From an optimization exercise on the open Yosys and OpenROAD flow, aimed at small area and a short achievable clock period; shortcuts taken in it are not production practice. RTL that was checked went through simulation tests only; none was proved equivalent to the original. Not every run is shown, and edits may drop behaviour that the tests do not exercise. Only the layout flow was run in runs 9 to 14; the RTL was not checked for function there. Power is estimated from default activity; no workload was simulated.

## run.sh

```bash
#!/bin/bash
# synth_recipe.tcl (not shown) runs the flow's synth.tcl, then flattens the netlist and writes it again
# the make line also repeats each setting of config.mk as NAME=value (left out here)
make -C /OpenROAD-flow-scripts/flow DESIGN_CONFIG=/design/flow/config.mk WORK_HOME=/design/flow/orfs CLKGATE_MAP_FILE= SYNTH_SCRIPT=/design/flow/synth_recipe.tcl finish
```

## config.mk

```make
export PLATFORM = sky130hd
export DESIGN_NAME = e203_exu_alu_dpath
export DESIGN_NICKNAME = e203_exu_alu_dpath
export VERILOG_FILES = /design/flow/design.v
export SDC_FILE = /design/flow/constraint.sdc
export NUM_CORES = 4
export LEC_CHECK = 0
export CAP_MARGIN = 20
export CORE_MARGIN = 2
export CORE_UTILIZATION = 40
export SETUP_SLACK_MARGIN = 0.3
export SLEW_MARGIN = 20
```

## constraint.sdc

```tcl
create_clock -name core_clock -period 8.5 [get_ports {clk}]
set_input_delay 1.7000 -clock core_clock [delete_from_list [all_inputs] [get_ports {clk}]]
set_output_delay 1.7000 -clock core_clock [all_outputs]
set_load 0.01 [all_outputs]
```

## design.v

```verilog
module sirv_gnrl_dffl # (
  parameter DW = 32
)(
  input lden,
  input [DW-1:0] dnxt,
  output [DW-1:0] qout,
  input clk
);
reg [DW-1:0] qout_r;
always @(posedge clk) begin: DFFL_PROC
  if (lden == 1'b1)
    qout_r <= dnxt;
end
assign qout = qout_r;
endmodule
module e203_exu_alu_dpath(
  input alu_req_alu,
  input alu_req_alu_add,
  input alu_req_alu_sub,
  input alu_req_alu_xor,
  input alu_req_alu_sll,
  input alu_req_alu_srl,
  input alu_req_alu_sra,
  input alu_req_alu_or,
  input alu_req_alu_and,
  input alu_req_alu_slt,
  input alu_req_alu_sltu,
  input alu_req_alu_lui,
  input [32-1:0] alu_req_alu_op1,
  input [32-1:0] alu_req_alu_op2,
  output [32-1:0] alu_req_alu_res,
  input bjp_req_alu,
  input [32-1:0] bjp_req_alu_op1,
  input [32-1:0] bjp_req_alu_op2,
  input bjp_req_alu_cmp_eq,
  input bjp_req_alu_cmp_ne,
  input bjp_req_alu_cmp_lt,
  input bjp_req_alu_cmp_gt,
  input bjp_req_alu_cmp_ltu,
  input bjp_req_alu_cmp_gtu,
  input bjp_req_alu_add,
  output bjp_req_alu_cmp_res,
  output [32-1:0] bjp_req_alu_add_res,
  input agu_req_alu,
  input [32-1:0] agu_req_alu_op1,
  input [32-1:0] agu_req_alu_op2,
  input agu_req_alu_swap,
  input agu_req_alu_add,
  input agu_req_alu_and,
  input agu_req_alu_or,
  input agu_req_alu_xor,
  input agu_req_alu_max,
  input agu_req_alu_min,
  input agu_req_alu_maxu,
  input agu_req_alu_minu,
  output [32-1:0] agu_req_alu_res,
  input agu_sbf_0_ena,
  input [32-1:0] agu_sbf_0_nxt,
  output [32-1:0] agu_sbf_0_r,
  input agu_sbf_1_ena,
  input [32-1:0] agu_sbf_1_nxt,
  output [32-1:0] agu_sbf_1_r,
  input clk,
  input rst_n
);
wire [32-1:0] mux_op1;
wire [32-1:0] mux_op2;
wire [32-1:0] misc_op1 = mux_op1[32-1:0];
wire [32-1:0] misc_op2 = mux_op2[32-1:0];
wire [32-1:0] shifter_op1 = alu_req_alu_op1[32-1:0];
wire [32-1:0] shifter_op2 = alu_req_alu_op2[32-1:0];
wire op_max;
wire op_min;
wire op_maxu;
wire op_minu;
wire op_add;
wire op_sub;
wire op_addsub = op_add | op_sub;
wire op_or;
wire op_xor;
wire op_and;
wire op_sll;
wire op_srl;
wire op_sra;
wire op_slt;
wire op_sltu;
wire op_mvop2;
wire op_cmp_eq;
wire op_cmp_ne;
wire op_cmp_lt;
wire op_cmp_gt;
wire op_cmp_ltu;
wire op_cmp_gtu;
wire cmp_res;
wire sbf_0_ena;
wire [32:0] sbf_0_nxt;
wire [32:0] sbf_0_r;
wire sbf_1_ena;
wire [32:0] sbf_1_nxt;
wire [32:0] sbf_1_r;
wire [32-1:0] shifter_in1;
wire [4:0] shifter_in2;
wire [32-1:0] shifter_res;
wire op_shift = op_sra | op_sll | op_srl;
wire [32-1:0] shifter_op1_reverse = {shifter_op1[00], shifter_op1[01], shifter_op1[02], shifter_op1[03],
                            shifter_op1[04], shifter_op1[05], shifter_op1[06], shifter_op1[07],
                            shifter_op1[08], shifter_op1[09], shifter_op1[10], shifter_op1[11],
                            shifter_op1[12], shifter_op1[13], shifter_op1[14], shifter_op1[15],
                            shifter_op1[16], shifter_op1[17], shifter_op1[18], shifter_op1[19],
                            shifter_op1[20], shifter_op1[21], shifter_op1[22], shifter_op1[23],
                            shifter_op1[24], shifter_op1[25], shifter_op1[26], shifter_op1[27],
                            shifter_op1[28], shifter_op1[29], shifter_op1[30], shifter_op1[31]};
assign shifter_in1 = {32{op_shift}} & ((op_sra | op_srl) ? shifter_op1_reverse : shifter_op1);
assign shifter_in2 = {5{op_shift}} & shifter_op2[4:0];
assign shifter_res = (shifter_in1 << shifter_in2);
wire [32-1:0] sll_res = shifter_res;
wire [32-1:0] srl_res = {shifter_res[00], shifter_res[01], shifter_res[02], shifter_res[03],
                                 shifter_res[04], shifter_res[05], shifter_res[06], shifter_res[07],
                                 shifter_res[08], shifter_res[09], shifter_res[10], shifter_res[11],
                                 shifter_res[12], shifter_res[13], shifter_res[14], shifter_res[15],
                                 shifter_res[16], shifter_res[17], shifter_res[18], shifter_res[19],
                                 shifter_res[20], shifter_res[21], shifter_res[22], shifter_res[23],
                                 shifter_res[24], shifter_res[25], shifter_res[26], shifter_res[27],
                                 shifter_res[28], shifter_res[29], shifter_res[30], shifter_res[31]};
wire [32-1:0] eff_mask = (~(32'b0)) >> shifter_in2;
wire [32-1:0] sra_res = (srl_res & eff_mask) | ({32{shifter_op1[31]}} & (~eff_mask));
wire op_unsigned = op_sltu | op_cmp_ltu | op_cmp_gtu | op_maxu | op_minu;
wire [(32+1)-1:0] misc_adder_op1 =
  {{(32+1) - 32{(~op_unsigned) & misc_op1[32-1]}}, misc_op1};
wire [(32+1)-1:0] misc_adder_op2 =
  {{(32+1) - 32{(~op_unsigned) & misc_op2[32-1]}}, misc_op2};
wire [(32+1)-1:0] adder_op1 =
  misc_adder_op1;
wire [(32+1)-1:0] adder_op2 =
  misc_adder_op2;
wire adder_cin;
wire [(32+1)-1:0] adder_in1;
wire [(32+1)-1:0] adder_in2;
wire [(32+1)-1:0] adder_res;
wire adder_add;
wire adder_sub;
assign adder_add =
  op_add;
assign adder_sub =
  (op_sub | (op_cmp_lt | op_cmp_gt |
             op_cmp_ltu | op_cmp_gtu |
             op_max | op_maxu |
             op_min | op_minu |
             op_slt | op_sltu));
wire adder_addsub = adder_add | adder_sub;
assign adder_in1 = {(32+1){adder_addsub}} & adder_op1;
assign adder_in2 = {(32+1){adder_addsub}} & (adder_sub ? (~adder_op2) : adder_op2);
assign adder_cin = adder_addsub & adder_sub;
assign adder_res = adder_in1 + adder_in2 + adder_cin;
wire [32-1:0] xorer_in1;
wire [32-1:0] xorer_in2;
wire xorer_op = op_xor | (op_cmp_eq | op_cmp_ne);
assign xorer_in1 = {32{xorer_op}} & misc_op1;
assign xorer_in2 = {32{xorer_op}} & misc_op2;
wire [32-1:0] xorer_res = xorer_in1 ^ xorer_in2;
wire [32-1:0] orer_res = misc_op1 | misc_op2;
wire [32-1:0] ander_res = misc_op1 & misc_op2;
wire neq = (|xorer_res);
wire cmp_res_ne = (op_cmp_ne & neq);
wire cmp_res_eq = op_cmp_eq & (~neq);
wire cmp_res_lt = op_cmp_lt & adder_res[32];
wire cmp_res_ltu = op_cmp_ltu & adder_res[32];
wire op1_gt_op2 = (~adder_res[32]);
wire cmp_res_gt = op_cmp_gt & op1_gt_op2;
wire cmp_res_gtu = op_cmp_gtu & op1_gt_op2;
assign cmp_res = cmp_res_eq | cmp_res_ne | cmp_res_lt |
                 cmp_res_gt | cmp_res_ltu | cmp_res_gtu;
wire [32-1:0] mvop2_res = misc_op2;
wire op_slttu = (op_slt | op_sltu);
wire slttu_cmp_lt = op_slttu & adder_res[32];
wire [32-1:0] slttu_res = slttu_cmp_lt ? 32'b1 : 32'b0;
wire maxmin_sel_op1 = ((op_max | op_maxu) & op1_gt_op2) |
                      ((op_min | op_minu) & (~op1_gt_op2));
wire [32-1:0] maxmin_res = maxmin_sel_op1 ? misc_op1 : misc_op2;
wire [32-1:0] alu_dpath_res = ({32{op_or}} & orer_res) |
                                      ({32{op_and}} & ander_res) |
                                      ({32{op_xor}} & xorer_res) |
                                      ({32{op_addsub}} & adder_res[32-1:0]) |
                                      ({32{op_srl}} & srl_res) |
                                      ({32{op_sll}} & sll_res) |
                                      ({32{op_sra}} & sra_res) |
                                      ({32{op_mvop2}} & mvop2_res) |
                                      ({32{op_slttu}} & slttu_res) |
                                      ({32{op_max | op_maxu | op_min | op_minu}} & maxmin_res);
sirv_gnrl_dffl #(33) sbf_0_dffl(sbf_0_ena, sbf_0_nxt, sbf_0_r, clk);
sirv_gnrl_dffl #(33) sbf_1_dffl(sbf_1_ena, sbf_1_nxt, sbf_1_r, clk);
localparam DPATH_MIX_WIDTH = ((32 * 2) + 21);
assign {
  mux_op1,
  mux_op2,
  op_max,
  op_min,
  op_maxu,
  op_minu,
  op_add,
  op_sub,
  op_or,
  op_xor,
  op_and,
  op_sll,
  op_srl,
  op_sra,
  op_slt,
  op_sltu,
  op_mvop2,
  op_cmp_eq,
  op_cmp_ne,
  op_cmp_lt,
  op_cmp_gt,
  op_cmp_ltu,
  op_cmp_gtu
} = ({DPATH_MIX_WIDTH{alu_req_alu}} & {
  alu_req_alu_op1,
  alu_req_alu_op2,
  1'b0,
  1'b0,
  1'b0,
  1'b0,
  alu_req_alu_add,
  alu_req_alu_sub,
  alu_req_alu_or,
  alu_req_alu_xor,
  alu_req_alu_and,
  alu_req_alu_sll,
  alu_req_alu_srl,
  alu_req_alu_sra,
  alu_req_alu_slt,
  alu_req_alu_sltu,
  alu_req_alu_lui,
  1'b0,
  1'b0,
  1'b0,
  1'b0,
  1'b0,
  1'b0
}) | ({DPATH_MIX_WIDTH{bjp_req_alu}} & {
  bjp_req_alu_op1,
  bjp_req_alu_op2,
  1'b0,
  1'b0,
  1'b0,
  1'b0,
  bjp_req_alu_add,
  1'b0,
  1'b0,
  1'b0,
  1'b0,
  1'b0,
  1'b0,
  1'b0,
  1'b0,
  1'b0,
  1'b0,
  bjp_req_alu_cmp_eq,
  bjp_req_alu_cmp_ne,
  bjp_req_alu_cmp_lt,
  bjp_req_alu_cmp_gt,
  bjp_req_alu_cmp_ltu,
  bjp_req_alu_cmp_gtu
}) | ({DPATH_MIX_WIDTH{agu_req_alu}} & {
  agu_req_alu_op1,
  agu_req_alu_op2,
  agu_req_alu_max,
  agu_req_alu_min,
  agu_req_alu_maxu,
  agu_req_alu_minu,
  agu_req_alu_add,
  1'b0,
  agu_req_alu_or,
  agu_req_alu_xor,
  agu_req_alu_and,
  1'b0,
  1'b0,
  1'b0,
  1'b0,
  1'b0,
  agu_req_alu_swap,
  1'b0,
  1'b0,
  1'b0,
  1'b0,
  1'b0,
  1'b0
});
assign alu_req_alu_res = alu_dpath_res[32-1:0];
assign agu_req_alu_res = alu_dpath_res[32-1:0];
assign bjp_req_alu_add_res = alu_dpath_res[32-1:0];
assign bjp_req_alu_cmp_res = cmp_res;
assign sbf_0_ena =
  agu_sbf_0_ena;
assign sbf_1_ena =
  agu_sbf_1_ena;
assign sbf_0_nxt =
  {1'b0, agu_sbf_0_nxt};
assign sbf_1_nxt =
  {1'b0, agu_sbf_1_nxt};
assign agu_sbf_0_r = sbf_0_r[32-1:0];
assign agu_sbf_1_r = sbf_1_r[32-1:0];
endmodule
```

**Run 1: static IR drop**

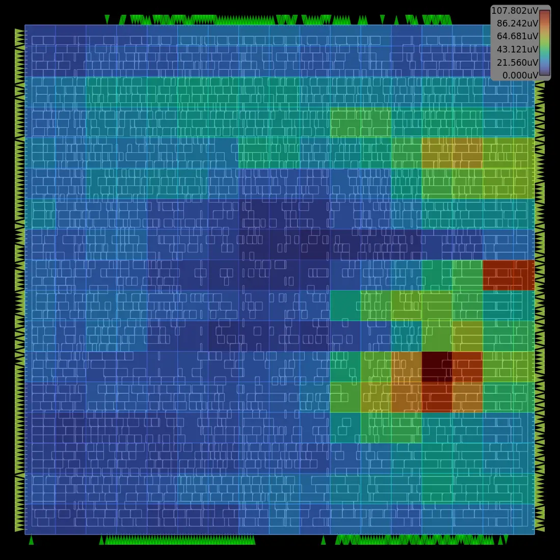
Pint: 1.37 mW
net load switching power: 1.06 mW
pwr dens: 144 nW/um^2
Power, Total: 2.43 mW

**Run 1: wires after detailed routing**

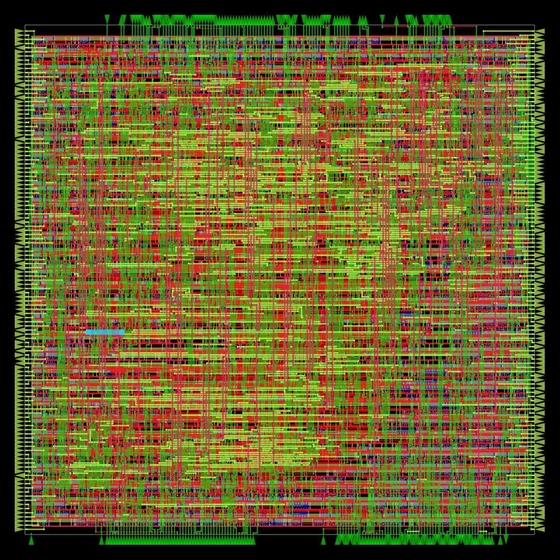
Wirelength per Cell: 27.5 um
Vias: 15,600
Top Layer Used: met5

==> metrics.csv, run 1 <==
metric;value;unit
status;finished clean;
tap cells;335;
dominant kind of cell by area;multi-input gates;
post-route setup slack;0.337;ns
Slew Limit Headroom;40.8;%
Comb group;1.64;mW
final hold vios;0;
syn_nets;1799;
worst-margin pin slew;0.889;ns
Layout Nets;2324;
Die Wd;167;um
Antenna Violating Nets Remaining;0;
sw frac;43.5;%
crit end category;output pin;
clk buf depth;2;
critical path depth in cells;21;
gr busiest metal;met2;
#MultiIn Comb;1208;
Synth Register Bits;64;
Syn Inst Count;1476;
Max IR drop VDD;0.178;mV
Finished Cell Area;16900;sq um
Compound-Gate Fraction of Synth Area;37.9;%
crit-path cells;dlymetal6s2s_1 -> o41ai_2 -> buf_4 -> and3_4 -> inv_2 -> buf_4 -> fa_2 -> fa_2 -> a21o_1 -> a221o_1 -> a31oi_4 -> o21ai_4 -> a31oi_4 -> xor2_2 -> mux2_4 -> buf_12 -> buf_4 -> nand3_1 -> o211ai_1 -> buf_4 -> dlygate4sd2_1;
CP most frequent cell;buf_4;
row cnt;59;
XOR/XNOR share of the synthesized area;4.77;%
most common cell after layout, fill and taps aside;clkdlybuf4s50_1;
Synth Area in Simple Gates;19.8;%
Regs by FF count;sbf_0_dffl.qout_r (32), sbf_1_dffl.qout_r (32);
count of flip-flops with a built-in enable after synthesis;64;
unrepaired setup endpoints after global routing;no;
mean area per synthesized cell;7.19;sq um
final-report setup violation count;0;
M3 GR Usage;9.72;%
worst hold start;agu_sbf_1_nxt[12];
Post-CTS Setup Repair Bufs;8;
worst hold slack;1.92;ns
initial antenna violation count;1;
clk cell area share;1.93;%
Post-Layout Cell Count;2341;
area delta synth->final;58.9;%
I/O pin count;451;
register area;1920;sq um
met3 wire len;8.22;mm
highest-power group;combinational logic;
Hold Path End;sbf_1_dffl.qout_r[12]$_DFFE_PP_;
number of global-route vias before repair;14500;
CP Max Fanout;8;
met2 Use GR;68.4;%
die height;167;um
worst setup path endpoint;alu_req_alu_res[20];
minimum clock period;8.16;ns
global routing usage on met1;53.6;%
Leak;6.71;nW
routed wl met2;28.2;mm
fmax;0.123;GHz
buffers and inverters on the worst path;8;
Worst Hold Class;primary input to flop;
Layout non-clock buf frac;37.1;%
Filler Cells Inserted;2272;
Buffers, non-clock;693;
CTS H-Tree Depth;3;
CLK BUF;9;
largest net degree at the start of global routing;79;
DP Wirelength;51.6;mm
most frequent cells in the layout;clkdlybuf4s50_1, buf_4, nand2_1;
ys flop type;edfxtp_1;
first-pass GRT wire length;91.9;mm
Via density;6.65;
CORE AREA;26100;sq um
Final Routed Wirelength;64.5;mm
layout cell share with drive strength beyond 1;16.7;%
routability cong.;1.11;
fraction of area in multi-input gates;46.5;%
port bufs;449;
TritonCTS Buffers;9;
Antenna diodes;0;
YS warnings;1;
largest cells by area after synthesis;edfxtp_1, o21ai_0, nand2_1, a21oi_1, nor2_1;
gr usage total;43.3;%
FFs w/ async S/R, synth;0;%
placed cell areas;16300;sq um
area of the mapped netlist;10600;sq um
Multi-input gate area;7840;sq um
dpl cells;2301;
Synth cell types;74;
Reg power frac;15.8;%
die footprint;27900;sq um
Max Slew Vio Count;0;
CP top delay family;compound AO/OA/AOI/OAI gates;
Placement Setup Slack;-0.637;ns
clk slew on worst S/H paths;0.06;ns
Initial Utilization;40.7;%
Sink Count;64;
CTS tree;yes;
MaxCap Viol Count;0;
mux share of post-synthesis cell area;5.72;%
cts hold-fix bufs;0;
Root Buffer;clkbuf_16;
largest family of logic cells by synthesized area;compound AO/OA/AOI/OAI gates;
adder-cell share of the synthesized area;4.03;%
clock share of power;16.7;%
Worst Setup Path Type;primary input to output pin;
critical path data required time;6.80;ns
post_cts resized;181;
crit start category;primary input;
setup TNS;0;ns
Tcrit/Tclk final;96.0;%
first drt pass iteration count;8;
hold-critical path depth;1;
total sequential power;0.384;mW
Initial DRC Count;2468;
GRT overflow;0;
synth cell count leaders;nand2_1, nor2_1, o21ai_0;
Seq area share;11.4;%
DR DRC count;0;
Crit-path slowest cell;fa_2;
Combinational Power Share;67.5;%
Synth top area share;18.1;%
inverter count;25;
slowest cell delay on critical path;0.48;ns
metal1 wirelength;23.4;mm
CP arrival;6.46;ns
dominant cell type by area after synthesis;edfxtp_1;
Clk. pwr;0.406;mW
sequential fraction of the synthesis area;18.1;%
sequential cells;64;
Worst Setup SP;bjp_req_alu_cmp_gtu;
post-layout util;64.7;%
most frequent cell after synthesis;nand2_1;
**Run 1: a small window of the routed layout**

Window x 22 to 62, y 22 to 62 um. Cells in grey, sequential cells in the stronger grey; small squares are vias.
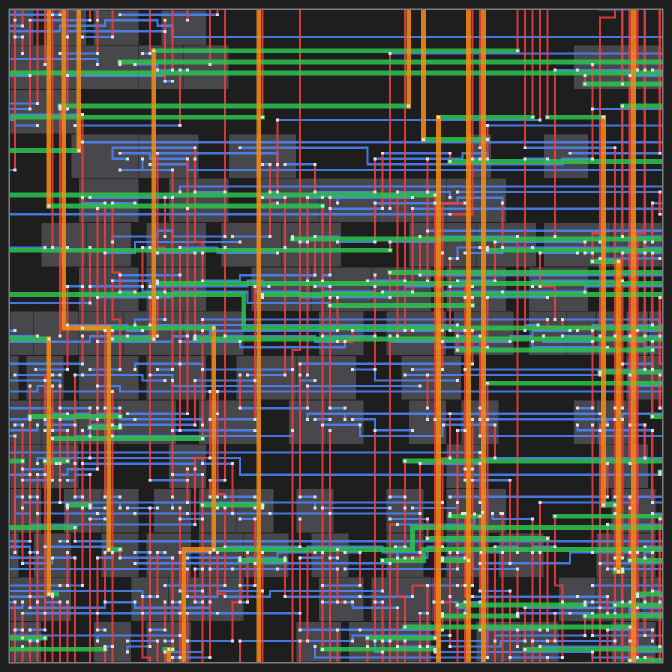
- metal 2: red
- metal 3: green
- metal 4: orange
- metal 1: blue
- sequential cells in the window: 0
- cells with their middle in the window: 114
- most frequent: mux2i_1 (29), o22ai_1 (23), a31oi_1 (14)

--- run 2 (changed files replaced; the others as in run 1) ---
==> design.v <==
module sirv_gnrl_dffl # (
  parameter DW = 32
)(
  input lden,
  input [DW-1:0] dnxt,
  output [DW-1:0] qout,
  input clk
);
reg [DW-1:0] qout_r;
always @(posedge clk) begin: DFFL_PROC
  if (lden == 1'b1)
    qout_r <= dnxt;
end
assign qout = qout_r;
endmodule
module e203_exu_alu_dpath(
  input alu_req_alu,
  input alu_req_alu_add,
  input alu_req_alu_sub,
  input alu_req_alu_xor,
  input alu_req_alu_sll,
  input alu_req_alu_srl,
  input alu_req_alu_sra,
  input alu_req_alu_or,
  input alu_req_alu_and,
  input alu_req_alu_slt,
  input alu_req_alu_sltu,
  input alu_req_alu_lui,
  input [32-1:0] alu_req_alu_op1,
  input [32-1:0] alu_req_alu_op2,
  output [32-1:0] alu_req_alu_res,
  input bjp_req_alu,
  input [32-1:0] bjp_req_alu_op1,
  input [32-1:0] bjp_req_alu_op2,
  input bjp_req_alu_cmp_eq,
  input bjp_req_alu_cmp_ne,
  input bjp_req_alu_cmp_lt,
  input bjp_req_alu_cmp_gt,
  input bjp_req_alu_cmp_ltu,
  input bjp_req_alu_cmp_gtu,
  input bjp_req_alu_add,
  output bjp_req_alu_cmp_res,
  output [32-1:0] bjp_req_alu_add_res,
  input agu_req_alu,
  input [32-1:0] agu_req_alu_op1,
  input [32-1:0] agu_req_alu_op2,
  input agu_req_alu_swap,
  input agu_req_alu_add,
  input agu_req_alu_and,
  input agu_req_alu_or,
  input agu_req_alu_xor,
  input agu_req_alu_max,
  input agu_req_alu_min,
  input agu_req_alu_maxu,
  input agu_req_alu_minu,
  output [32-1:0] agu_req_alu_res,
  input agu_sbf_0_ena,
  input [32-1:0] agu_sbf_0_nxt,
  output [32-1:0] agu_sbf_0_r,
  input agu_sbf_1_ena,
  input [32-1:0] agu_sbf_1_nxt,
  output [32-1:0] agu_sbf_1_r,
  input clk,
  input rst_n
);
localparam W = 32;
wire alu = alu_req_alu;
wire bjp = bjp_req_alu;
wire agu = agu_req_alu;
wire op_sub = (alu & (alu_req_alu_sub | alu_req_alu_slt | alu_req_alu_sltu))
            | (bjp & ~bjp_req_alu_add)
            | (agu & (agu_req_alu_max | agu_req_alu_min | agu_req_alu_maxu | agu_req_alu_minu));
wire e_c = (alu & (alu_req_alu_add | alu_req_alu_sub | alu_req_alu_lui))
         | (bjp & bjp_req_alu_add)
         | (agu & (agu_req_alu_add | agu_req_alu_swap));
wire op_or  = (alu & alu_req_alu_or)  | (agu & agu_req_alu_or);
wire op_and = (alu & alu_req_alu_and) | (agu & agu_req_alu_and);
wire op_xor = (alu & alu_req_alu_xor) | (agu & agu_req_alu_xor);
wire e_g = op_or | op_and;
wire e_p = ~(e_c | op_or | op_xor);
wire op_unsigned = (alu & alu_req_alu_sltu)
                 | (bjp & (bjp_req_alu_cmp_ltu | bjp_req_alu_cmp_gtu))
                 | (agu & (agu_req_alu_maxu | agu_req_alu_minu));
wire op_slt  = alu & (alu_req_alu_slt | alu_req_alu_sltu);
wire op_maxs = agu & (agu_req_alu_max | agu_req_alu_maxu);
wire op_mins = agu & (agu_req_alu_min | agu_req_alu_minu);
wire a_alu = alu & ~alu_req_alu_lui;
wire a_agu = agu & ~agu_req_alu_swap;
wire [W-1:0] a = ({W{a_alu}} & alu_req_alu_op1) | ({W{bjp}} & bjp_req_alu_op1) | ({W{a_agu}} & agu_req_alu_op1);
wire [W-1:0] b = ({W{alu}} & alu_req_alu_op2) | ({W{bjp}} & bjp_req_alu_op2) | ({W{agu}} & agu_req_alu_op2);
wire [W-1:0] bx = b ^ {W{op_sub}};
wire [W-1:0] p  = a ^ bx;
wire [W-1:0] g  = a & bx;
wire [W-1:0] G0 = {g[W-1:1], g[0] | (p[0] & op_sub)};
wire [W-1:0] P0 = p;
wire [W-1:0] Gl [0:5];
wire [W-1:0] Pl [0:5];
assign Gl[0] = G0;
assign Pl[0] = P0;
genvar lv, i;
generate
  for (lv = 0; lv < 5; lv = lv + 1) begin : g_lv
    for (i = 0; i < W; i = i + 1) begin : g_bit
      if ((i >> lv) & 1) begin : g_comb
        localparam integer J = ((i >> lv) << lv) - 1;
        assign Gl[lv+1][i] = Gl[lv][i] | (Pl[lv][i] & Gl[lv][J]);
        assign Pl[lv+1][i] = Pl[lv][i] & Pl[lv][J];
      end else begin : g_pass
        assign Gl[lv+1][i] = Gl[lv][i];
        assign Pl[lv+1][i] = Pl[lv][i];
      end
    end
  end
endgenerate
wire [W:0] c = {Gl[5], op_sub};
wire [W-1:0] x = (c[W-1:0] & {W{e_c}}) | (g & {W{e_g}}) | (p & {W{e_p}});
wire [W-1:0] sum_res = p ^ x;
wire ult = ~c[W];
wire lt  = ult ^ (~op_unsigned & (a[W-1] ^ b[W-1]));
wire eq  = &p;
assign bjp_req_alu_cmp_res = (bjp_req_alu_cmp_eq & eq)
                           | (bjp_req_alu_cmp_ne & ~eq)
                           | ((bjp_req_alu_cmp_lt | bjp_req_alu_cmp_ltu) & lt)
                           | ((bjp_req_alu_cmp_gt | bjp_req_alu_cmp_gtu) & ~lt);
wire sel_a = (op_maxs & ~lt) | (op_mins & lt);
wire sel_b = (op_maxs & lt) | (op_mins & ~lt);
wire [W-1:0] mm_res = (a & {W{sel_a}}) | (b & {W{sel_b}});
wire [4:0] sh = alu_req_alu_op2[4:0];
wire op_sll = alu & alu_req_alu_sll;
wire op_shift = alu & (alu_req_alu_sll | alu_req_alu_srl | alu_req_alu_sra);
wire [4:0] rot = op_sll ? (5'd0 - sh) : sh;   
wire [W-1:0] rl [0:5];
assign rl[0] = alu_req_alu_op1;
generate
  for (lv = 0; lv < 5; lv = lv + 1) begin : g_rot
    assign rl[lv+1] = rot[lv] ? {rl[lv][(1<<lv)-1:0], rl[lv][W-1:(1<<lv)]} : rl[lv];
  end
endgenerate
wire [W-1:0] shmask;
generate
  for (i = 0; i < W; i = i + 1) begin : g_mask
    assign shmask[i] = op_shift & (op_sll ? (sh <= i) : ((W - 1 - i) >= sh));
  end
endgenerate
wire fill = alu & alu_req_alu_sra & alu_req_alu_op1[W-1];
wire [W-1:0] sh_res = (rl[5] & shmask) | ({W{fill}} & ~shmask);
assign alu_req_alu_res     = sum_res | sh_res | {{W-1{1'b0}}, op_slt & lt};
assign agu_req_alu_res     = sum_res | mm_res;
assign bjp_req_alu_add_res = sum_res;
sirv_gnrl_dffl #(W) sbf_0_dffl(agu_sbf_0_ena, agu_sbf_0_nxt, agu_sbf_0_r, clk);
sirv_gnrl_dffl #(W) sbf_1_dffl(agu_sbf_1_ena, agu_sbf_1_nxt, agu_sbf_1_r, clk);
endmodule
**Run 2: static IR drop**

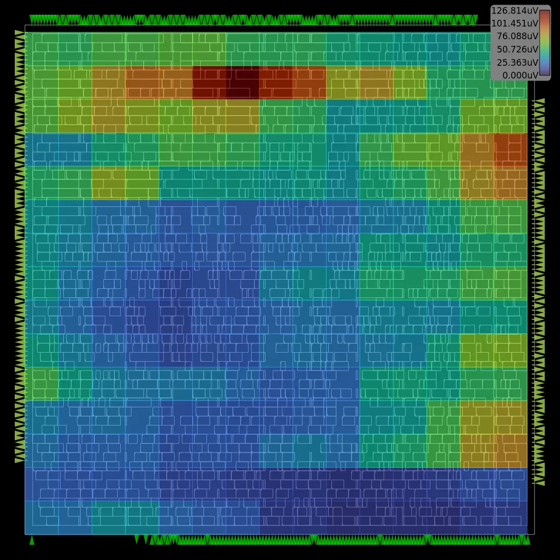
Pint: 1.44 mW
Power, Total: 2.48 mW
net load switching power: 1.04 mW
pwr dens: 170 nW/um^2

**Run 2: a small window of the routed layout**

Window x 18 to 58, y 18 to 58 um. Cells in grey, sequential cells in the stronger grey; small squares are vias.
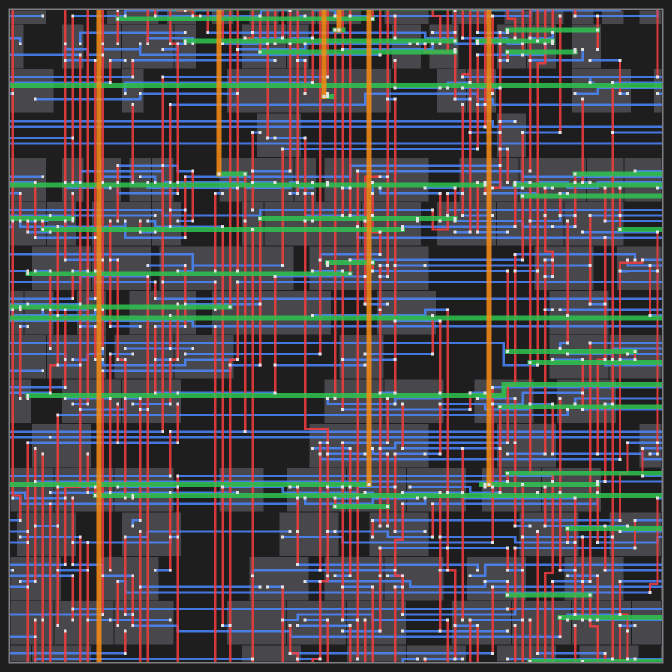
- metal 3: green
- metal 2: red
- metal 4: orange
- metal 1: blue
- most frequent: mux2i_1 (54), a21oi_1 (9), nor2_1 (6)
- sequential cells in the window: 0
- cells with their middle in the window: 105

==> metrics.csv, run 2 <==
metric;value;unit
die footprint;23200;sq um
gr usage total;37.3;%
fraction of area in multi-input gates;45.2;%
post_cts resized;18;
Layout non-clock buf frac;36.4;%
#MultiIn Comb;879;
TritonCTS Buffers;9;
slowest cell delay on critical path;0.73;ns
CP arrival;6.48;ns
Finished Cell Area;14600;sq um
crit end category;output pin;
area of the mapped netlist;8780;sq um
Antenna diodes;1;
ys flop type;edfxtp_1;
fmax;0.122;GHz
adder-cell share of the synthesized area;5.27;%
critical path data required time;6.80;ns
Leak;6.23;nW
Reg power frac;15.4;%
setup TNS;0;ns
CORE AREA;21700;sq um
CP top delay family;compound AO/OA/AOI/OAI gates;
Sink Count;64;
CP Max Fanout;32;
Seq area share;13.2;%
Worst Setup SP;alu_req_alu_lui;
met3 wire len;4.35;mm
I/O pin count;451;
Initial Utilization;40.5;%
Wirelength per Cell;25.1;um
hold-critical path depth;1;
buffers and inverters on the worst path;5;
clk slew on worst S/H paths;0.06;ns
Compound-Gate Fraction of Synth Area;28.3;%
gr busiest metal;met2;
mean area per synthesized cell;8.30;sq um
dominant cell type by area after synthesis;edfxtp_1;
area delta synth->final;66.2;%
cts hold-fix bufs;0;
unrepaired setup endpoints after global routing;yes;
Via density;6.08;
most common cell after layout, fill and taps aside;clkdlybuf4s50_1;
clk buf depth;2;
highest-power group;combinational logic;
global routing usage on met1;47.6;%
MaxCap Viol Count;0;
Slew Limit Headroom;26.5;%
Syn Inst Count;1058;
post-route setup slack;0.316;ns
most frequent cells in the layout;clkdlybuf4s50_1, mux2i_1, nand2_1;
clock share of power;13.3;%
Die Wd;152;um
synth cell count leaders;mux2i_1, nand2_1, a21oi_1;
Hold Path End;sbf_1_dffl.qout_r[7]$_DFFE_PP_;
Worst Setup Path Type;primary input to output pin;
CTS tree;yes;
Placement Setup Slack;0.0613;ns
Regs by FF count;sbf_0_dffl.qout_r (32), sbf_1_dffl.qout_r (32);
status;finished clean;
first drt pass iteration count;7;
worst hold start;agu_sbf_1_nxt[7];
Antenna Violating Nets Remaining;0;
Worst Hold Class;primary input to flop;
largest family of logic cells by synthesized area;compound AO/OA/AOI/OAI gates;
Combinational Power Share;71.3;%
FFs w/ async S/R, synth;0;%
CP most frequent cell;clkdlybuf4s50_1;
Tcrit/Tclk final;96.3;%
first-pass GRT wire length;66.9;mm
Crit-path slowest cell;o21ai_0;
Max IR drop VDD;0.130;mV
number of global-route vias before repair;10900;
Post-CTS Setup Repair Bufs;5;
Synth top area share;21.9;%
final-report setup violation count;0;
dpl cells;1783;
metal1 wirelength;18.0;mm
Synth Area in Simple Gates;13.9;%
Clk. pwr;0.330;mW
mux share of post-synthesis cell area;21.9;%
Synth Register Bits;64;
inverter count;40;
critical path depth in cells;15;
Max Slew Vio Count;0;
final hold vios;0;
layout cell share with drive strength beyond 1;11.1;%
Multi-input gate area;6590;sq um
routability cong.;1.01;
Root Buffer;clkbuf_16;
dominant kind of cell by area;multi-input gates;
placed cell areas;14000;sq um
sequential fraction of the synthesis area;21.9;%
worst setup path endpoint;agu_req_alu_res[16];
Post-Layout Cell Count;1819;
register area;1920;sq um
YS warnings;2;
Vias;11100;
port bufs;449;
tap cells;280;
CLK BUF;9;
clk cell area share;1.87;%
Comb group;1.77;mW
GRT overflow;0;
CTS H-Tree Depth;3;
largest cells by area after synthesis;edfxtp_1, mux2i_1, nand2_1, ha_1, a21oi_1;
crit start category;primary input;
M3 GR Usage;8.96;%
crit-path cells;clkdlybuf4s50_1 -> nor2b_2 -> buf_12 -> a222oi_1 -> buf_4 -> inv_1 -> ha_1 -> nand4_1 -> or3_1 -> o22a_2 -> a31oi_1 -> a21boi_0 -> o21ai_0 -> a221o_1 -> clkdlybuf4s50_1;
row cnt;54;
==> run 3: changes to the inputs <==
==> flow/run.sh (new file) <==
#!/bin/bash
set -euo pipefail
export BUFFER_PORTS_ARGS="-buffer_cell sky130_fd_sc_hd__buf_1"
bash standard.sh > standard_flow.log 2>&1
==> standard.sh (new file) <==
#!/bin/bash
# synth_recipe.tcl (not shown) runs the flow's synth.tcl, then flattens the netlist and writes it again
# the make line also repeats each setting of config.mk as NAME=value (left out here)
make -C /OpenROAD-flow-scripts/flow DESIGN_CONFIG=/design/flow/config.mk WORK_HOME=/design/flow/orfs CLKGATE_MAP_FILE= SYNTH_SCRIPT=/design/flow/synth_recipe.tcl "${@:-finish}"
removed: run.sh
**Run 3: logic cells by family**

Drawn at 4 px/um.
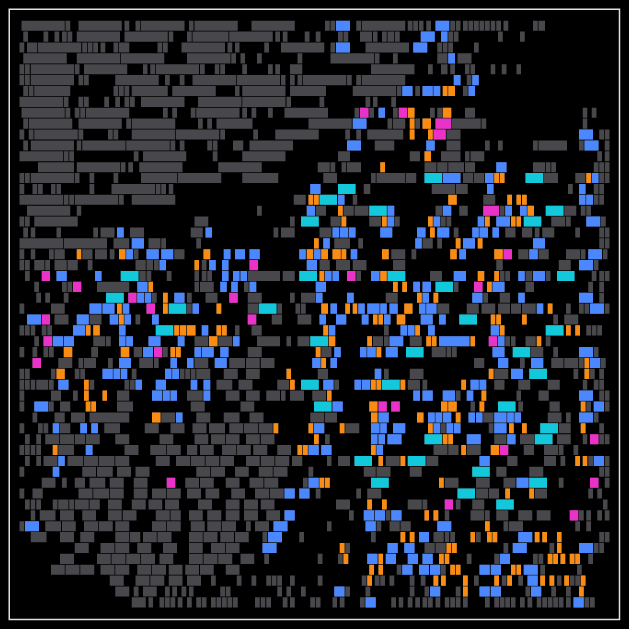
- NAND gates: orange (cells 189; most used nand2_1)
- inverting AOI/OAI gates: blue (cells 264; most used a21oi_1)
- adder and majority cells: cyan (cells 37; most used ha_1)
- AND and OR gates: magenta (cells 28; most used or2_2)
most common cell after layout, fill and taps aside: buf_1
Post-Layout Cell Count: 1,775
fraction of area in multi-input gates: 57.2%

**Run 3: a small window of the routed layout**

Window x 18 to 58, y 18 to 58 um. Cells in grey, sequential cells in the stronger grey; small squares are vias.
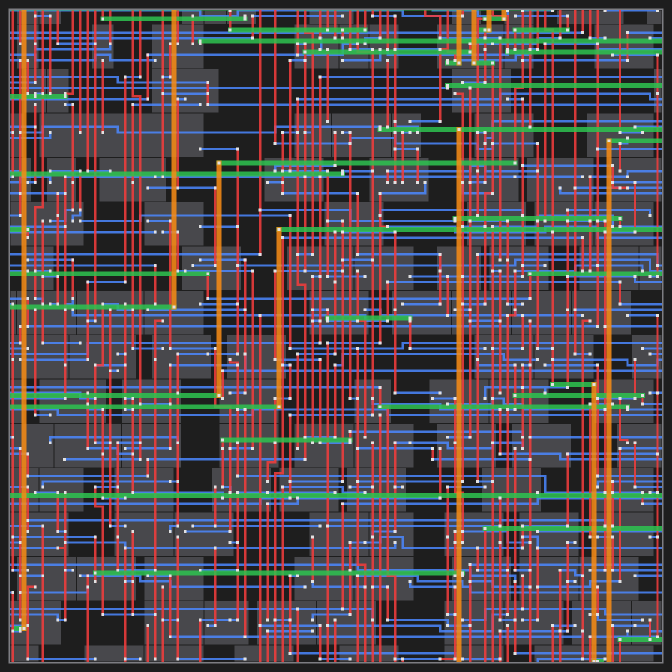
- metal 1: blue
- metal 4: orange
- metal 2: red
- metal 3: green
- sequential cells in the window: 0
- most frequent: mux2i_1 (70), mux2_2 (10), a21oi_1 (5)
- cells with their middle in the window: 103

==> metrics.csv, run 3 <==
metric;value;unit
CTS tree;yes;
buffers and inverters on the worst path;3;
row cnt;54;
Buffers, non-clock;496;
largest net degree at the start of global routing;42;
dominant kind of cell by area;multi-input gates;
first-pass GRT wire length;60.9;mm
M3 GR Usage;7.65;%
register area;1920;sq um
XOR/XNOR share of the synthesized area;3.58;%
Crit-path slowest cell;a222oi_1;
net load switching power;0.984;mW
sequential fraction of the synthesis area;21.9;%
Regs by FF count;sbf_0_dffl.qout_r (32), sbf_1_dffl.qout_r (32);
Placement Setup Slack;0.448;ns
Leak;4.69;nW
CP arrival;6.35;ns
worst hold start;agu_sbf_1_nxt[24];
Worst Hold Class;primary input to flop;
Layout non-clock buf frac;18.4;%
die footprint;23200;sq um
Synth Register Bits;64;
critical path depth in cells;15;
Slew Limit Headroom;26.1;%
Vias;10800;
met3 wire len;4.17;mm
ys flop type;edfxtp_1;
#MultiIn Comb;879;
Clk. pwr;0.418;mW
placed cell areas;11000;sq um
hold-critical path depth;1;
crit-path cells;clkbuf_2 -> buf_12 -> a222oi_1 -> xnor2_1 -> ha_1 -> and3_1 -> and2_1 -> a2111oi_0 -> a31o_2 -> o31ai_4 -> a31o_2 -> a31oi_1 -> a2bb2oi_1 -> o211ai_1 -> buf_1;
clock share of power;19.6;%
mean area per synthesized cell;8.30;sq um
MaxCap Viol Count;0;
Multi-input gate area;6470;sq um
slowest cell delay on critical path;0.76;ns
post_cts resized;0;
status;finished clean;
clk buf depth;2;
Syn Inst Count;1058;
layout cell share with drive strength beyond 1;7.69;%
DP Wirelength;33.6;mm
Via density;6.07;
metal1 wirelength;16.7;mm
Final Routed Wirelength;41.5;mm
Top Layer Used;met4;
sw frac;46.1;%
TritonCTS Buffers;9;
Wirelength per Cell;23.4;um
CP most frequent cell;a31o_2;
count of flip-flops with a built-in enable after synthesis;64;
fmax;0.124;GHz
Initial Utilization;40.5;%
Compound-Gate Fraction of Synth Area;28.3;%
unrepaired setup endpoints after global routing;no;
Hold Path End;sbf_1_dffl.qout_r[24]$_DFFE_PP_;
Pint;1.15;mW
final-report setup violation count;0;
met2 Use GR;57.3;%
dpl cells;1759;
DR DRC count;0;
clk slew on worst S/H paths;0.05;ns
routed wl met2;19.8;mm
final hold vios;0;
==> run 4: changes to the inputs <==
--- a/config.mk
+++ b/config.mk
@@ -6,7 +6,8 @@
 export NUM_CORES = 4
 export LEC_CHECK = 0
+export ABC_CLOCK_PERIOD_IN_PS = 3000
 export CAP_MARGIN = 20
 export CORE_MARGIN = 2
 export CORE_UTILIZATION = 40
-export SETUP_SLACK_MARGIN = 0.3
+export SETUP_SLACK_MARGIN = 2.0
 export SLEW_MARGIN = 20
**Run 4: a small window of the routed layout**

Window x 18 to 58, y 18 to 58 um. Cells in grey, sequential cells in the stronger grey; small squares are vias.
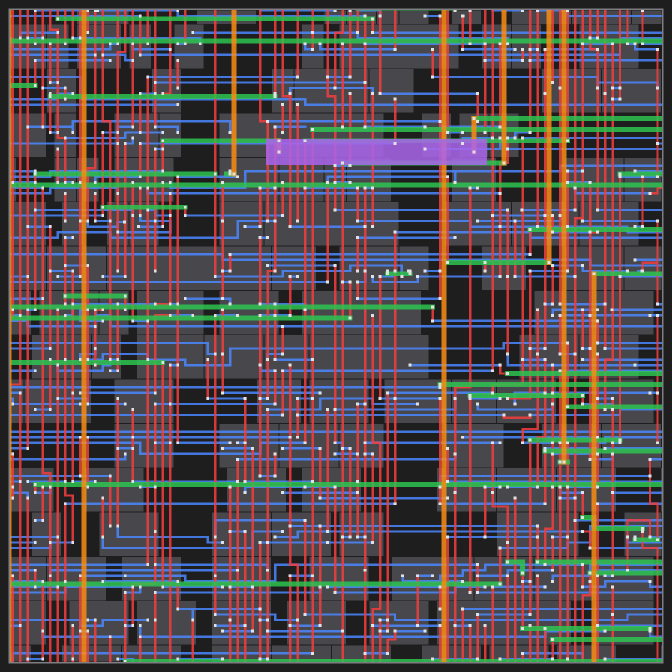
- metal 5: purple
- metal 1: blue
- metal 4: orange
- metal 2: red
- metal 3: green
- cells with their middle in the window: 115
- sequential cells in the window: 0
- most frequent: mux2i_1 (50), buf_4 (16), a21oi_1 (9)

**Run 4: logic cells by family**

Drawn at 4 px/um.
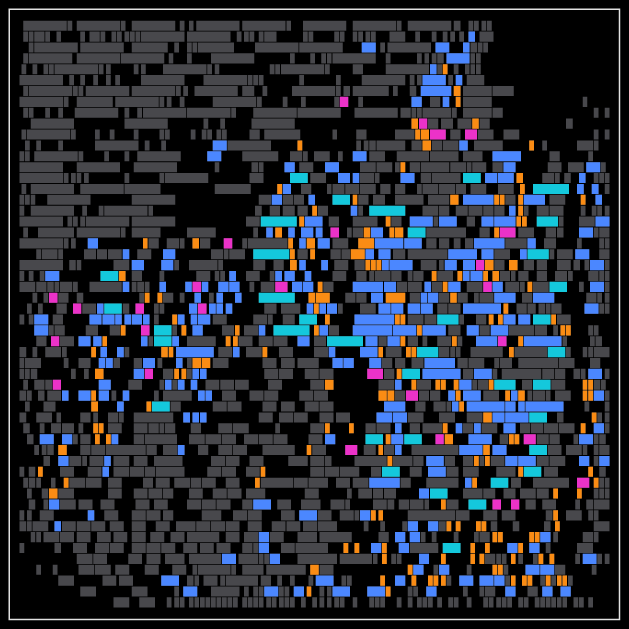
- adder and majority cells: cyan (cells 37; most used ha_1)
- NAND gates: orange (cells 189; most used nand2_1)
- inverting AOI/OAI gates: blue (cells 264; most used a21oi_1)
- AND and OR gates: magenta (cells 28; most used or2_2)
fraction of area in multi-input gates: 53.1%
Post-Layout Cell Count: 1,912

==> metrics.csv, run 4 <==
metric;value;unit
Root Buffer;clkbuf_16;
port bufs;449;
die footprint;23200;sq um
Worst Setup Path Type;primary input to output pin;
number of global-route vias before repair;10900;
Layout Nets;1954;
routability cong.;0.994;
inverter count;40;
pwr dens;194;nW/um^2
synth cell count leaders;mux2i_1, nand2_1, a21oi_1;
Seq area share;13.5;%
first-pass GRT wire length;66.3;mm
largest family of logic cells by synthesized area;compound AO/OA/AOI/OAI gates;
net load switching power;1.19;mW
Clk. pwr;0.419;mW
count of flip-flops with a built-in enable after synthesis;64;
Buffers, non-clock;633;
Multi-input gate area;7530;sq um
metal1 wirelength;17.6;mm
dominant kind of cell by area;multi-input gates;
hold-critical path depth;1;
sequential fraction of the synthesis area;21.9;%
final-report setup violation count;0;
DR DRC count;0;
cts hold-fix bufs;0;
crit end category;output pin;
placed cell areas;11100;sq um
critical path depth in cells;18;
Placement Setup Slack;0.684;ns
CORE AREA;21700;sq um
Layout non-clock buf frac;27.4;%
Filler Cells Inserted;1834;
gr usage total;36.9;%
DP Wirelength;34.1;mm
mean area per synthesized cell;8.30;sq um
Power, Total;2.76;mW
met2 Use GR;61.8;%
Wirelength per Cell;24.3;um
most frequent cell after synthesis;mux2i_1;
clk buf depth;2;
Combinational Power Share;70.9;%
critical path data required time;6.80;ns
sw frac;43.2;%
most common cell after layout, fill and taps aside;buf_1;
YS warnings;2;
area delta synth->final;61.6;%
slowest cell delay on critical path;0.62;ns
CP arrival;5.78;ns
Post-CTS Setup Repair Bufs;82;
Sink Count;64;
worst hold slack;1.53;ns
fmax;0.134;GHz
CP top delay family;compound AO/OA/AOI/OAI gates;
Leak;5.86;nW
Synth Register Bits;64;
highest-power group;combinational logic;
Compound-Gate Fraction of Synth Area;28.3;%
Worst Setup SP;agu_req_alu;
ys flop type;edfxtp_1;
most frequent cells in the layout;buf_1, nand2_1, mux2i_1;
Crit-path slowest cell;a222oi_1;
Finished Cell Area;14200;sq um
CTS H-Tree Depth;3;
register area;1920;sq um
status;finished clean;
row cnt;54;
initial antenna violation count;3;
Slew Limit Headroom;38.1;%
post_cts resized;205;
Initial DRC Count;1383;
dominant cell type by area after synthesis;edfxtp_1;
#MultiIn Comb;879;
minimum clock period;7.48;ns
mux share of post-synthesis cell area;21.9;%
Antenna Violating Nets Remaining;0;
Die Wd;152;um
M3 GR Usage;8.33;%
Final Routed Wirelength;46.5;mm
met3 wire len;4.94;mm
largest cells by area after synthesis;edfxtp_1, mux2i_1, nand2_1, ha_1, a21oi_1;
FFs w/ async S/R, synth;0;%
Hold Path End;sbf_1_dffl.qout_r[28]$_DFFE_PP_;
final hold vios;0;
worst hold start;agu_sbf_1_nxt[28];
clk cell area share;2.42;%
==> run 5: changes to the inputs <==
--- a/config.mk
+++ b/config.mk
@@ -6,5 +6,4 @@
 export NUM_CORES = 4
 export LEC_CHECK = 0
-export ABC_CLOCK_PERIOD_IN_PS = 3000
 export CAP_MARGIN = 20
 export CORE_MARGIN = 2
**Run 5: wires after detailed routing**

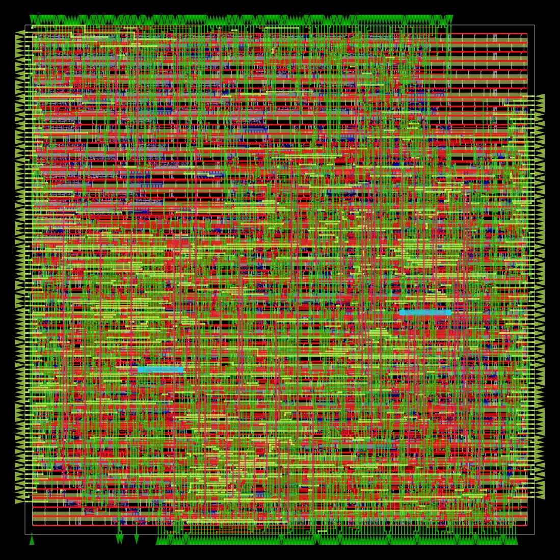
Final Routed Wirelength: 46.5 mm
met3 wire len: 4.94 mm
Vias: 11,800

**Run 5: I/O pins on the die edge**

Drawn at 3 px/um. Pins as bars across the die edge, other pins in grey.
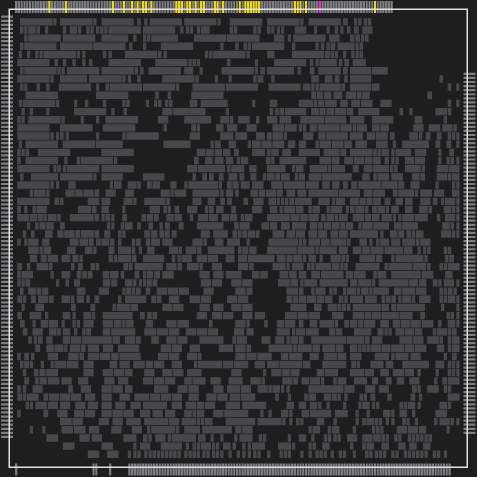
- `alu_req_alu_add`: magenta (pins 1; direction input; edge north)
- `agu_sbf_0_r`: yellow (pins 32; direction output; edge north)
- all pins by edge: 137 north, 121 south, 104 west, 89 east
Die Wd: 152 um
die height: 152 um
port bufs: 449

==> metrics.csv, run 5 <==
metric;value;unit
layout cell share with drive strength beyond 1;28.1;%
area delta synth->final;61.6;%
Initial Utilization;40.5;%
Regs by FF count;sbf_0_dffl.qout_r (32), sbf_1_dffl.qout_r (32);
cts hold-fix bufs;0;
initial antenna violation count;3;
I/O pin count;451;
M3 GR Usage;8.33;%
critical path depth in cells;18;
crit-path cells;buf_8 -> nor2b_4 -> buf_12 -> a222oi_1 -> inv_1 -> ha_4 -> nand4_1 -> or3_1 -> o22a_2 -> a31o_4 -> o31ai_4 -> a21o_1 -> buf_4 -> buf_4 -> a21boi_2 -> o22ai_4 -> a311o_1 -> buf_2;
Filler Cells Inserted;1834;
Compound-Gate Fraction of Synth Area;28.3;%
slowest cell delay on critical path;0.62;ns
CLK BUF;9;
CP most frequent cell;buf_4;
clk slew on worst S/H paths;0.06;ns
routability cong.;0.994;
Hold Path End;sbf_1_dffl.qout_r[28]$_DFFE_PP_;
buffers and inverters on the worst path;6;
crit end category;output pin;
CP arrival;5.78;ns
largest net degree at the start of global routing;36;
adder-cell share of the synthesized area;5.27;%
number of global-route vias before repair;10900;
Worst Setup Path Type;primary input to output pin;
post-layout util;65.4;%
Seq area share;13.5;%
gr busiest metal;met2;
clock share of power;15.2;%
CORE AREA;21700;sq um
dominant cell type by area after synthesis;edfxtp_1;
tap cells;280;
most frequent cell after synthesis;mux2i_1;
sw frac;43.2;%
Slew Limit Headroom;38.1;%
area of the mapped netlist;8780;sq um
Antenna diodes;0;
unrepaired setup endpoints after global routing;yes;
net load switching power;1.19;mW
Power, Total;2.76;mW
Layout non-clock buf frac;27.4;%
Tcrit/Tclk final;88.0;%
sequential cells;64;
inverter count;40;
Via density;6.15;
Root Buffer;clkbuf_16;
Sink Count;64;
Worst Hold Class;primary input to flop;
clk buf depth;2;
largest family of logic cells by synthesized area;compound AO/OA/AOI/OAI gates;
FFs w/ async S/R, synth;0;%
clk cell area share;2.42;%
global routing usage on met1;46.8;%
sequential fraction of the synthesis area;21.9;%
Post-CTS Setup Repair Bufs;82;
Worst Setup SP;agu_req_alu;
Leak;5.86;nW
minimum clock period;7.48;ns
critical path data required time;6.80;ns
Synth Area in Simple Gates;13.9;%
Wirelength per Cell;24.3;um
Reg power frac;13.9;%
dominant kind of cell by area;multi-input gates;
first-pass GRT wire length;66.3;mm
total sequential power;0.382;mW
Finished Cell Area;14200;sq um
#MultiIn Comb;879;
syn_nets;1385;
Clk. pwr;0.419;mW
gr usage total;36.9;%
Max IR drop VDD;0.171;mV
DR DRC count;0;
mux share of post-synthesis cell area;21.9;%
MaxCap Viol Count;0;
GRT overflow;0;
Pint;1.57;mW
DP Wirelength;34.1;mm
worst setup path endpoint;alu_req_alu_res[25];
ys flop type;edfxtp_1;
Synth top area share;21.9;%
placed cell areas;11100;sq um
Combinational Power Share;70.9;%
status;finished clean;
metal1 wirelength;17.6;mm
mean area per synthesized cell;8.30;sq um
most common cell after layout, fill and taps aside;buf_1;
TritonCTS Buffers;9;
final-report setup violation count;0;
Layout Nets;1954;
==> run 6: changes to the inputs <==
--- a/config.mk
+++ b/config.mk
@@ -9,4 +9,4 @@
 export CORE_MARGIN = 2
 export CORE_UTILIZATION = 40
-export SETUP_SLACK_MARGIN = 2.0
+export SETUP_SLACK_MARGIN = 1.3
 export SLEW_MARGIN = 20
**Run 6: wires after detailed routing**

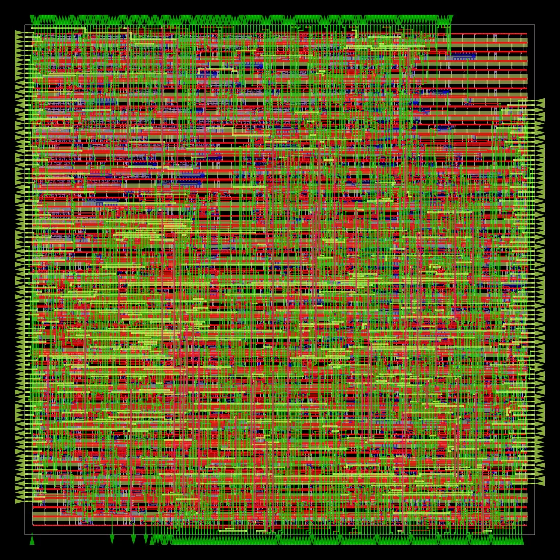
gr usage total: 36.0%
Vias: 11,500

**Run 6: signal wires on met1**

Drawn at 2 px/um.
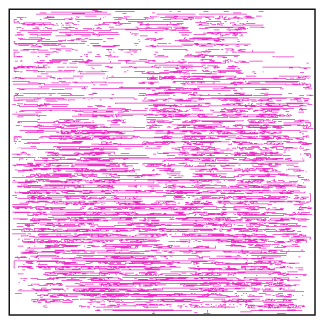
- longest straight run: 71.3 um
- share of all routed wire: 39%
- nets with wire on the layer: 1,711
- wire length on this layer: 18,100 um
- main direction: horizontal
global routing usage on met1: 46.4%
Final Routed Wirelength: 46.0 mm

==> metrics.csv, run 6 <==
metric;value;unit
sequential cells;64;
Power, Total;2.49;mW
post-layout util;61.2;%
sequential fraction of the synthesis area;21.9;%
routability cong.;1.07;
I/O pin count;451;
syn_nets;1385;
Synth top area share;21.9;%
Die Wd;152;um
crit start category;primary input;
post-route setup slack;1.23;ns
final hold vios;0;
inverter count;40;
Initial Utilization;40.5;%
row cnt;54;
minimum clock period;7.27;ns
pwr dens;188;nW/um^2
Crit-path slowest cell;a222oi_1;
DP Wirelength;34.6;mm
Post-CTS Setup Repair Bufs;54;
worst hold slack;1.54;ns
CP most frequent cell;buf_6;
largest family of logic cells by synthesized area;compound AO/OA/AOI/OAI gates;
ys flop type;edfxtp_1;
worst hold start;agu_sbf_1_nxt[26];
die footprint;23200;sq um
Worst Setup SP;alu_req_alu;
Max Slew Vio Count;0;
Reg power frac;15.3;%
Multi-input gate area;7210;sq um
first drt pass iteration count;6;
CLK BUF;9;
CTS tree;yes;
Syn Inst Count;1058;
Max IR drop VDD;0.162;mV
Layout Nets;1923;
most common cell after layout, fill and taps aside;buf_1;
Post-Layout Cell Count;1882;
Placement Setup Slack;0.591;ns
area delta synth->final;51.0;%
M3 GR Usage;6.83;%
Worst Hold Class;primary input to flop;
Synth cell types;70;
Antenna Violating Nets Remaining;0;
status;finished clean;
largest cells by area after synthesis;edfxtp_1, mux2i_1, nand2_1, ha_1, a21oi_1;
hold-critical path depth;1;
final-report setup violation count;0;
area of the mapped netlist;8780;sq um
#MultiIn Comb;879;
YS warnings;2;
tap cells;280;
met2 Use GR;61.8;%
die height;152;um
Buffers, non-clock;602;
Antenna diodes;1;
largest net degree at the start of global routing;36;
met3 wire len;4.32;mm
number of global-route vias before repair;10700;
Sink Count;64;
dominant kind of cell by area;multi-input gates;
worst setup path endpoint;alu_req_alu_res[26];
FFs w/ async S/R, synth;0;%
initial antenna violation count;1;
most frequent cells in the layout;buf_1, mux2i_1, nand2_1;
Seq area share;14.5;%
critical path depth in cells;17;
Comb group;1.71;mW
critical path data required time;6.80;ns
highest-power group;combinational logic;
MaxCap Viol Count;0;
fmax;0.138;GHz
crit-path cells;clkbuf_16 -> nor2b_4 -> buf_12 -> a222oi_1 -> inv_1 -> ha_4 -> nand3_4 -> or3_1 -> o22a_2 -> a31o_4 -> o31ai_4 -> buf_6 -> a21o_1 -> a2111oi_2 -> or4_4 -> a211o_1 -> buf_6;
CP top delay family;compound AO/OA/AOI/OAI gates;
synth cell count leaders;mux2i_1, nand2_1, a21oi_1;
layout cell share with drive strength beyond 1;20.8;%
Synth Register Bits;64;
unrepaired setup endpoints after global routing;yes;
post_cts resized;66;
Clk. pwr;0.402;mW
register area;1920;sq um
Wirelength per Cell;24.4;um
fraction of area in multi-input gates;54.3;%
mean area per synthesized cell;8.30;sq um
==> run 7: changes to the inputs <==
--- a/config.mk
+++ b/config.mk
@@ -9,4 +9,4 @@
 export CORE_MARGIN = 2
 export CORE_UTILIZATION = 40
-export SETUP_SLACK_MARGIN = 1.3
+export SETUP_SLACK_MARGIN = 0.8
 export SLEW_MARGIN = 20
**Run 7: a small window of the routed layout**

Window x 18 to 58, y 18 to 58 um. Cells in grey, sequential cells in the stronger grey; small squares are vias.
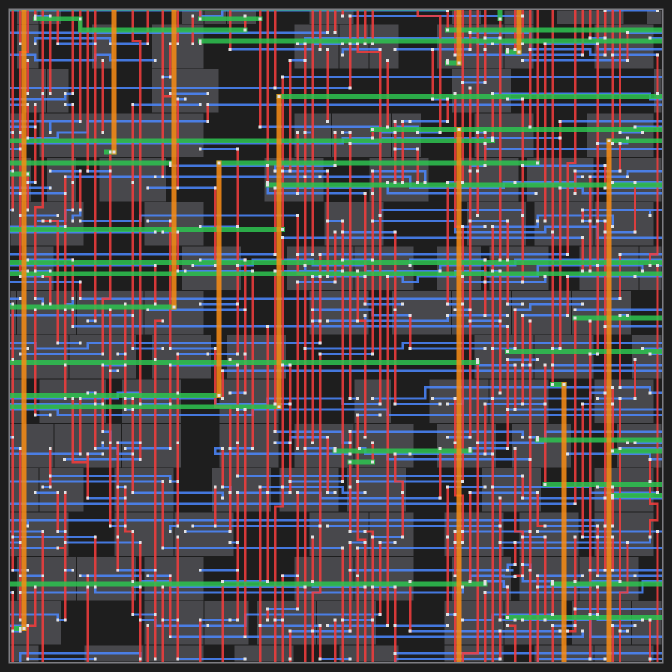
- metal 2: red
- metal 3: green
- metal 4: orange
- metal 1: blue
- cells with their middle in the window: 103
- sequential cells in the window: 0
- most frequent: mux2i_1 (70), mux2_2 (10), a21oi_1 (5)

**Run 7: logic cells by family**

Drawn at 4 px/um.
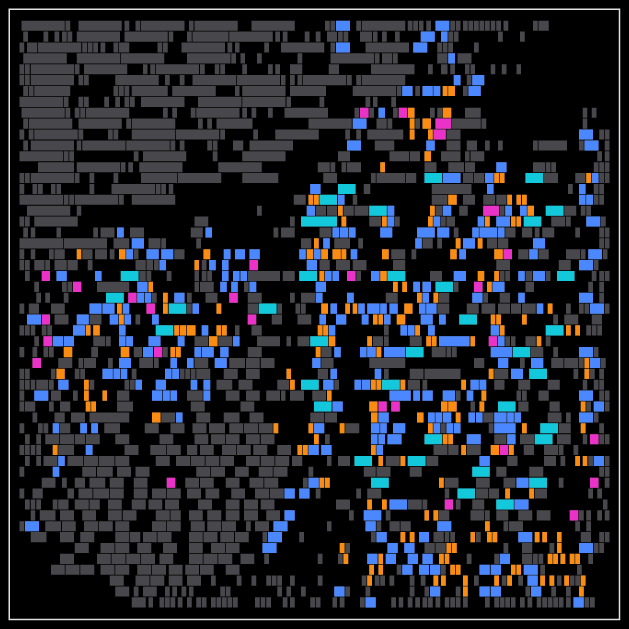
- inverting AOI/OAI gates: blue (cells 264; most used a21oi_1)
- AND and OR gates: magenta (cells 28; most used or2_2)
- NAND gates: orange (cells 189; most used nand2_1)
- adder and majority cells: cyan (cells 37; most used ha_1)
Post-Layout Cell Count: 1,795
fraction of area in multi-input gates: 56.6%

==> metrics.csv, run 7 <==
metric;value;unit
clock share of power;19.2;%
status;finished clean;
pwr dens;187;nW/um^2
clk buf depth;2;
CTS tree;yes;
tap cells;280;
MaxCap Viol Count;0;
Final Routed Wirelength;42.5;mm
Worst Setup SP;bjp_req_alu;
dominant cell type by area after synthesis;edfxtp_1;
syn_nets;1385;
Comb group;1.38;mW
post-layout util;53.5;%
worst hold slack;1.54;ns
port bufs;449;
net load switching power;1.00;mW
I/O pin count;451;
FFs w/ async S/R, synth;0;%
mean area per synthesized cell;8.30;sq um
count of flip-flops with a built-in enable after synthesis;64;
Tcrit/Tclk final;89.7;%
area delta synth->final;32.2;%
row cnt;54;
Synth Area in Simple Gates;13.9;%
Worst Setup Path Type;primary input to output pin;
Hold Path End;sbf_1_dffl.qout_r[15]$_DFFE_PP_;
metal1 wirelength;16.8;mm
Crit-path slowest cell;a222oi_1;
largest net degree at the start of global routing;42;
Clk. pwr;0.418;mW
worst-margin pin slew;1.10;ns
crit end category;output pin;
gr busiest metal;met2;
post_cts resized;10;
XOR/XNOR share of the synthesized area;3.58;%
Synth cell types;70;
routability cong.;1.07;
CP Max Fanout;11;
worst setup path endpoint;alu_req_alu_res[26];
post-route setup slack;0.875;ns
adder-cell share of the synthesized area;5.27;%
worst hold start;agu_sbf_1_nxt[15];
YS warnings;2;
cts hold-fix bufs;0;
largest family of logic cells by synthesized area;compound AO/OA/AOI/OAI gates;
setup TNS;0;ns
final-report setup violation count;0;
crit start category;primary input;
first-pass GRT wire length;60.9;mm
register area;1920;sq um
sequential fraction of the synthesis area;21.9;%
dpl cells;1759;
Worst Hold Class;primary input to flop;
total sequential power;0.382;mW
Slew Limit Headroom;26.1;%
initial antenna violation count;2;
sw frac;45.9;%
Sink Count;64;
Layout non-clock buf frac;19.6;%
DP Wirelength;33.6;mm
Root Buffer;clkbuf_16;
Placement Setup Slack;0.448;ns
CP arrival;5.93;ns
buffers and inverters on the worst path;4;
number of global-route vias before repair;10200;
Combinational Power Share;63.2;%
hold-critical path depth;1;
Post-CTS Setup Repair Bufs;6;
Die Wd;152;um
Max IR drop VDD;0.182;mV
CTS H-Tree Depth;3;
area of the mapped netlist;8780;sq um
Synth top area share;21.9;%
Regs by FF count;sbf_0_dffl.qout_r (32), sbf_1_dffl.qout_r (32);
Vias;10900;
M3 GR Usage;7.68;%
CLK BUF;9;
critical path depth in cells;15;
clk cell area share;2.96;%
Syn Inst Count;1058;
==> run 8: changes to the inputs <==
==> flow/run.sh (replaced) <==
#!/bin/bash
# Layout flow: the standard flow (standard.sh) with two changes:
#  - synthesis is the standard script (synth_recipe.tcl: same passes, flatten,
#    renames) except that ABC maps the logic with flow/abc.script;
#  - every port gets a buffer (as standard), but the plain buf_1 rather than
#    the delay cell buffer_ports picks by default.
set -euo pipefail
HERE=$(pwd)
export BUFFER_PORTS_ARGS="-buffer_cell sky130_fd_sc_hd__buf_1"
export MY_ABC_SCRIPT="$HERE/flow/abc.script"
make -C "$FLOW_HOME" DESIGN_CONFIG="$HERE/config.mk" WORK_HOME="$HERE/orfs" CLKGATE_MAP_FILE= \
  SYNTH_SCRIPT="$HERE/flow/synth.tcl" synth > "$HERE/synth_make.log" 2>&1
bash standard.sh > "$HERE/standard_flow.log" 2>&1
==> flow/abc.script (new file) <==
strash
dch
map
buffer
upsize
dnsize
==> flow/synth.tcl (new file) <==
# synth_recipe.tcl, with ABC's mapping script replaced by MY_ABC_SCRIPT.
proc synth {args} { yosys synth -nofsm -noshare {*}$args }
proc abc {args} {
  set i [lsearch -exact $args -script]
  if {$i >= 0 && [info exists ::env(MY_ABC_SCRIPT)]} { lset args [expr {$i + 1}] $::env(MY_ABC_SCRIPT) }
  puts "abc (own script): $args"
  yosys abc {*}$args
}
source $::env(SCRIPTS_DIR)/synth.tcl
# left out here: clear keep_hierarchy, flatten, clean up, hide names made inside functions, write 1_2_yosys.v
**Run 8: signal wires on met1**

Drawn at 2 px/um.
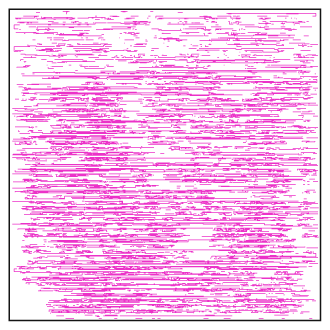
- main direction: horizontal
- share of all routed wire: 42%
- wire length on this layer: 19,500 um
- longest straight run: 71.3 um
global routing usage on met1: 50.5%
Final Routed Wirelength: 46.0 mm
Vias: 12,200

**Run 8: wires after detailed routing**

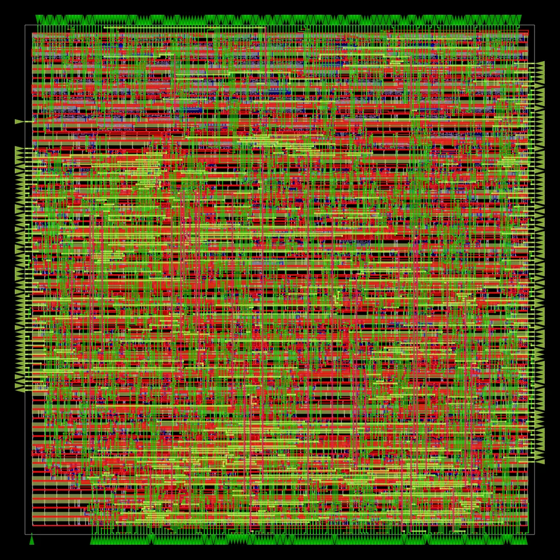
gr usage total: 36.6%
Top Layer Used: met4
Wirelength per Cell: 21.9 um
met3 wire len: 5.07 mm

==> metrics.csv, run 8 <==
metric;value;unit
Combinational Power Share;66.6;%
Worst Setup SP;agu_req_alu_min;
fmax;0.134;GHz
dpl cells;2084;
dominant kind of cell by area;multi-input gates;
#MultiIn Comb;1115;
gr busiest metal;met2;
Regs by FF count;sbf_0_dffl.qout_r (32), sbf_1_dffl.qout_r (32);
port bufs;449;
Leak;4.72;nW
CLK BUF;10;
critical path depth in cells;20;
Comb group;1.39;mW
cts hold-fix bufs;0;
Initial DRC Count;1247;
mean area per synthesized cell;6.51;sq um
Placement Setup Slack;0.760;ns
dominant cell type by area after synthesis;edfxtp_1;
Synth Register Bits;64;
Synth Area in Simple Gates;28.5;%
tap cells;285;
post-route setup slack;1.05;ns
Buffers, non-clock;490;
mux share of post-synthesis cell area;2.43;%
area of the mapped netlist;9100;sq um
sequential cells;64;
Crit-path slowest cell;o21bai_1;
CP arrival;5.75;ns
crit end category;output pin;
final hold vios;0;
routed wl met2;19.9;mm
post-layout util;50.8;%
Post-Layout Cell Count;2099;
total sequential power;0.383;mW
Initial Utilization;40.4;%
Synth cell types;53;
Worst Hold Class;primary input to flop;
net load switching power;1.09;mW
CTS H-Tree Depth;3;
most frequent cells in the layout;buf_1, nand2_1, o21ai_0;
TritonCTS Buffers;9;
register area;1920;sq um
Antenna diodes;0;
sw frac;52.4;%
FFs w/ async S/R, synth;0;%
YS warnings;2;
status;finished clean;
M3 GR Usage;9.61;%
largest cells by area after synthesis;edfxtp_1, nand2_1, o21ai_0, nand3_1, a22oi_1;
Tcrit/Tclk final;87.6;%
adder-cell share of the synthesized area;5.09;%
CP top delay family;compound AO/OA/AOI/OAI gates;
GRT overflow;0;
met2 Use GR;56.6;%
Worst Setup Path Type;primary input to output pin;
DR DRC count;0;
inverter count;132;
most frequent cell after synthesis;nand2_1;
CP Max Fanout;32;
clock share of power;15.0;%
first-pass GRT wire length;66.4;mm
==> run 9: changes to the inputs <==
--- a/design.v
+++ b/design.v
@@ -94,24 +94,122 @@
 wire [W-1:0] G0 = {g[W-1:1], g[0] | (p[0] & op_sub)};
 wire [W-1:0] P0 = p;
-wire [W-1:0] Gl [0:5];
-wire [W-1:0] Pl [0:5];
-assign Gl[0] = G0;
-assign Pl[0] = P0;
+wire [W-1:0] Gout;
 genvar lv, i;
-generate
-  for (lv = 0; lv < 5; lv = lv + 1) begin : g_lv
-    for (i = 0; i < W; i = i + 1) begin : g_bit
-      if ((i >> lv) & 1) begin : g_comb
-        localparam integer J = ((i >> lv) << lv) - 1;
-        assign Gl[lv+1][i] = Gl[lv][i] | (Pl[lv][i] & Gl[lv][J]);
-        assign Pl[lv+1][i] = Pl[lv][i] & Pl[lv][J];
-      end else begin : g_pass
-        assign Gl[lv+1][i] = Gl[lv][i];
-        assign Pl[lv+1][i] = Pl[lv][i];
-      end
-    end
-  end
-endgenerate
-wire [W:0] c = {Gl[5], op_sub};
+wire pg_g0_1 = G0[1] | (P0[1] & G0[0]);
+wire pg_g0_3 = G0[3] | (P0[3] & G0[2]);
+wire pg_p0_3 = P0[3] & P0[2];
+wire pg_g0_5 = G0[5] | (P0[5] & G0[4]);
+wire pg_p0_5 = P0[5] & P0[4];
+wire pg_g0_7 = G0[7] | (P0[7] & G0[6]);
+wire pg_p0_7 = P0[7] & P0[6];
+wire pg_g0_9 = G0[9] | (P0[9] & G0[8]);
+wire pg_p0_9 = P0[9] & P0[8];
+wire pg_g0_11 = G0[11] | (P0[11] & G0[10]);
+wire pg_p0_11 = P0[11] & P0[10];
+wire pg_g0_13 = G0[13] | (P0[13] & G0[12]);
+wire pg_p0_13 = P0[13] & P0[12];
+wire pg_g0_15 = G0[15] | (P0[15] & G0[14]);
+wire pg_p0_15 = P0[15] & P0[14];
+wire pg_g0_17 = G0[17] | (P0[17] & G0[16]);
+wire pg_p0_17 = P0[17] & P0[16];
+wire pg_g0_19 = G0[19] | (P0[19] & G0[18]);
+wire pg_p0_19 = P0[19] & P0[18];
+wire pg_g0_21 = G0[21] | (P0[21] & G0[20]);
+wire pg_p0_21 = P0[21] & P0[20];
+wire pg_g0_23 = G0[23] | (P0[23] & G0[22]);
+wire pg_p0_23 = P0[23] & P0[22];
+wire pg_g0_25 = G0[25] | (P0[25] & G0[24]);
+wire pg_p0_25 = P0[25] & P0[24];
+wire pg_g0_27 = G0[27] | (P0[27] & G0[26]);
+wire pg_p0_27 = P0[27] & P0[26];
+wire pg_g0_29 = G0[29] | (P0[29] & G0[28]);
+wire pg_p0_29 = P0[29] & P0[28];
+wire pg_g0_31 = G0[31] | (P0[31] & G0[30]);
+wire pg_p0_31 = P0[31] & P0[30];
+wire pg_g1_3 = pg_g0_3 | (pg_p0_3 & pg_g0_1);
+wire pg_g1_7 = pg_g0_7 | (pg_p0_7 & pg_g0_5);
+wire pg_p1_7 = pg_p0_7 & pg_p0_5;
+wire pg_g1_11 = pg_g0_11 | (pg_p0_11 & pg_g0_9);
+wire pg_p1_11 = pg_p0_11 & pg_p0_9;
+wire pg_g1_15 = pg_g0_15 | (pg_p0_15 & pg_g0_13);
+wire pg_p1_15 = pg_p0_15 & pg_p0_13;
+wire pg_g1_19 = pg_g0_19 | (pg_p0_19 & pg_g0_17);
+wire pg_p1_19 = pg_p0_19 & pg_p0_17;
+wire pg_g1_23 = pg_g0_23 | (pg_p0_23 & pg_g0_21);
+wire pg_p1_23 = pg_p0_23 & pg_p0_21;
+wire pg_g1_27 = pg_g0_27 | (pg_p0_27 & pg_g0_25);
+wire pg_p1_27 = pg_p0_27 & pg_p0_25;
+wire pg_g1_31 = pg_g0_31 | (pg_p0_31 & pg_g0_29);
+wire pg_p1_31 = pg_p0_31 & pg_p0_29;
+wire pg_g2_7 = pg_g1_7 | (pg_p1_7 & pg_g1_3);
+wire pg_g2_15 = pg_g1_15 | (pg_p1_15 & pg_g1_11);
+wire pg_p2_15 = pg_p1_15 & pg_p1_11;
+wire pg_g2_23 = pg_g1_23 | (pg_p1_23 & pg_g1_19);
+wire pg_p2_23 = pg_p1_23 & pg_p1_19;
+wire pg_g2_31 = pg_g1_31 | (pg_p1_31 & pg_g1_27);
+wire pg_p2_31 = pg_p1_31 & pg_p1_27;
+wire pg_g3_15 = pg_g2_15 | (pg_p2_15 & pg_g2_7);
+wire pg_g3_31 = pg_g2_31 | (pg_p2_31 & pg_g2_23);
+wire pg_p3_31 = pg_p2_31 & pg_p2_23;
+wire pg_g4_31 = pg_g3_31 | (pg_p3_31 & pg_g3_15);
+wire pg_g5_23 = pg_g2_23 | (pg_p2_23 & pg_g3_15);
+wire pg_g6_11 = pg_g1_11 | (pg_p1_11 & pg_g2_7);
+wire pg_g6_19 = pg_g1_19 | (pg_p1_19 & pg_g3_15);
+wire pg_g6_27 = pg_g1_27 | (pg_p1_27 & pg_g5_23);
+wire pg_g7_5 = pg_g0_5 | (pg_p0_5 & pg_g1_3);
+wire pg_g7_9 = pg_g0_9 | (pg_p0_9 & pg_g2_7);
+wire pg_g7_13 = pg_g0_13 | (pg_p0_13 & pg_g6_11);
+wire pg_g7_17 = pg_g0_17 | (pg_p0_17 & pg_g3_15);
+wire pg_g7_21 = pg_g0_21 | (pg_p0_21 & pg_g6_19);
+wire pg_g7_25 = pg_g0_25 | (pg_p0_25 & pg_g5_23);
+wire pg_g7_29 = pg_g0_29 | (pg_p0_29 & pg_g6_27);
+wire pg_g8_2 = G0[2] | (P0[2] & pg_g0_1);
+wire pg_g8_4 = G0[4] | (P0[4] & pg_g1_3);
+wire pg_g8_6 = G0[6] | (P0[6] & pg_g7_5);
+wire pg_g8_8 = G0[8] | (P0[8] & pg_g2_7);
+wire pg_g8_10 = G0[10] | (P0[10] & pg_g7_9);
+wire pg_g8_12 = G0[12] | (P0[12] & pg_g6_11);
+wire pg_g8_14 = G0[14] | (P0[14] & pg_g7_13);
+wire pg_g8_16 = G0[16] | (P0[16] & pg_g3_15);
+wire pg_g8_18 = G0[18] | (P0[18] & pg_g7_17);
+wire pg_g8_20 = G0[20] | (P0[20] & pg_g6_19);
+wire pg_g8_22 = G0[22] | (P0[22] & pg_g7_21);
+wire pg_g8_24 = G0[24] | (P0[24] & pg_g5_23);
+wire pg_g8_26 = G0[26] | (P0[26] & pg_g7_25);
+wire pg_g8_28 = G0[28] | (P0[28] & pg_g6_27);
+wire pg_g8_30 = G0[30] | (P0[30] & pg_g7_29);
+assign Gout[0] = G0[0];
+assign Gout[1] = pg_g0_1;
+assign Gout[2] = pg_g8_2;
+assign Gout[3] = pg_g1_3;
+assign Gout[4] = pg_g8_4;
+assign Gout[5] = pg_g7_5;
+assign Gout[6] = pg_g8_6;
+assign Gout[7] = pg_g2_7;
+assign Gout[8] = pg_g8_8;
+assign Gout[9] = pg_g7_9;
+assign Gout[10] = pg_g8_10;
+assign Gout[11] = pg_g6_11;
+assign Gout[12] = pg_g8_12;
+assign Gout[13] = pg_g7_13;
+assign Gout[14] = pg_g8_14;
+assign Gout[15] = pg_g3_15;
+assign Gout[16] = pg_g8_16;
+assign Gout[17] = pg_g7_17;
+assign Gout[18] = pg_g8_18;
+assign Gout[19] = pg_g6_19;
+assign Gout[20] = pg_g8_20;
+assign Gout[21] = pg_g7_21;
+assign Gout[22] = pg_g8_22;
+assign Gout[23] = pg_g5_23;
+assign Gout[24] = pg_g8_24;
+assign Gout[25] = pg_g7_25;
+assign Gout[26] = pg_g8_26;
+assign Gout[27] = pg_g6_27;
+assign Gout[28] = pg_g8_28;
+assign Gout[29] = pg_g7_29;
+assign Gout[30] = pg_g8_30;
+assign Gout[31] = pg_g4_31;
+wire [W:0] c = {Gout, op_sub};
 wire [W-1:0] x = (c[W-1:0] & {W{e_c}}) | (g & {W{e_g}}) | (p & {W{e_p}});
 wire [W-1:0] sum_res = p ^ x;
**Run 9: logic cells by family**

Drawn at 4 px/um.
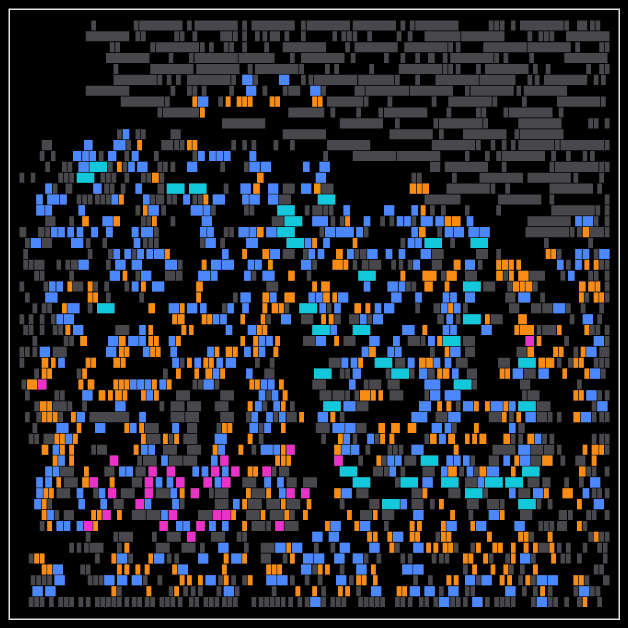
- adder and majority cells: cyan (cells 37; most used ha_1)
- NAND gates: orange (cells 388; most used nand2_1)
- AND and OR gates: magenta (cells 31; most used or2_2)
- inverting AOI/OAI gates: blue (cells 396; most used o21ai_0)
Post-Layout Cell Count: 2,011
fraction of area in multi-input gates: 55.3%

**Run 9: wires after detailed routing**

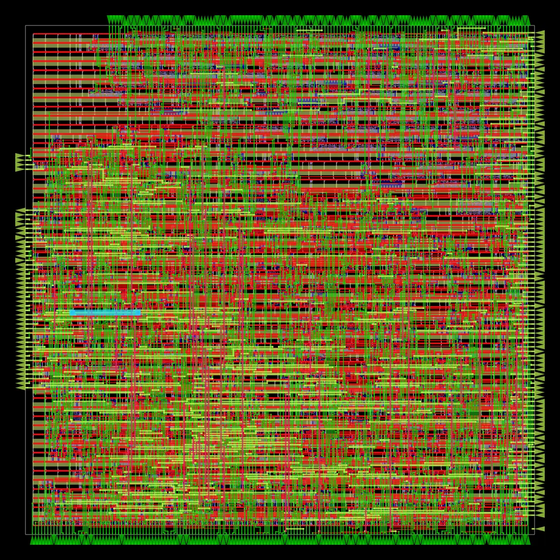
gr usage total: 36.2%
Top Layer Used: met5

==> metrics.csv, run 9 <==
metric;value;unit
first drt pass iteration count;8;
placed cell areas;10800;sq um
Buffers, non-clock;482;
status;finished clean;
pwr dens;186;nW/um^2
post-route setup slack;0.993;ns
crit start category;primary input;
largest family of logic cells by synthesized area;compound AO/OA/AOI/OAI gates;
adder-cell share of the synthesized area;5.28;%
number of global-route vias before repair;10500;
syn_nets;1637;
Die Wd;152;um
dominant kind of cell by area;multi-input gates;
Max IR drop VDD;0.0866;mV
gr busiest metal;met2;
largest net degree at the start of global routing;40;
CLK BUF;9;
register area;1920;sq um
clk cell area share;2.67;%
clk buf depth;2;
ys flop type;edfxtp_1;
CTS H-Tree Depth;3;
Layout non-clock buf frac;17.5;%
CTS tree;yes;
TritonCTS Buffers;9;
setup TNS;0;ns
row cnt;54;
Pint;1.01;mW
fmax;0.133;GHz
Antenna diodes;0;
Wirelength per Cell;21.9;um
critical path data required time;6.80;ns
Initial Utilization;40.5;%
routed wl met2;19.8;mm
Initial DRC Count;1410;
hold-critical path depth;1;
net load switching power;1.05;mW
die footprint;23100;sq um
dominant cell type by area after synthesis;edfxtp_1;
Syn Inst Count;1310;
largest cells by area after synthesis;edfxtp_1, nand2_1, a22oi_1, o21ai_0, ha_1;
most frequent cell after synthesis;nand2_1;
YS warnings;2;
highest-power group;combinational logic;
cts hold-fix bufs;0;
GRT overflow;0;
CP top delay family;compound AO/OA/AOI/OAI gates;
layout cell share with drive strength beyond 1;5.60;%
Layout Nets;2053;
Synth top area share;21.9;%
Post-CTS Setup Repair Bufs;0;
Synth cell types;45;
Finished Cell Area;11100;sq um
Combinational Power Share;64.0;%
Sink Count;64;
crit end category;output pin;
Synth Register Bits;64;
count of flip-flops with a built-in enable after synthesis;64;
Root Buffer;clkbuf_16;
Worst Setup Path Type;primary input to output pin;
XOR/XNOR share of the synthesized area;4.49;%
Hold Path End;sbf_1_dffl.qout_r[14]$_DFFE_PP_;
worst hold start;agu_sbf_1_nxt[14];
CP Max Fanout;31;
Worst Setup SP;agu_req_alu;
die height;152;um
mux share of post-synthesis cell area;5.02;%
first-pass GRT wire length;64.5;mm
sequential fraction of the synthesis area;21.9;%
Synth Area in Simple Gates;24.2;%
Compound-Gate Fraction of Synth Area;30.4;%
Vias;11700;
final hold vios;0;
inverter count;120;
critical path depth in cells;20;
area delta synth->final;26.6;%
metal1 wirelength;17.8;mm
CP arrival;5.81;ns
I/O pin count;451;
met3 wire len;4.87;mm
post-layout util;51.2;%
DR DRC count;0;
dpl cells;1995;
slowest cell delay on critical path;0.41;ns
clock share of power;17.5;%
Filler Cells Inserted;2355;
met2 Use GR;57.9;%
most common cell after layout, fill and taps aside;buf_1;
Comb group;1.32;mW
Leak;4.65;nW
Worst Hold Class;primary input to flop;
Max Slew Vio Count;0;
tap cells;280;
worst setup path endpoint;agu_req_alu_res[3];
==> run 10: changes to the inputs <==
--- a/config.mk
+++ b/config.mk
@@ -9,4 +9,4 @@
 export CORE_MARGIN = 2
 export CORE_UTILIZATION = 40
-export SETUP_SLACK_MARGIN = 0.8
+export SETUP_SLACK_MARGIN = 1.2
 export SLEW_MARGIN = 20
**Run 10: signal wires on met1**

Drawn at 2 px/um.
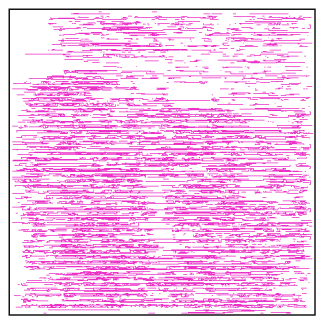
- wire length on this layer: 17,900 um
- main direction: horizontal
- share of all routed wire: 41%
- longest straight run: 57.0 um
- nets with wire on the layer: 1,837
Final Routed Wirelength: 43.9 mm
Vias: 11,700
global routing usage on met1: 49.5%

**Run 10: wires after detailed routing**

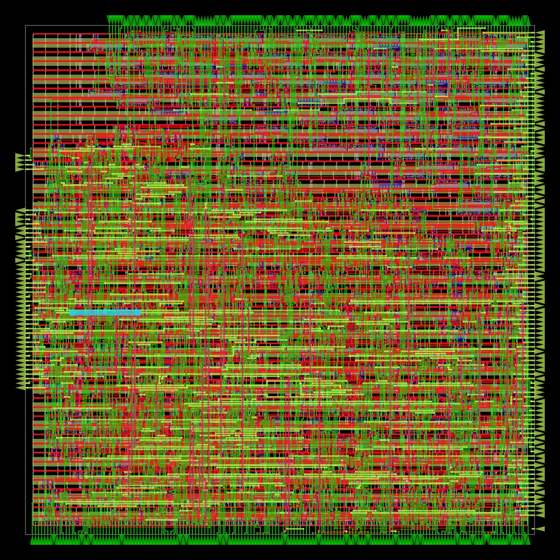
Wirelength per Cell: 21.8 um
met3 wire len: 4.80 mm
routed wl met2: 19.7 mm
metal1 wirelength: 17.9 mm
gr usage total: 36.2%

==> metrics.csv, run 10 <==
metric;value;unit
status;finished clean;
Pint;1.02;mW
worst hold start;agu_sbf_1_nxt[12];
YS warnings;2;
CP top delay family;compound AO/OA/AOI/OAI gates;
first-pass GRT wire length;64.5;mm
Antenna Violating Nets Remaining;0;
Buffers, non-clock;484;
first drt pass iteration count;7;
largest net degree at the start of global routing;40;
Syn Inst Count;1310;
row cnt;54;
synth cell count leaders;nand2_1, o21ai_0, inv_1;
CP most frequent cell;nand2_1;
post-route setup slack;1.40;ns
Antenna diodes;0;
gr busiest metal;met2;
CTS H-Tree Depth;3;
Die Wd;152;um
critical path depth in cells;18;
Sink Count;64;
GRT overflow;0;
DP Wirelength;36.3;mm
Top Layer Used;met5;
syn_nets;1637;
MaxCap Viol Count;0;
tap cells;280;
largest cells by area after synthesis;edfxtp_1, nand2_1, a22oi_1, o21ai_0, ha_1;
FFs w/ async S/R, synth;0;%
Tcrit/Tclk final;83.6;%
ys flop type;edfxtp_1;
#MultiIn Comb;1049;
sequential fraction of the synthesis area;21.9;%
most common cell after layout, fill and taps aside;buf_1;
clk buf depth;2;
DR DRC count;0;
port bufs;449;
fmax;0.141;GHz
Post-CTS Setup Repair Bufs;0;
Comb group;1.34;mW
Finished Cell Area;11200;sq um
slowest cell delay on critical path;0.42;ns
total sequential power;0.382;mW
Worst Setup Path Type;primary input to output pin;
post-layout util;51.7;%
crit-path cells;buf_1 -> clkinvlp_4 -> o21ai_1 -> xor2_1 -> ha_1 -> inv_1 -> o21ai_0 -> o21bai_2 -> a21boi_4 -> o21bai_4 -> nand3_2 -> nand2_1 -> nand2_1 -> nand2_1 -> o21ai_2 -> buf_6 -> a221o_1 -> buf_1;
area delta synth->final;27.7;%
met2 Use GR;58.0;%
XOR/XNOR share of the synthesized area;4.49;%
Seq area share;17.1;%
mux share of post-synthesis cell area;5.02;%
M3 GR Usage;7.64;%
Initial Utilization;40.5;%
fraction of area in multi-input gates;55.3;%
Post-Layout Cell Count;2013;
Multi-input gate area;6200;sq um
CLK BUF;9;
CP Max Fanout;21;
final-report setup violation count;0;
most frequent cell after synthesis;nand2_1;
Compound-Gate Fraction of Synth Area;30.4;%
area of the mapped netlist;8770;sq um
mean area per synthesized cell;6.70;sq um
cts hold-fix bufs;0;
clk cell area share;2.65;%
hold-critical path depth;1;
Placement Setup Slack;1.05;ns
Worst Setup SP;alu_req_alu_op2[3];
highest-power group;combinational logic;
Synth cell types;45;
Hold Path End;sbf_1_dffl.qout_r[12]$_DFFE_PP_;
routability cong.;1.06;
clock share of power;17.4;%
final hold vios;0;
Clk. pwr;0.361;mW
Leak;4.69;nW
worst-margin pin slew;0.867;ns
crit end category;output pin;
worst hold slack;1.53;ns
sequential cells;64;
count of flip-flops with a built-in enable after synthesis;64;
pwr dens;186;nW/um^2
Synth Area in Simple Gates;24.2;%
Crit-path slowest cell;a221o_1;
placed cell areas;10800;sq um
critical path data required time;6.80;ns
Regs by FF count;sbf_0_dffl.qout_r (32), sbf_1_dffl.qout_r (32);
Power, Total;2.08;mW
post_cts resized;6;
==> run 11: changes to the inputs <==
--- a/config.mk
+++ b/config.mk
@@ -9,4 +9,4 @@
 export CORE_MARGIN = 2
 export CORE_UTILIZATION = 40
-export SETUP_SLACK_MARGIN = 1.2
+export SETUP_SLACK_MARGIN = 1.6
 export SLEW_MARGIN = 20
**Run 11: logic cells by family**

Drawn at 4 px/um.
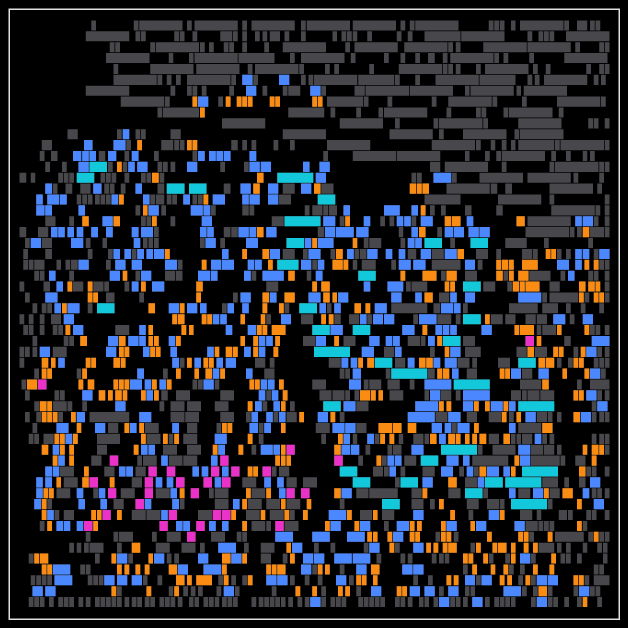
- AND and OR gates: magenta (cells 31; most used or2_2)
- adder and majority cells: cyan (cells 37; most used ha_1)
- NAND gates: orange (cells 388; most used nand2_1)
- inverting AOI/OAI gates: blue (cells 396; most used o21ai_0)
Post-Layout Cell Count: 2,031
fraction of area in multi-input gates: 55.4%

**Run 11: a small window of the routed layout**

Window x 18 to 58, y 18 to 58 um. Cells in grey, sequential cells in the stronger grey; small squares are vias.
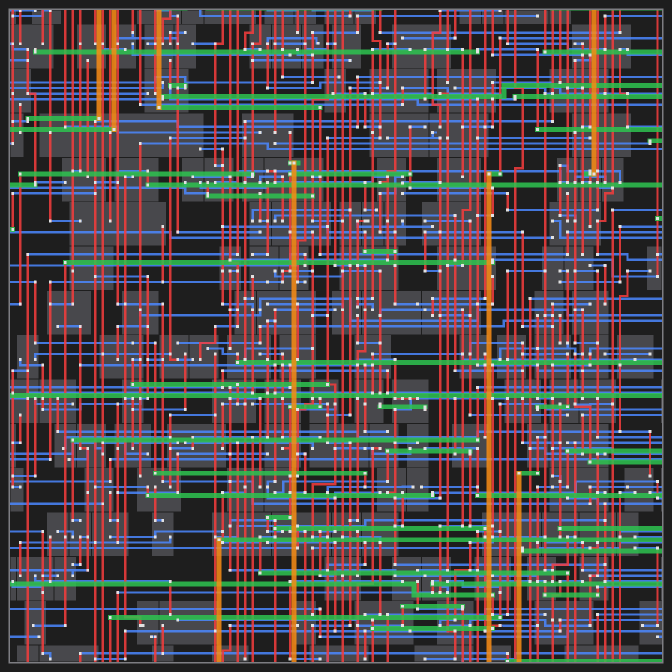
- metal 3: green
- metal 2: red
- metal 4: orange
- metal 1: blue
- most frequent: mux2i_1 (26), o21ai_0 (25), or2_2 (23)
- cells with their middle in the window: 129
- sequential cells in the window: 0

==> metrics.csv, run 11 <==
metric;value;unit
area of the mapped netlist;8770;sq um
Post-CTS Setup Repair Bufs;3;
Layout Nets;2073;
Placement Setup Slack;1.05;ns
Initial DRC Count;1497;
Comb group;1.47;mW
adder-cell share of the synthesized area;5.28;%
Final Routed Wirelength;45.3;mm
Leak;4.87;nW
gr busiest metal;met2;
die footprint;23100;sq um
clk slew on worst S/H paths;0.06;ns
placed cell areas;10800;sq um
CTS tree;yes;
Multi-input gate area;6590;sq um
M3 GR Usage;8.59;%
most frequent cell after synthesis;nand2_1;
Sink Count;64;
dominant kind of cell by area;multi-input gates;
routability cong.;1.06;
die height;152;um
inverter count;121;
global routing usage on met1;49.2;%
Reg power frac;17.3;%
Wirelength per Cell;22.3;um
met3 wire len;4.96;mm
Seq area share;16.2;%
Synth cell types;45;
sequential cells;64;
CP Max Fanout;29;
most frequent cells in the layout;buf_1, nand2_1, inv_1, o21ai_0, a22oi_1;
minimum clock period;6.85;ns
clk cell area share;2.50;%
Tcrit/Tclk final;80.6;%
CP top delay family;buffers and inverters;
critical path depth in cells;21;
crit end category;output pin;
final hold vios;0;
largest net degree at the start of global routing;40;
Filler Cells Inserted;2278;
Synth Register Bits;64;
GRT overflow;0;
worst hold start;agu_sbf_1_nxt[12];
initial antenna violation count;0;
status;finished clean;
DP Wirelength;36.3;mm
buffers and inverters on the worst path;8;
MaxCap Viol Count;0;
most common cell after layout, fill and taps aside;buf_1;
register area;1920;sq um
CTS H-Tree Depth;3;
Finished Cell Area;11900;sq um
port bufs;449;
worst setup path endpoint;agu_req_alu_res[3];
Vias;12000;
TritonCTS Buffers;9;
metal1 wirelength;18.3;mm
Max Slew Vio Count;0;
XOR/XNOR share of the synthesized area;4.49;%
Worst Setup SP;alu_req_alu;
Crit-path slowest cell;a221o_1;
highest-power group;combinational logic;
clock share of power;16.4;%
tap cells;280;
CORE AREA;21700;sq um
routed wl met2;20.9;mm
Root Buffer;clkbuf_16;
post-layout util;54.8;%
number of global-route vias before repair;10600;
worst hold slack;1.53;ns
Synth top area share;21.9;%
Die Wd;152;um
CLK BUF;9;
dpl cells;1995;
first-pass GRT wire length;65.2;mm
Layout non-clock buf frac;19.0;%
crit start category;primary input;
Max IR drop VDD;0.0859;mV
Synth Area in Simple Gates;24.2;%
YS warnings;2;
largest family of logic cells by synthesized area;compound AO/OA/AOI/OAI gates;
mean area per synthesized cell;6.70;sq um
pwr dens;186;nW/um^2
Top Layer Used;met4;
CP arrival;5.15;ns
post-route setup slack;1.65;ns
row cnt;54;
largest cells by area after synthesis;edfxtp_1, nand2_1, a22oi_1, o21ai_0, ha_1;
syn_nets;1637;
Compound-Gate Fraction of Synth Area;30.4;%
Combinational Power Share;66.4;%
Hold Path End;sbf_1_dffl.qout_r[12]$_DFFE_PP_;
==> run 12: changes to the inputs <==
--- a/config.mk
+++ b/config.mk
@@ -8,5 +8,5 @@
 export CAP_MARGIN = 20
 export CORE_MARGIN = 2
-export CORE_UTILIZATION = 40
-export SETUP_SLACK_MARGIN = 1.6
+export CORE_UTILIZATION = 60
+export SETUP_SLACK_MARGIN = 0.8
 export SLEW_MARGIN = 20
==> metrics.csv, run 12 <==
metric;value;unit
Die Wd;125;um
syn_nets;1637;
Synth cell types;45;
XOR/XNOR share of the synthesized area;4.49;%
largest cells by area after synthesis;edfxtp_1, nand2_1, a22oi_1, o21ai_0, ha_1;
Synth Area in Simple Gates;24.2;%
ys flop type;edfxtp_1;
Synth Register Bits;64;
largest family of logic cells by synthesized area;compound AO/OA/AOI/OAI gates;
row cnt;44;
area of the mapped netlist;8770;sq um
synth cell count leaders;nand2_1, o21ai_0, inv_1;
YS warnings;2;
Log Error;[ERROR PPL-0024] Number of IO pins (451) exceeds maximum number of available positions (444). Increase the die perimeter from 499.68um to 613.36um.;
Syn Inst Count;1310;
count of flip-flops with a built-in enable after synthesis;64;
dominant cell type by area after synthesis;edfxtp_1;
mux share of post-synthesis cell area;5.02;%
mean area per synthesized cell;6.70;sq um
FFs w/ async S/R, synth;0;%
die height;125;um
Initial Utilization;60.8;%
Synth top area share;21.9;%
sequential fraction of the synthesis area;21.9;%
status;aborted with a tool error;
Last stage;I/O pin placement (3_2_place_iop);
adder-cell share of the synthesized area;5.28;%
most frequent cell after synthesis;nand2_1;
Compound-Gate Fraction of Synth Area;30.4;%
==> run 13: changes to the inputs <==
--- a/config.mk
+++ b/config.mk
@@ -8,5 +8,6 @@
 export CAP_MARGIN = 20
 export CORE_MARGIN = 2
-export CORE_UTILIZATION = 60
-export SETUP_SLACK_MARGIN = 0.8
+export CORE_UTILIZATION = 40
+export CTS_BUF_LIST = sky130_fd_sc_hd__clkbuf_8
+export SETUP_SLACK_MARGIN = 1.2
 export SLEW_MARGIN = 20
**Run 13: a small window of the routed layout**

Window x 18 to 58, y 18 to 58 um. Cells in grey, sequential cells in the stronger grey; small squares are vias.
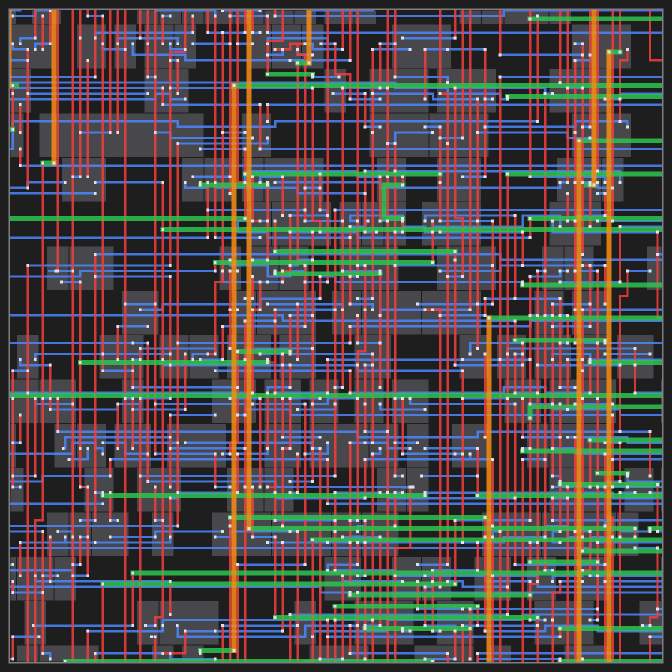
- metal 1: blue
- metal 3: green
- metal 4: orange
- metal 2: red
- most frequent: mux2i_1 (26), o21ai_0 (25), or2_2 (23)
- sequential cells in the window: 0
- cells with their middle in the window: 126

**Run 13: logic cells by family**

Drawn at 4 px/um.
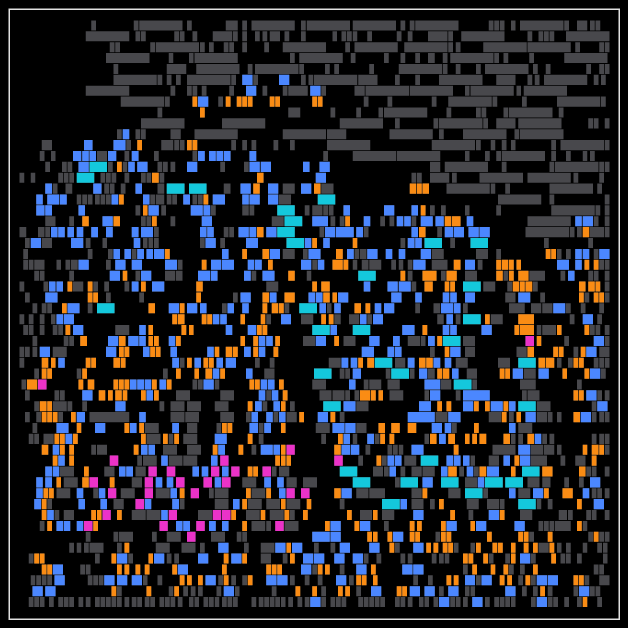
- AND and OR gates: magenta (cells 31; most used or2_2)
- NAND gates: orange (cells 388; most used nand2_1)
- inverting AOI/OAI gates: blue (cells 396; most used o21ai_0)
- adder and majority cells: cyan (cells 37; most used ha_1)
fraction of area in multi-input gates: 55.8%
Post-Layout Cell Count: 2,013

==> metrics.csv, run 13 <==
metric;value;unit
status;finished clean;
GRT overflow;0;
Layout non-clock buf frac;17.9;%
register area;1920;sq um
area delta synth->final;26.6;%
pwr dens;179;nW/um^2
number of global-route vias before repair;10500;
Via density;5.87;
Tcrit/Tclk final;83.7;%
Crit-path slowest cell;a221o_1;
syn_nets;1637;
Regs by FF count;sbf_0_dffl.qout_r (32), sbf_1_dffl.qout_r (32);
dominant kind of cell by area;multi-input gates;
final hold vios;0;
Synth Register Bits;64;
routed wl met2;20.1;mm
worst hold start;agu_sbf_1_nxt[12];
minimum clock period;7.11;ns
Post-CTS Setup Repair Bufs;0;
DR DRC count;0;
XOR/XNOR share of the synthesized area;4.49;%
Synth cell types;45;
adder-cell share of the synthesized area;5.28;%
#MultiIn Comb;1049;
largest family of logic cells by synthesized area;compound AO/OA/AOI/OAI gates;
Synth Area in Simple Gates;24.2;%
CTS tree;yes;
YS warnings;2;
port bufs;449;
Wirelength per Cell;21.9;um
Layout Nets;2055;
Filler Cells Inserted;2355;
Comb group;1.34;mW
largest net degree at the start of global routing;40;
Initial DRC Count;1566;
final-report setup violation count;0;
critical path depth in cells;18;
largest cells by area after synthesis;edfxtp_1, nand2_1, a22oi_1, o21ai_0, ha_1;
Root Buffer;clkbuf_8;
Max Slew Vio Count;0;
TritonCTS Buffers;9;
CORE AREA;21700;sq um
total sequential power;0.382;mW
CP most frequent cell;nand2_1;
post-route setup slack;1.39;ns
crit end category;output pin;
sequential cells;64;
dominant cell type by area after synthesis;edfxtp_1;
most common cell after layout, fill and taps aside;buf_1;
count of flip-flops with a built-in enable after synthesis;64;
initial antenna violation count;1;
Antenna Violating Nets Remaining;0;
Reg power frac;19.3;%
inverter count;120;
tap cells;280;
layout cell share with drive strength beyond 1;6.35;%
worst setup path endpoint;agu_req_alu_res[3];
crit-path cells;buf_1 -> clkinvlp_4 -> o21ai_1 -> xor2_1 -> ha_1 -> inv_1 -> o21ai_0 -> o21bai_2 -> a21boi_4 -> o21bai_4 -> nand3_2 -> nand2_1 -> nand2_1 -> nand2_1 -> o21ai_2 -> buf_6 -> a221o_1 -> buf_1;
Worst Setup SP;alu_req_alu_op2[3];
row cnt;54;
FFs w/ async S/R, synth;0;%
metal1 wirelength;17.8;mm
net load switching power;1.05;mW
met2 Use GR;58.2;%
area of the mapped netlist;8770;sq um
post_cts resized;6;
Die Wd;152;um
mux share of post-synthesis cell area;5.02;%
Top Layer Used;met5;
Buffers, non-clock;484;
worst hold slack;1.51;ns
Synth top area share;21.9;%
Sink Count;64;
global routing usage on met1;49.6;%
CP arrival;5.41;ns
MaxCap Viol Count;0;
die footprint;23100;sq um
M3 GR Usage;7.33;%
Vias;11800;
highest-power group;combinational logic;
Seq area share;17.3;%
post-layout util;51.2;%
first-pass GRT wire length;64.6;mm
crit start category;primary input;
Finished Cell Area;11100;sq um
Power, Total;1.98;mW
met3 wire len;4.96;mm
routability cong.;1.06;
Placement Setup Slack;1.05;ns
Final Routed Wirelength;44.2;mm
Pint;0.932;mW
I/O pin count;451;
sw frac;53.0;%
sequential fraction of the synthesis area;21.9;%
gr usage total;36.2;%
Clk. pwr;0.258;mW
Antenna diodes;0;
die height;152;um
Worst Setup Path Type;primary input to output pin;
most frequent cells in the layout;buf_1, nand2_1, o21ai_0;
Initial Utilization;40.5;%
Multi-input gate area;6200;sq um
Hold Path End;sbf_1_dffl.qout_r[12]$_DFFE_PP_;
Slew Limit Headroom;40.6;%
setup TNS;0;ns
synth cell count leaders;nand2_1, o21ai_0, inv_1;
ys flop type;edfxtp_1;
worst-margin pin slew;0.890;ns
clk cell area share;1.76;%
gr busiest metal;met2;
cts hold-fix bufs;0;
Leak;4.64;nW
unrepaired setup endpoints after global routing;no;
CP Max Fanout;21;
placed cell areas;10800;sq um
==> run 14: changes to the inputs <==
==> flow/run.sh (replaced) <==
#!/bin/bash
# Layout flow: the standard flow (standard.sh) with two changes:
#  - synthesis is the standard script (synth_recipe.tcl: same passes, then
#    flatten and renames) except for the ABC mapping scripts (see synth.tcl);
#  - every port gets a buffer, as standard, but the plain buf_1 rather than
#    the delay cell buffer_ports picks by default.
set -euo pipefail
HERE=$(pwd)
export BUFFER_PORTS_ARGS="-buffer_cell sky130_fd_sc_hd__buf_1"
export MY_ABC_SCRIPT="$HERE/flow/abc.script"
if [[ -f "$HERE/flow/abc_sh.script" ]]; then
  export MY_ABC_SCRIPT_SH="$HERE/flow/abc_sh.script"
  export SYNTH_KEEP_MODULES="e203_alu_shifter"
fi
make -C "$FLOW_HOME" DESIGN_CONFIG="$HERE/config.mk" WORK_HOME="$HERE/orfs" CLKGATE_MAP_FILE= \
  SYNTH_SCRIPT="$HERE/flow/synth.tcl" synth > "$HERE/synth_make.log" 2>&1
unset SYNTH_KEEP_MODULES MY_ABC_SCRIPT MY_ABC_SCRIPT_SH
bash standard.sh > "$HERE/standard_flow.log" 2>&1
==> flow/abc.script (replaced) <==
strash
&get -n
&fraig -x
&put
scorr
dc2
strash
&get -n
&dch -f
&nf -R 1000
&put
buffer
upsize
dnsize
==> flow/synth.tcl (replaced) <==
# synth_recipe.tcl, with ABC's mapping script replaced: flow/abc.script for the
# top module and, when the design keeps a shifter module apart
# (SYNTH_KEEP_MODULES), flow/abc_sh.script for that module. Everything is
# flattened at the end exactly as synth_recipe.tcl does.
proc synth {args} { yosys synth -nofsm -noshare {*}$args }
proc abc {args} {
  set i [lsearch -exact $args -script]
  set top $args
  lset top [expr {$i + 1}] $::env(MY_ABC_SCRIPT)
  if {[info exists ::env(MY_ABC_SCRIPT_SH)] && [info exists ::env(SYNTH_KEEP_MODULES)]} {
    set sh $args
    lset sh [expr {$i + 1}] $::env(MY_ABC_SCRIPT_SH)
    foreach m $::env(SYNTH_KEEP_MODULES) { yosys abc {*}$sh $m }
    yosys abc {*}$top $::env(DESIGN_NAME)
  } else {
    yosys abc {*}$top
  }
}
source $::env(SCRIPTS_DIR)/synth.tcl
# left out here: clear keep_hierarchy, flatten, clean up, hide names made inside functions, write 1_2_yosys.v
--- a/config.mk
+++ b/config.mk
@@ -9,5 +9,4 @@
 export CORE_MARGIN = 2
 export CORE_UTILIZATION = 40
-export CTS_BUF_LIST = sky130_fd_sc_hd__clkbuf_8
 export SETUP_SLACK_MARGIN = 1.2
 export SLEW_MARGIN = 20
**Run 14: logic cells by family**

Drawn at 4 px/um.
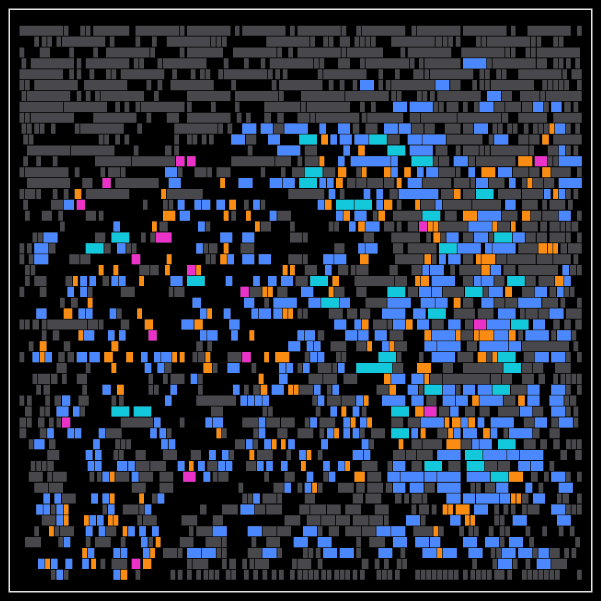
- AND and OR gates: magenta (cells 17; most used or2_2)
- adder and majority cells: cyan (cells 37; most used ha_1)
- inverting AOI/OAI gates: blue (cells 393; most used a21oi_1; where spread over the die)
- NAND gates: orange (cells 162; most used nand2_1)
Post-Layout Cell Count: 1,834
fraction of area in multi-input gates: 52.5%

**Run 14: signal wires on met1**

Drawn at 2 px/um.
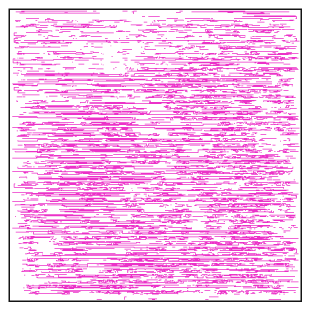
- longest straight run: 95.2 um
- share of all routed wire: 39%
Final Routed Wirelength: 46.7 mm
global routing usage on met1: 52.9%
Vias: 11,600

==> metrics.csv, run 14 <==
metric;value;unit
CP most frequent cell;buf_4;
Synth Area in Simple Gates;16.4;%
crit-path cells;clkbuf_16 -> nor2b_4 -> buf_4 -> buf_4 -> nand2_1 -> nand2_1 -> ha_1 -> nand4_1 -> nor2_2 -> a2111oi_4 -> nor2_2 -> a2111oi_4 -> o21ai_2 -> a21oi_2 -> o21ai_2 -> and2_4 -> inv_4 -> o22ai_4 -> buf_4 -> a222oi_1 -> nand3_1 -> o21ai_4 -> a211o_1 -> clkbuf_2;
area of the mapped netlist;7980;sq um
GRT overflow;0;
Clk. pwr;0.340;mW
worst hold start;agu_sbf_1_nxt[28];
gr busiest metal;met2;
worst-margin pin slew;1.27;ns
Filler Cells Inserted;1765;
Layout non-clock buf frac;25.8;%
CLK BUF;9;
Power, Total;2.46;mW
met2 Use GR;65.4;%
YS warnings;2;
met3 wire len;5.80;mm
Layout Nets;1889;
ys flop type;edfxtp_1;
critical path depth in cells;24;
final hold vios;0;
Reg power frac;15.5;%
synth cell count leaders;o21ai_0, a21oi_1, nor2_1;
Root Buffer;clkbuf_16;
Hold Path End;sbf_1_dffl.qout_r[28]$_DFFE_PP_;
Comb group;1.74;mW
Initial Utilization;40.9;%
Worst Hold Class;primary input to flop;
I/O pin count;451;
post_cts resized;173;
mux share of post-synthesis cell area;9.92;%
Initial DRC Count;1849;
row cnt;51;
Crit-path slowest cell;a222oi_1;
sequential cells;64;
tap cells;265;
cts hold-fix bufs;0;
TritonCTS Buffers;9;
minimum clock period;7.98;ns
register area;1920;sq um
slowest cell delay on critical path;0.41;ns
Worst Setup Path Type;primary input to output pin;
most common cell after layout, fill and taps aside;buf_1;
Leak;4.95;nW
routability cong.;1.03;
crit end category;output pin;
inverter count;38;
Antenna diodes;2;
area delta synth->final;55.3;%
final-report setup violation count;0;
port bufs;449;
Via density;6.33;
Antenna Violating Nets Remaining;0;
first-pass GRT wire length;65.1;mm
CP arrival;6.28;ns
die height;145;um
Sink Count;64;
worst setup path endpoint;alu_req_alu_res[29];
net load switching power;1.19;mW
routed wl met2;20.9;mm
CORE AREA;19500;sq um
sequential fraction of the synthesis area;24.1;%
largest net degree at the start of global routing;47;
gr usage total;40.2;%
status;finished clean;
adder-cell share of the synthesized area;5.80;%
Wirelength per Cell;25.5;um
XOR/XNOR share of the synthesized area;3.95;%
Seq area share;15.5;%
number of global-route vias before repair;10500;
dominant cell type by area after synthesis;edfxtp_1;
pwr dens;198;nW/um^2
Tcrit/Tclk final;93.9;%
unrepaired setup endpoints after global routing;yes;
crit start category;primary input;
clk slew on worst S/H paths;0.06;ns
Max IR drop VDD;0.127;mV
Finished Cell Area;12400;sq um
Worst Setup SP;agu_req_alu;
first drt pass iteration count;13;
clk cell area share;2.19;%
Synth Register Bits;64;
Buffers, non-clock;579;
Top Layer Used;met5;
CTS tree;yes;
CP Max Fanout;19;
M3 GR Usage;10.3;%
==> run 15: changes to the inputs <==
--- a/design.v
+++ b/design.v
@@ -225,22 +225,7 @@
 wire [W-1:0] mm_res = (a & {W{sel_a}}) | (b & {W{sel_b}});
 wire [4:0] sh = alu_req_alu_op2[4:0];
-wire op_sll = alu & alu_req_alu_sll;
-wire op_shift = alu & (alu_req_alu_sll | alu_req_alu_srl | alu_req_alu_sra);
-wire [4:0] rot = op_sll ? (5'd0 - sh) : sh;   
-wire [W-1:0] rl [0:5];
-assign rl[0] = alu_req_alu_op1;
-generate
-  for (lv = 0; lv < 5; lv = lv + 1) begin : g_rot
-    assign rl[lv+1] = rot[lv] ? {rl[lv][(1<<lv)-1:0], rl[lv][W-1:(1<<lv)]} : rl[lv];
-  end
-endgenerate
-wire [W-1:0] shmask;
-generate
-  for (i = 0; i < W; i = i + 1) begin : g_mask
-    assign shmask[i] = op_shift & (op_sll ? (sh <= i) : ((W - 1 - i) >= sh));
-  end
-endgenerate
-wire fill = alu & alu_req_alu_sra & alu_req_alu_op1[W-1];
-wire [W-1:0] sh_res = (rl[5] & shmask) | ({W{fill}} & ~shmask);
+wire [W-1:0] sh_res;
+e203_alu_shifter u_sh(.alu(alu), .sll(alu_req_alu_sll), .srl(alu_req_alu_srl), .sra(alu_req_alu_sra),
+                      .a(alu_req_alu_op1), .sh(sh), .sh_res(sh_res));
 assign alu_req_alu_res     = sum_res | sh_res | {{W-1{1'b0}}, op_slt & lt};
 assign agu_req_alu_res     = sum_res | mm_res;
@@ -249,2 +234,28 @@
 sirv_gnrl_dffl #(W) sbf_1_dffl(agu_sbf_1_ena, agu_sbf_1_nxt, agu_sbf_1_r, clk);
 endmodule
+module e203_alu_shifter(
+  input alu, input sll, input srl, input sra,
+  input [31:0] a, input [4:0] sh,
+  output [31:0] sh_res
+);
+localparam W = 32;
+genvar lv, i;
+wire op_sll = alu & sll;
+wire op_shift = alu & (sll | srl | sra);
+wire op_right = alu & (srl | sra);
+wire fill = alu & sra & a[W-1];
+wire [W-1:0] shin;
+generate for (i = 0; i < W; i = i + 1) begin : g_rin
+  assign shin[i] = op_right ? a[W-1-i] : a[i];
+end endgenerate
+wire [W-1:0] sl [0:5];
+assign sl[0] = shin;
+generate
+  for (lv = 0; lv < 5; lv = lv + 1) begin : g_sl
+    assign sl[lv+1] = sh[lv] ? {sl[lv][W-1-(1<<lv):0], {(1<<lv){fill}}} : sl[lv];
+  end
+endgenerate
+generate for (i = 0; i < W; i = i + 1) begin : g_rout
+  assign sh_res[i] = op_shift & (op_right ? sl[5][W-1-i] : sl[5][i]);
+end endgenerate
+endmodule
==> flow/abc.script (replaced) <==
strash
dch
map
buffer
upsize
dnsize
==> flow/abc_sh.script (new file) <==
strash
&get -n
&fraig -x
&put
scorr
dc2
strash
&get -n
&dch -f
&nf -R 1000
&put
buffer
upsize
dnsize
**Run 15: wires after detailed routing**

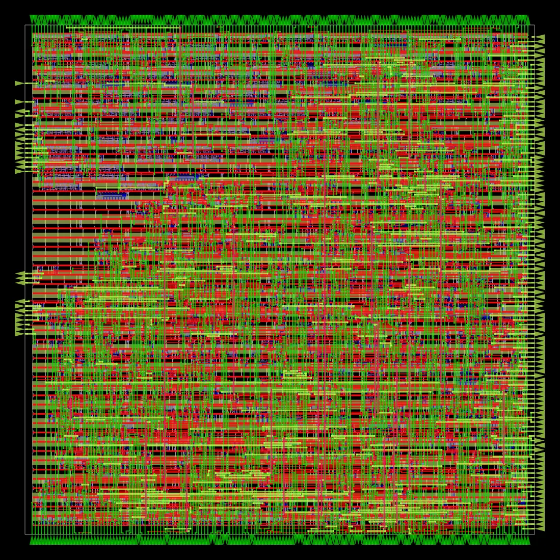
routed wl met2: 19.9 mm
Top Layer Used: met4

**Run 15: a small window of the routed layout**

Window x 17 to 57, y 17 to 57 um. Cells in grey, sequential cells in the stronger grey; small squares are vias.
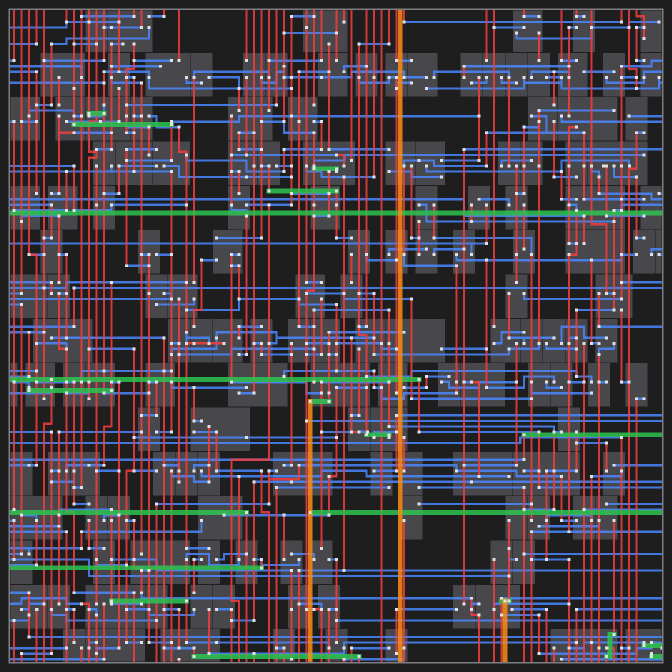
- metal 4: orange
- metal 3: green
- metal 1: blue
- metal 2: red
- sequential cells in the window: 0
- most frequent: nor2_1 (57), nand2_1 (21), mux2i_1 (16)
- cells with their middle in the window: 151

==> metrics.csv, run 15 <==
metric;value;unit
status;finished clean;
MaxCap Viol Count;0;
die footprint;22300;sq um
Synth Area in Simple Gates;26.4;%
Tcrit/Tclk final;83.7;%
net load switching power;0.971;mW
die height;149;um
met3 wire len;3.56;mm
Final Routed Wirelength;41.3;mm
layout cell share with drive strength beyond 1;6.72;%
met2 Use GR;59.7;%
minimum clock period;7.11;ns
CTS H-Tree Depth;3;
fmax;0.141;GHz
Synth cell types;62;
highest-power group;combinational logic;
Buffers, non-clock;474;
area delta synth->final;27.3;%
worst-margin pin slew;0.987;ns
Layout non-clock buf frac;17.9;%
routability cong.;0.989;
Reg power frac;19.4;%
crit-path cells;clkbuf_2 -> inv_1 -> nor2_2 -> buf_4 -> buf_6 -> a22oi_1 -> nand2_1 -> ha_1 -> inv_1 -> nor2_1 -> nand3_1 -> nor2_1 -> nand3_2 -> nand3_1 -> nand2_2 -> o21ai_4 -> buf_12 -> nand2_1 -> o2111ai_1 -> buf_1;
most common cell after layout, fill and taps aside;buf_1;
row cnt;53;
largest family of logic cells by synthesized area;compound AO/OA/AOI/OAI gates;
dominant kind of cell by area;multi-input gates;
Synth top area share;22.7;%
crit start category;primary input;
clock share of power;17.9;%
Max IR drop VDD;0.113;mV
placed cell areas;10300;sq um
buffers and inverters on the worst path;7;
cts hold-fix bufs;0;
mux share of post-synthesis cell area;5.77;%
Comb group;1.23;mW
global routing usage on met1;46.4;%
GRT overflow;0;
M3 GR Usage;6.64;%
Initial DRC Count;1121;
clk slew on worst S/H paths;0.05;ns
Placement Setup Slack;0.695;ns
CP arrival;5.41;ns
Worst Hold Class;primary input to flop;
Hold Path End;sbf_0_dffl.qout_r[19]$_DFFE_PP_;
worst setup path endpoint;agu_req_alu_res[23];
CLK BUF;10;
inverter count;75;
Root Buffer;clkbuf_16;
Seq area share;17.9;%
Antenna Violating Nets Remaining;0;
YS warnings;2;
Worst Setup SP;alu_req_alu;
Layout Nets;1970;
most frequent cells in the layout;buf_1, nand2_1, nor2_1;
mean area per synthesized cell;6.83;sq um
unrepaired setup endpoints after global routing;no;
Post-Layout Cell Count;1927;
Clk. pwr;0.353;mW
worst hold start;agu_sbf_0_nxt[19];
largest cells by area after synthesis;edfxtp_1, nand2_1, o21ai_0, a22oi_1, nor2_1;
Multi-input gate area;6000;sq um
Synth Register Bits;64;
CTS tree;yes;
first drt pass iteration count;5;
clk cell area share;2.67;%
Finished Cell Area;10800;sq um
gr busiest metal;met2;
Power, Total;1.97;mW
final-report setup violation count;0;
FFs w/ async S/R, synth;0;%
initial antenna violation count;0;
post_cts resized;6;
Filler Cells Inserted;2215;
register area;1920;sq um
Crit-path slowest cell;ha_1;
total sequential power;0.383;mW
sequential cells;64;
slowest cell delay on critical path;0.46;ns
DR DRC count;0;
sequential fraction of the synthesis area;22.7;%
dpl cells;1909;
port bufs;449;
clk buf depth;2;
TritonCTS Buffers;9;
pwr dens;183;nW/um^2
CORE AREA;20900;sq um
Worst Setup Path Type;primary input to output pin;
critical path depth in cells;20;
#MultiIn Comb;1024;
Syn Inst Count;1237;
Regs by FF count;sbf_0_dffl.qout_r (32), sbf_1_dffl.qout_r (32);
XOR/XNOR share of the synthesized area;4.04;%
setup TNS;0;ns
tap cells;275;
CP top delay family;simple AND/OR/NAND/NOR gates;
Max Slew Vio Count;0;
CP Max Fanout;32;
Slew Limit Headroom;34.2;%
area of the mapped netlist;8450;sq um
crit end category;output pin;
Wirelength per Cell;21.4;um
Combinational Power Share;62.6;%
worst hold slack;1.54;ns
fraction of area in multi-input gates;55.8;%
hold-critical path depth;1;
Initial Utilization;40.5;%
Via density;5.69;
number of global-route vias before repair;9877;
critical path data required time;6.80;ns
largest net degree at the start of global routing;54;
Compound-Gate Fraction of Synth Area;28.8;%
adder-cell share of the synthesized area;4.74;%
synth cell count leaders;nand2_1, nor2_1, o21ai_0;
first-pass GRT wire length;59.1;mm
Pint;0.998;mW
Die Wd;149;um
gr usage total;35.1;%
final hold vios;0;
dominant cell type by area after synthesis;edfxtp_1;
Post-CTS Setup Repair Bufs;0;
Antenna diodes;0;
ys flop type;edfxtp_1;
I/O pin count;451;
count of flip-flops with a built-in enable after synthesis;64;
post-layout util;51.5;%
DP Wirelength;33.6;mm
Vias;11000;
Leak;4.37;nW
metal1 wirelength;17.0;mm
sw frac;49.3;%
post-route setup slack;1.39;ns

==> notes/layouts.md <==
Pictures saved along the way, in no particular order.

Logic cells by family.
picture 1
Drawn at 4 px/um.
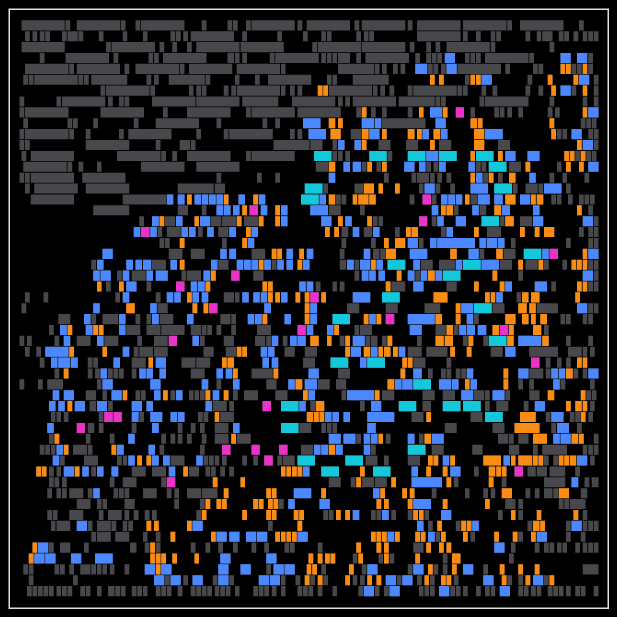
picture 2
Drawn at 4 px/um.
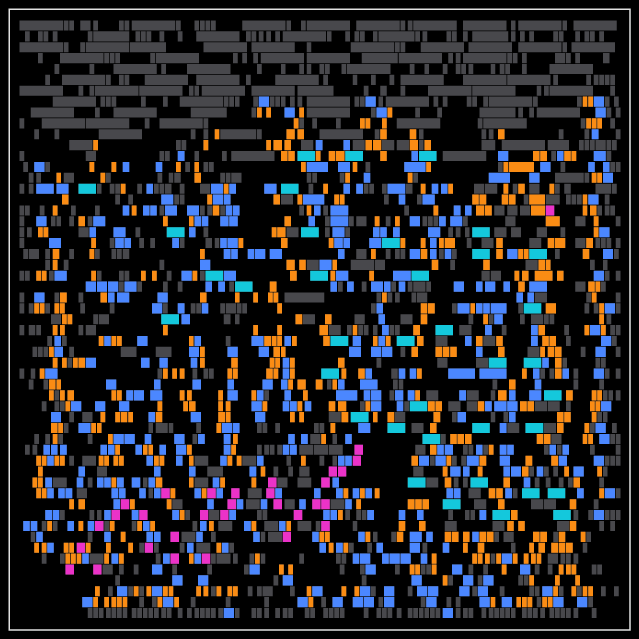
picture 3
Drawn at 3 px/um.
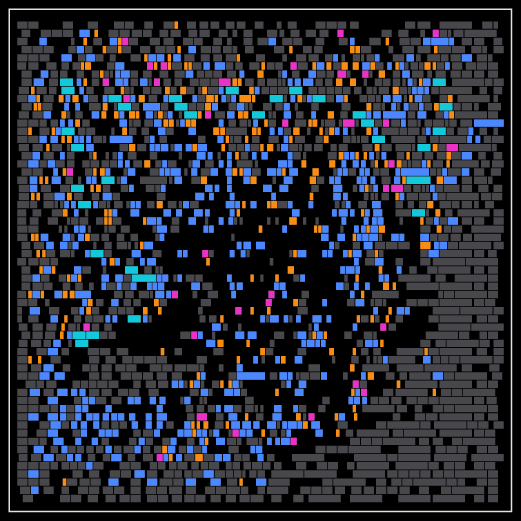
picture 4
Drawn at 4 px/um.
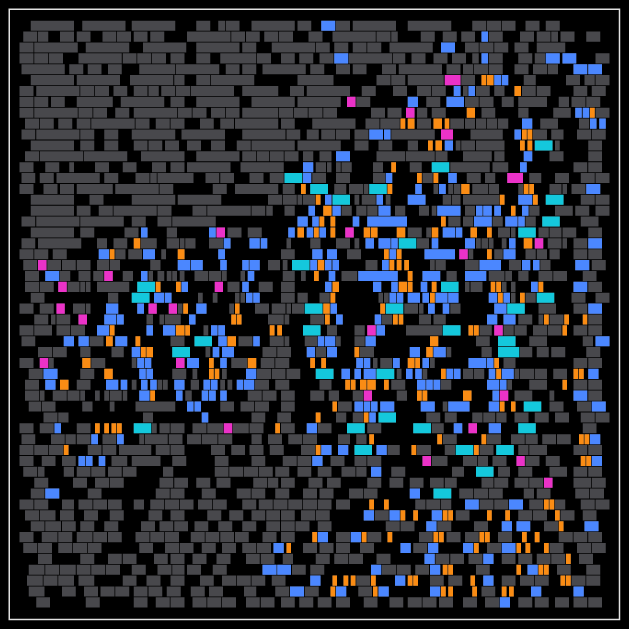
picture 5
Drawn at 4 px/um.
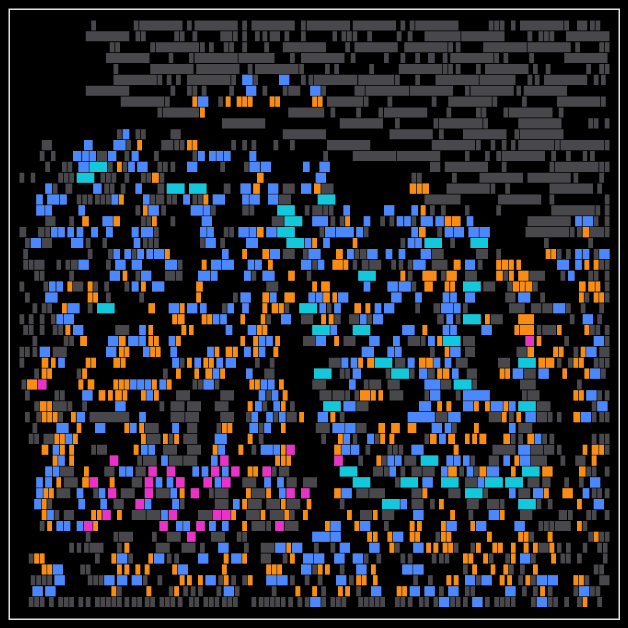
picture 6
Drawn at 4 px/um.
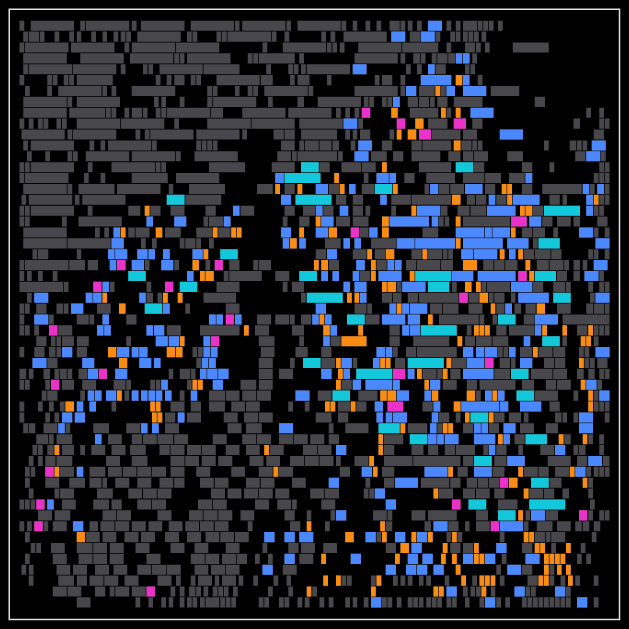
- picture 3 = run 1
- picture 6 = run 6
- picture 1 = run 15
- picture 2 = run 8
- picture 5 = run 10
- picture 4 = run 2


==> gallery <==
Static IR drop.
panel A
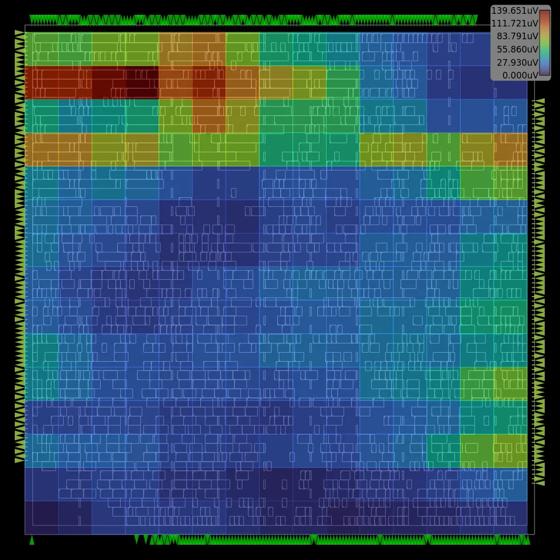
panel B
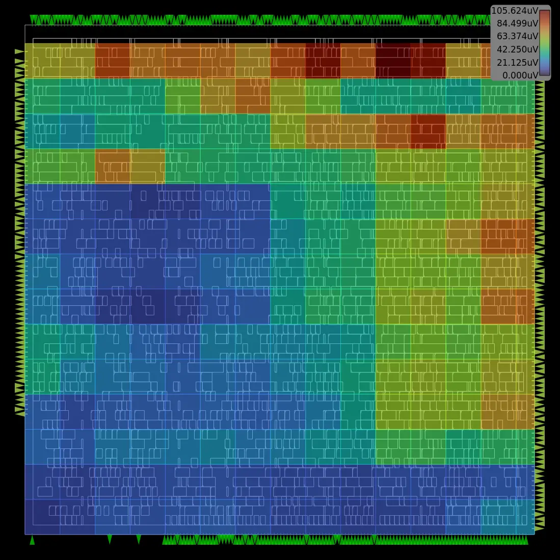
panel C
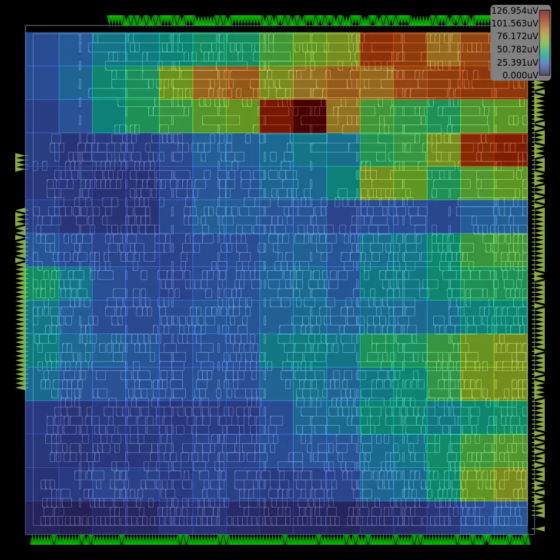
panel D
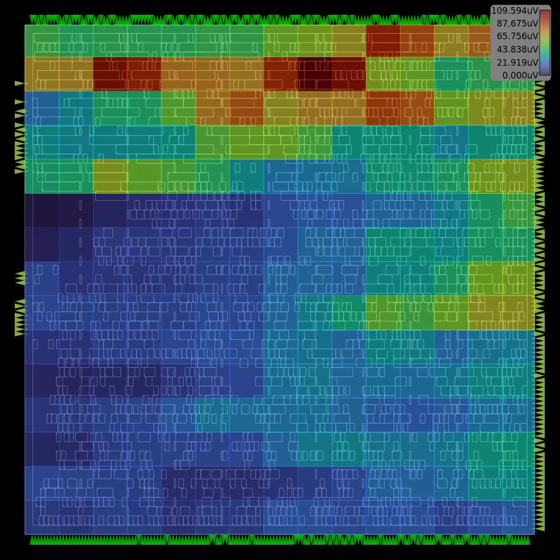
| picture | from |
|---|---|
| panel D | run 15 |
| panel C | run 10 |
| panel B | run 14 |
| panel A | run 3 |

## what the ideal ports hide
How much do the figures lean on ideal ports? The routed layouts below were timed once more, with nothing changed but the port constraints.
Step 1: set_driving_cell puts a clkbuf_16 on clk and a buf_2 on each other input, an assumption about the parent block.
Step 2, shift: input delay + t, output delay - t, t = (earliest + latest rising clock arrival at the registers) / 2. This alone moves slack from input paths to output paths.
Slacks: ideal / step 1 / step 2; pairs: ideal / step 1.
run | t (ns) | setup slack, ns | slew at the worst register clock pin (ns)
run 1 | 0.363 | 0.337 / 0.308 / 0.308 | 0.06 / 0.06
run 2 | 0.358 | 0.316 / 0.282 / 0.282 | 0.06 / 0.06
run 3 | 0.363 | 0.447 / 0.389 / 0.389 | 0.05 / 0.05
run 4 | 0.364 | 1.016 / 0.970 / 0.970 | 0.06 / 0.06
run 5 | 0.364 | 1.016 / 0.970 / 0.970 | 0.06 / 0.06
run 6 | 0.361 | 1.228 / 1.159 / 1.159 | 0.06 / 0.06
run 7 | 0.361 | 0.875 / 0.848 / 0.848 | 0.05 / 0.05
run 8 | 0.357 | 1.052 / 1.009 / 1.009 | 0.05 / 0.05
run 9 | 0.364 | 0.993 / 0.968 / 0.968 | 0.06 / 0.06
run 10 | 0.363 | 1.396 / 1.372 / 1.372 | 0.06 / 0.06
run 11 | 0.362 | 1.645 / 1.621 / 1.621 | 0.06 / 0.06
run 13 | 0.373 | 1.389 / 1.365 / 1.365 | 0.08 / 0.08
run 14 | 0.370 | 0.515 / 0.443 / 0.443 | 0.06 / 0.06
run 15 | 0.357 | 1.389 / 1.369 / 1.369 | 0.05 / 0.05
After both steps setup and hold are still met in every run listed. The setup slack of run 14, which loses most, moves by -0.072 ns with the drivers and by -0.072 ns with both steps.
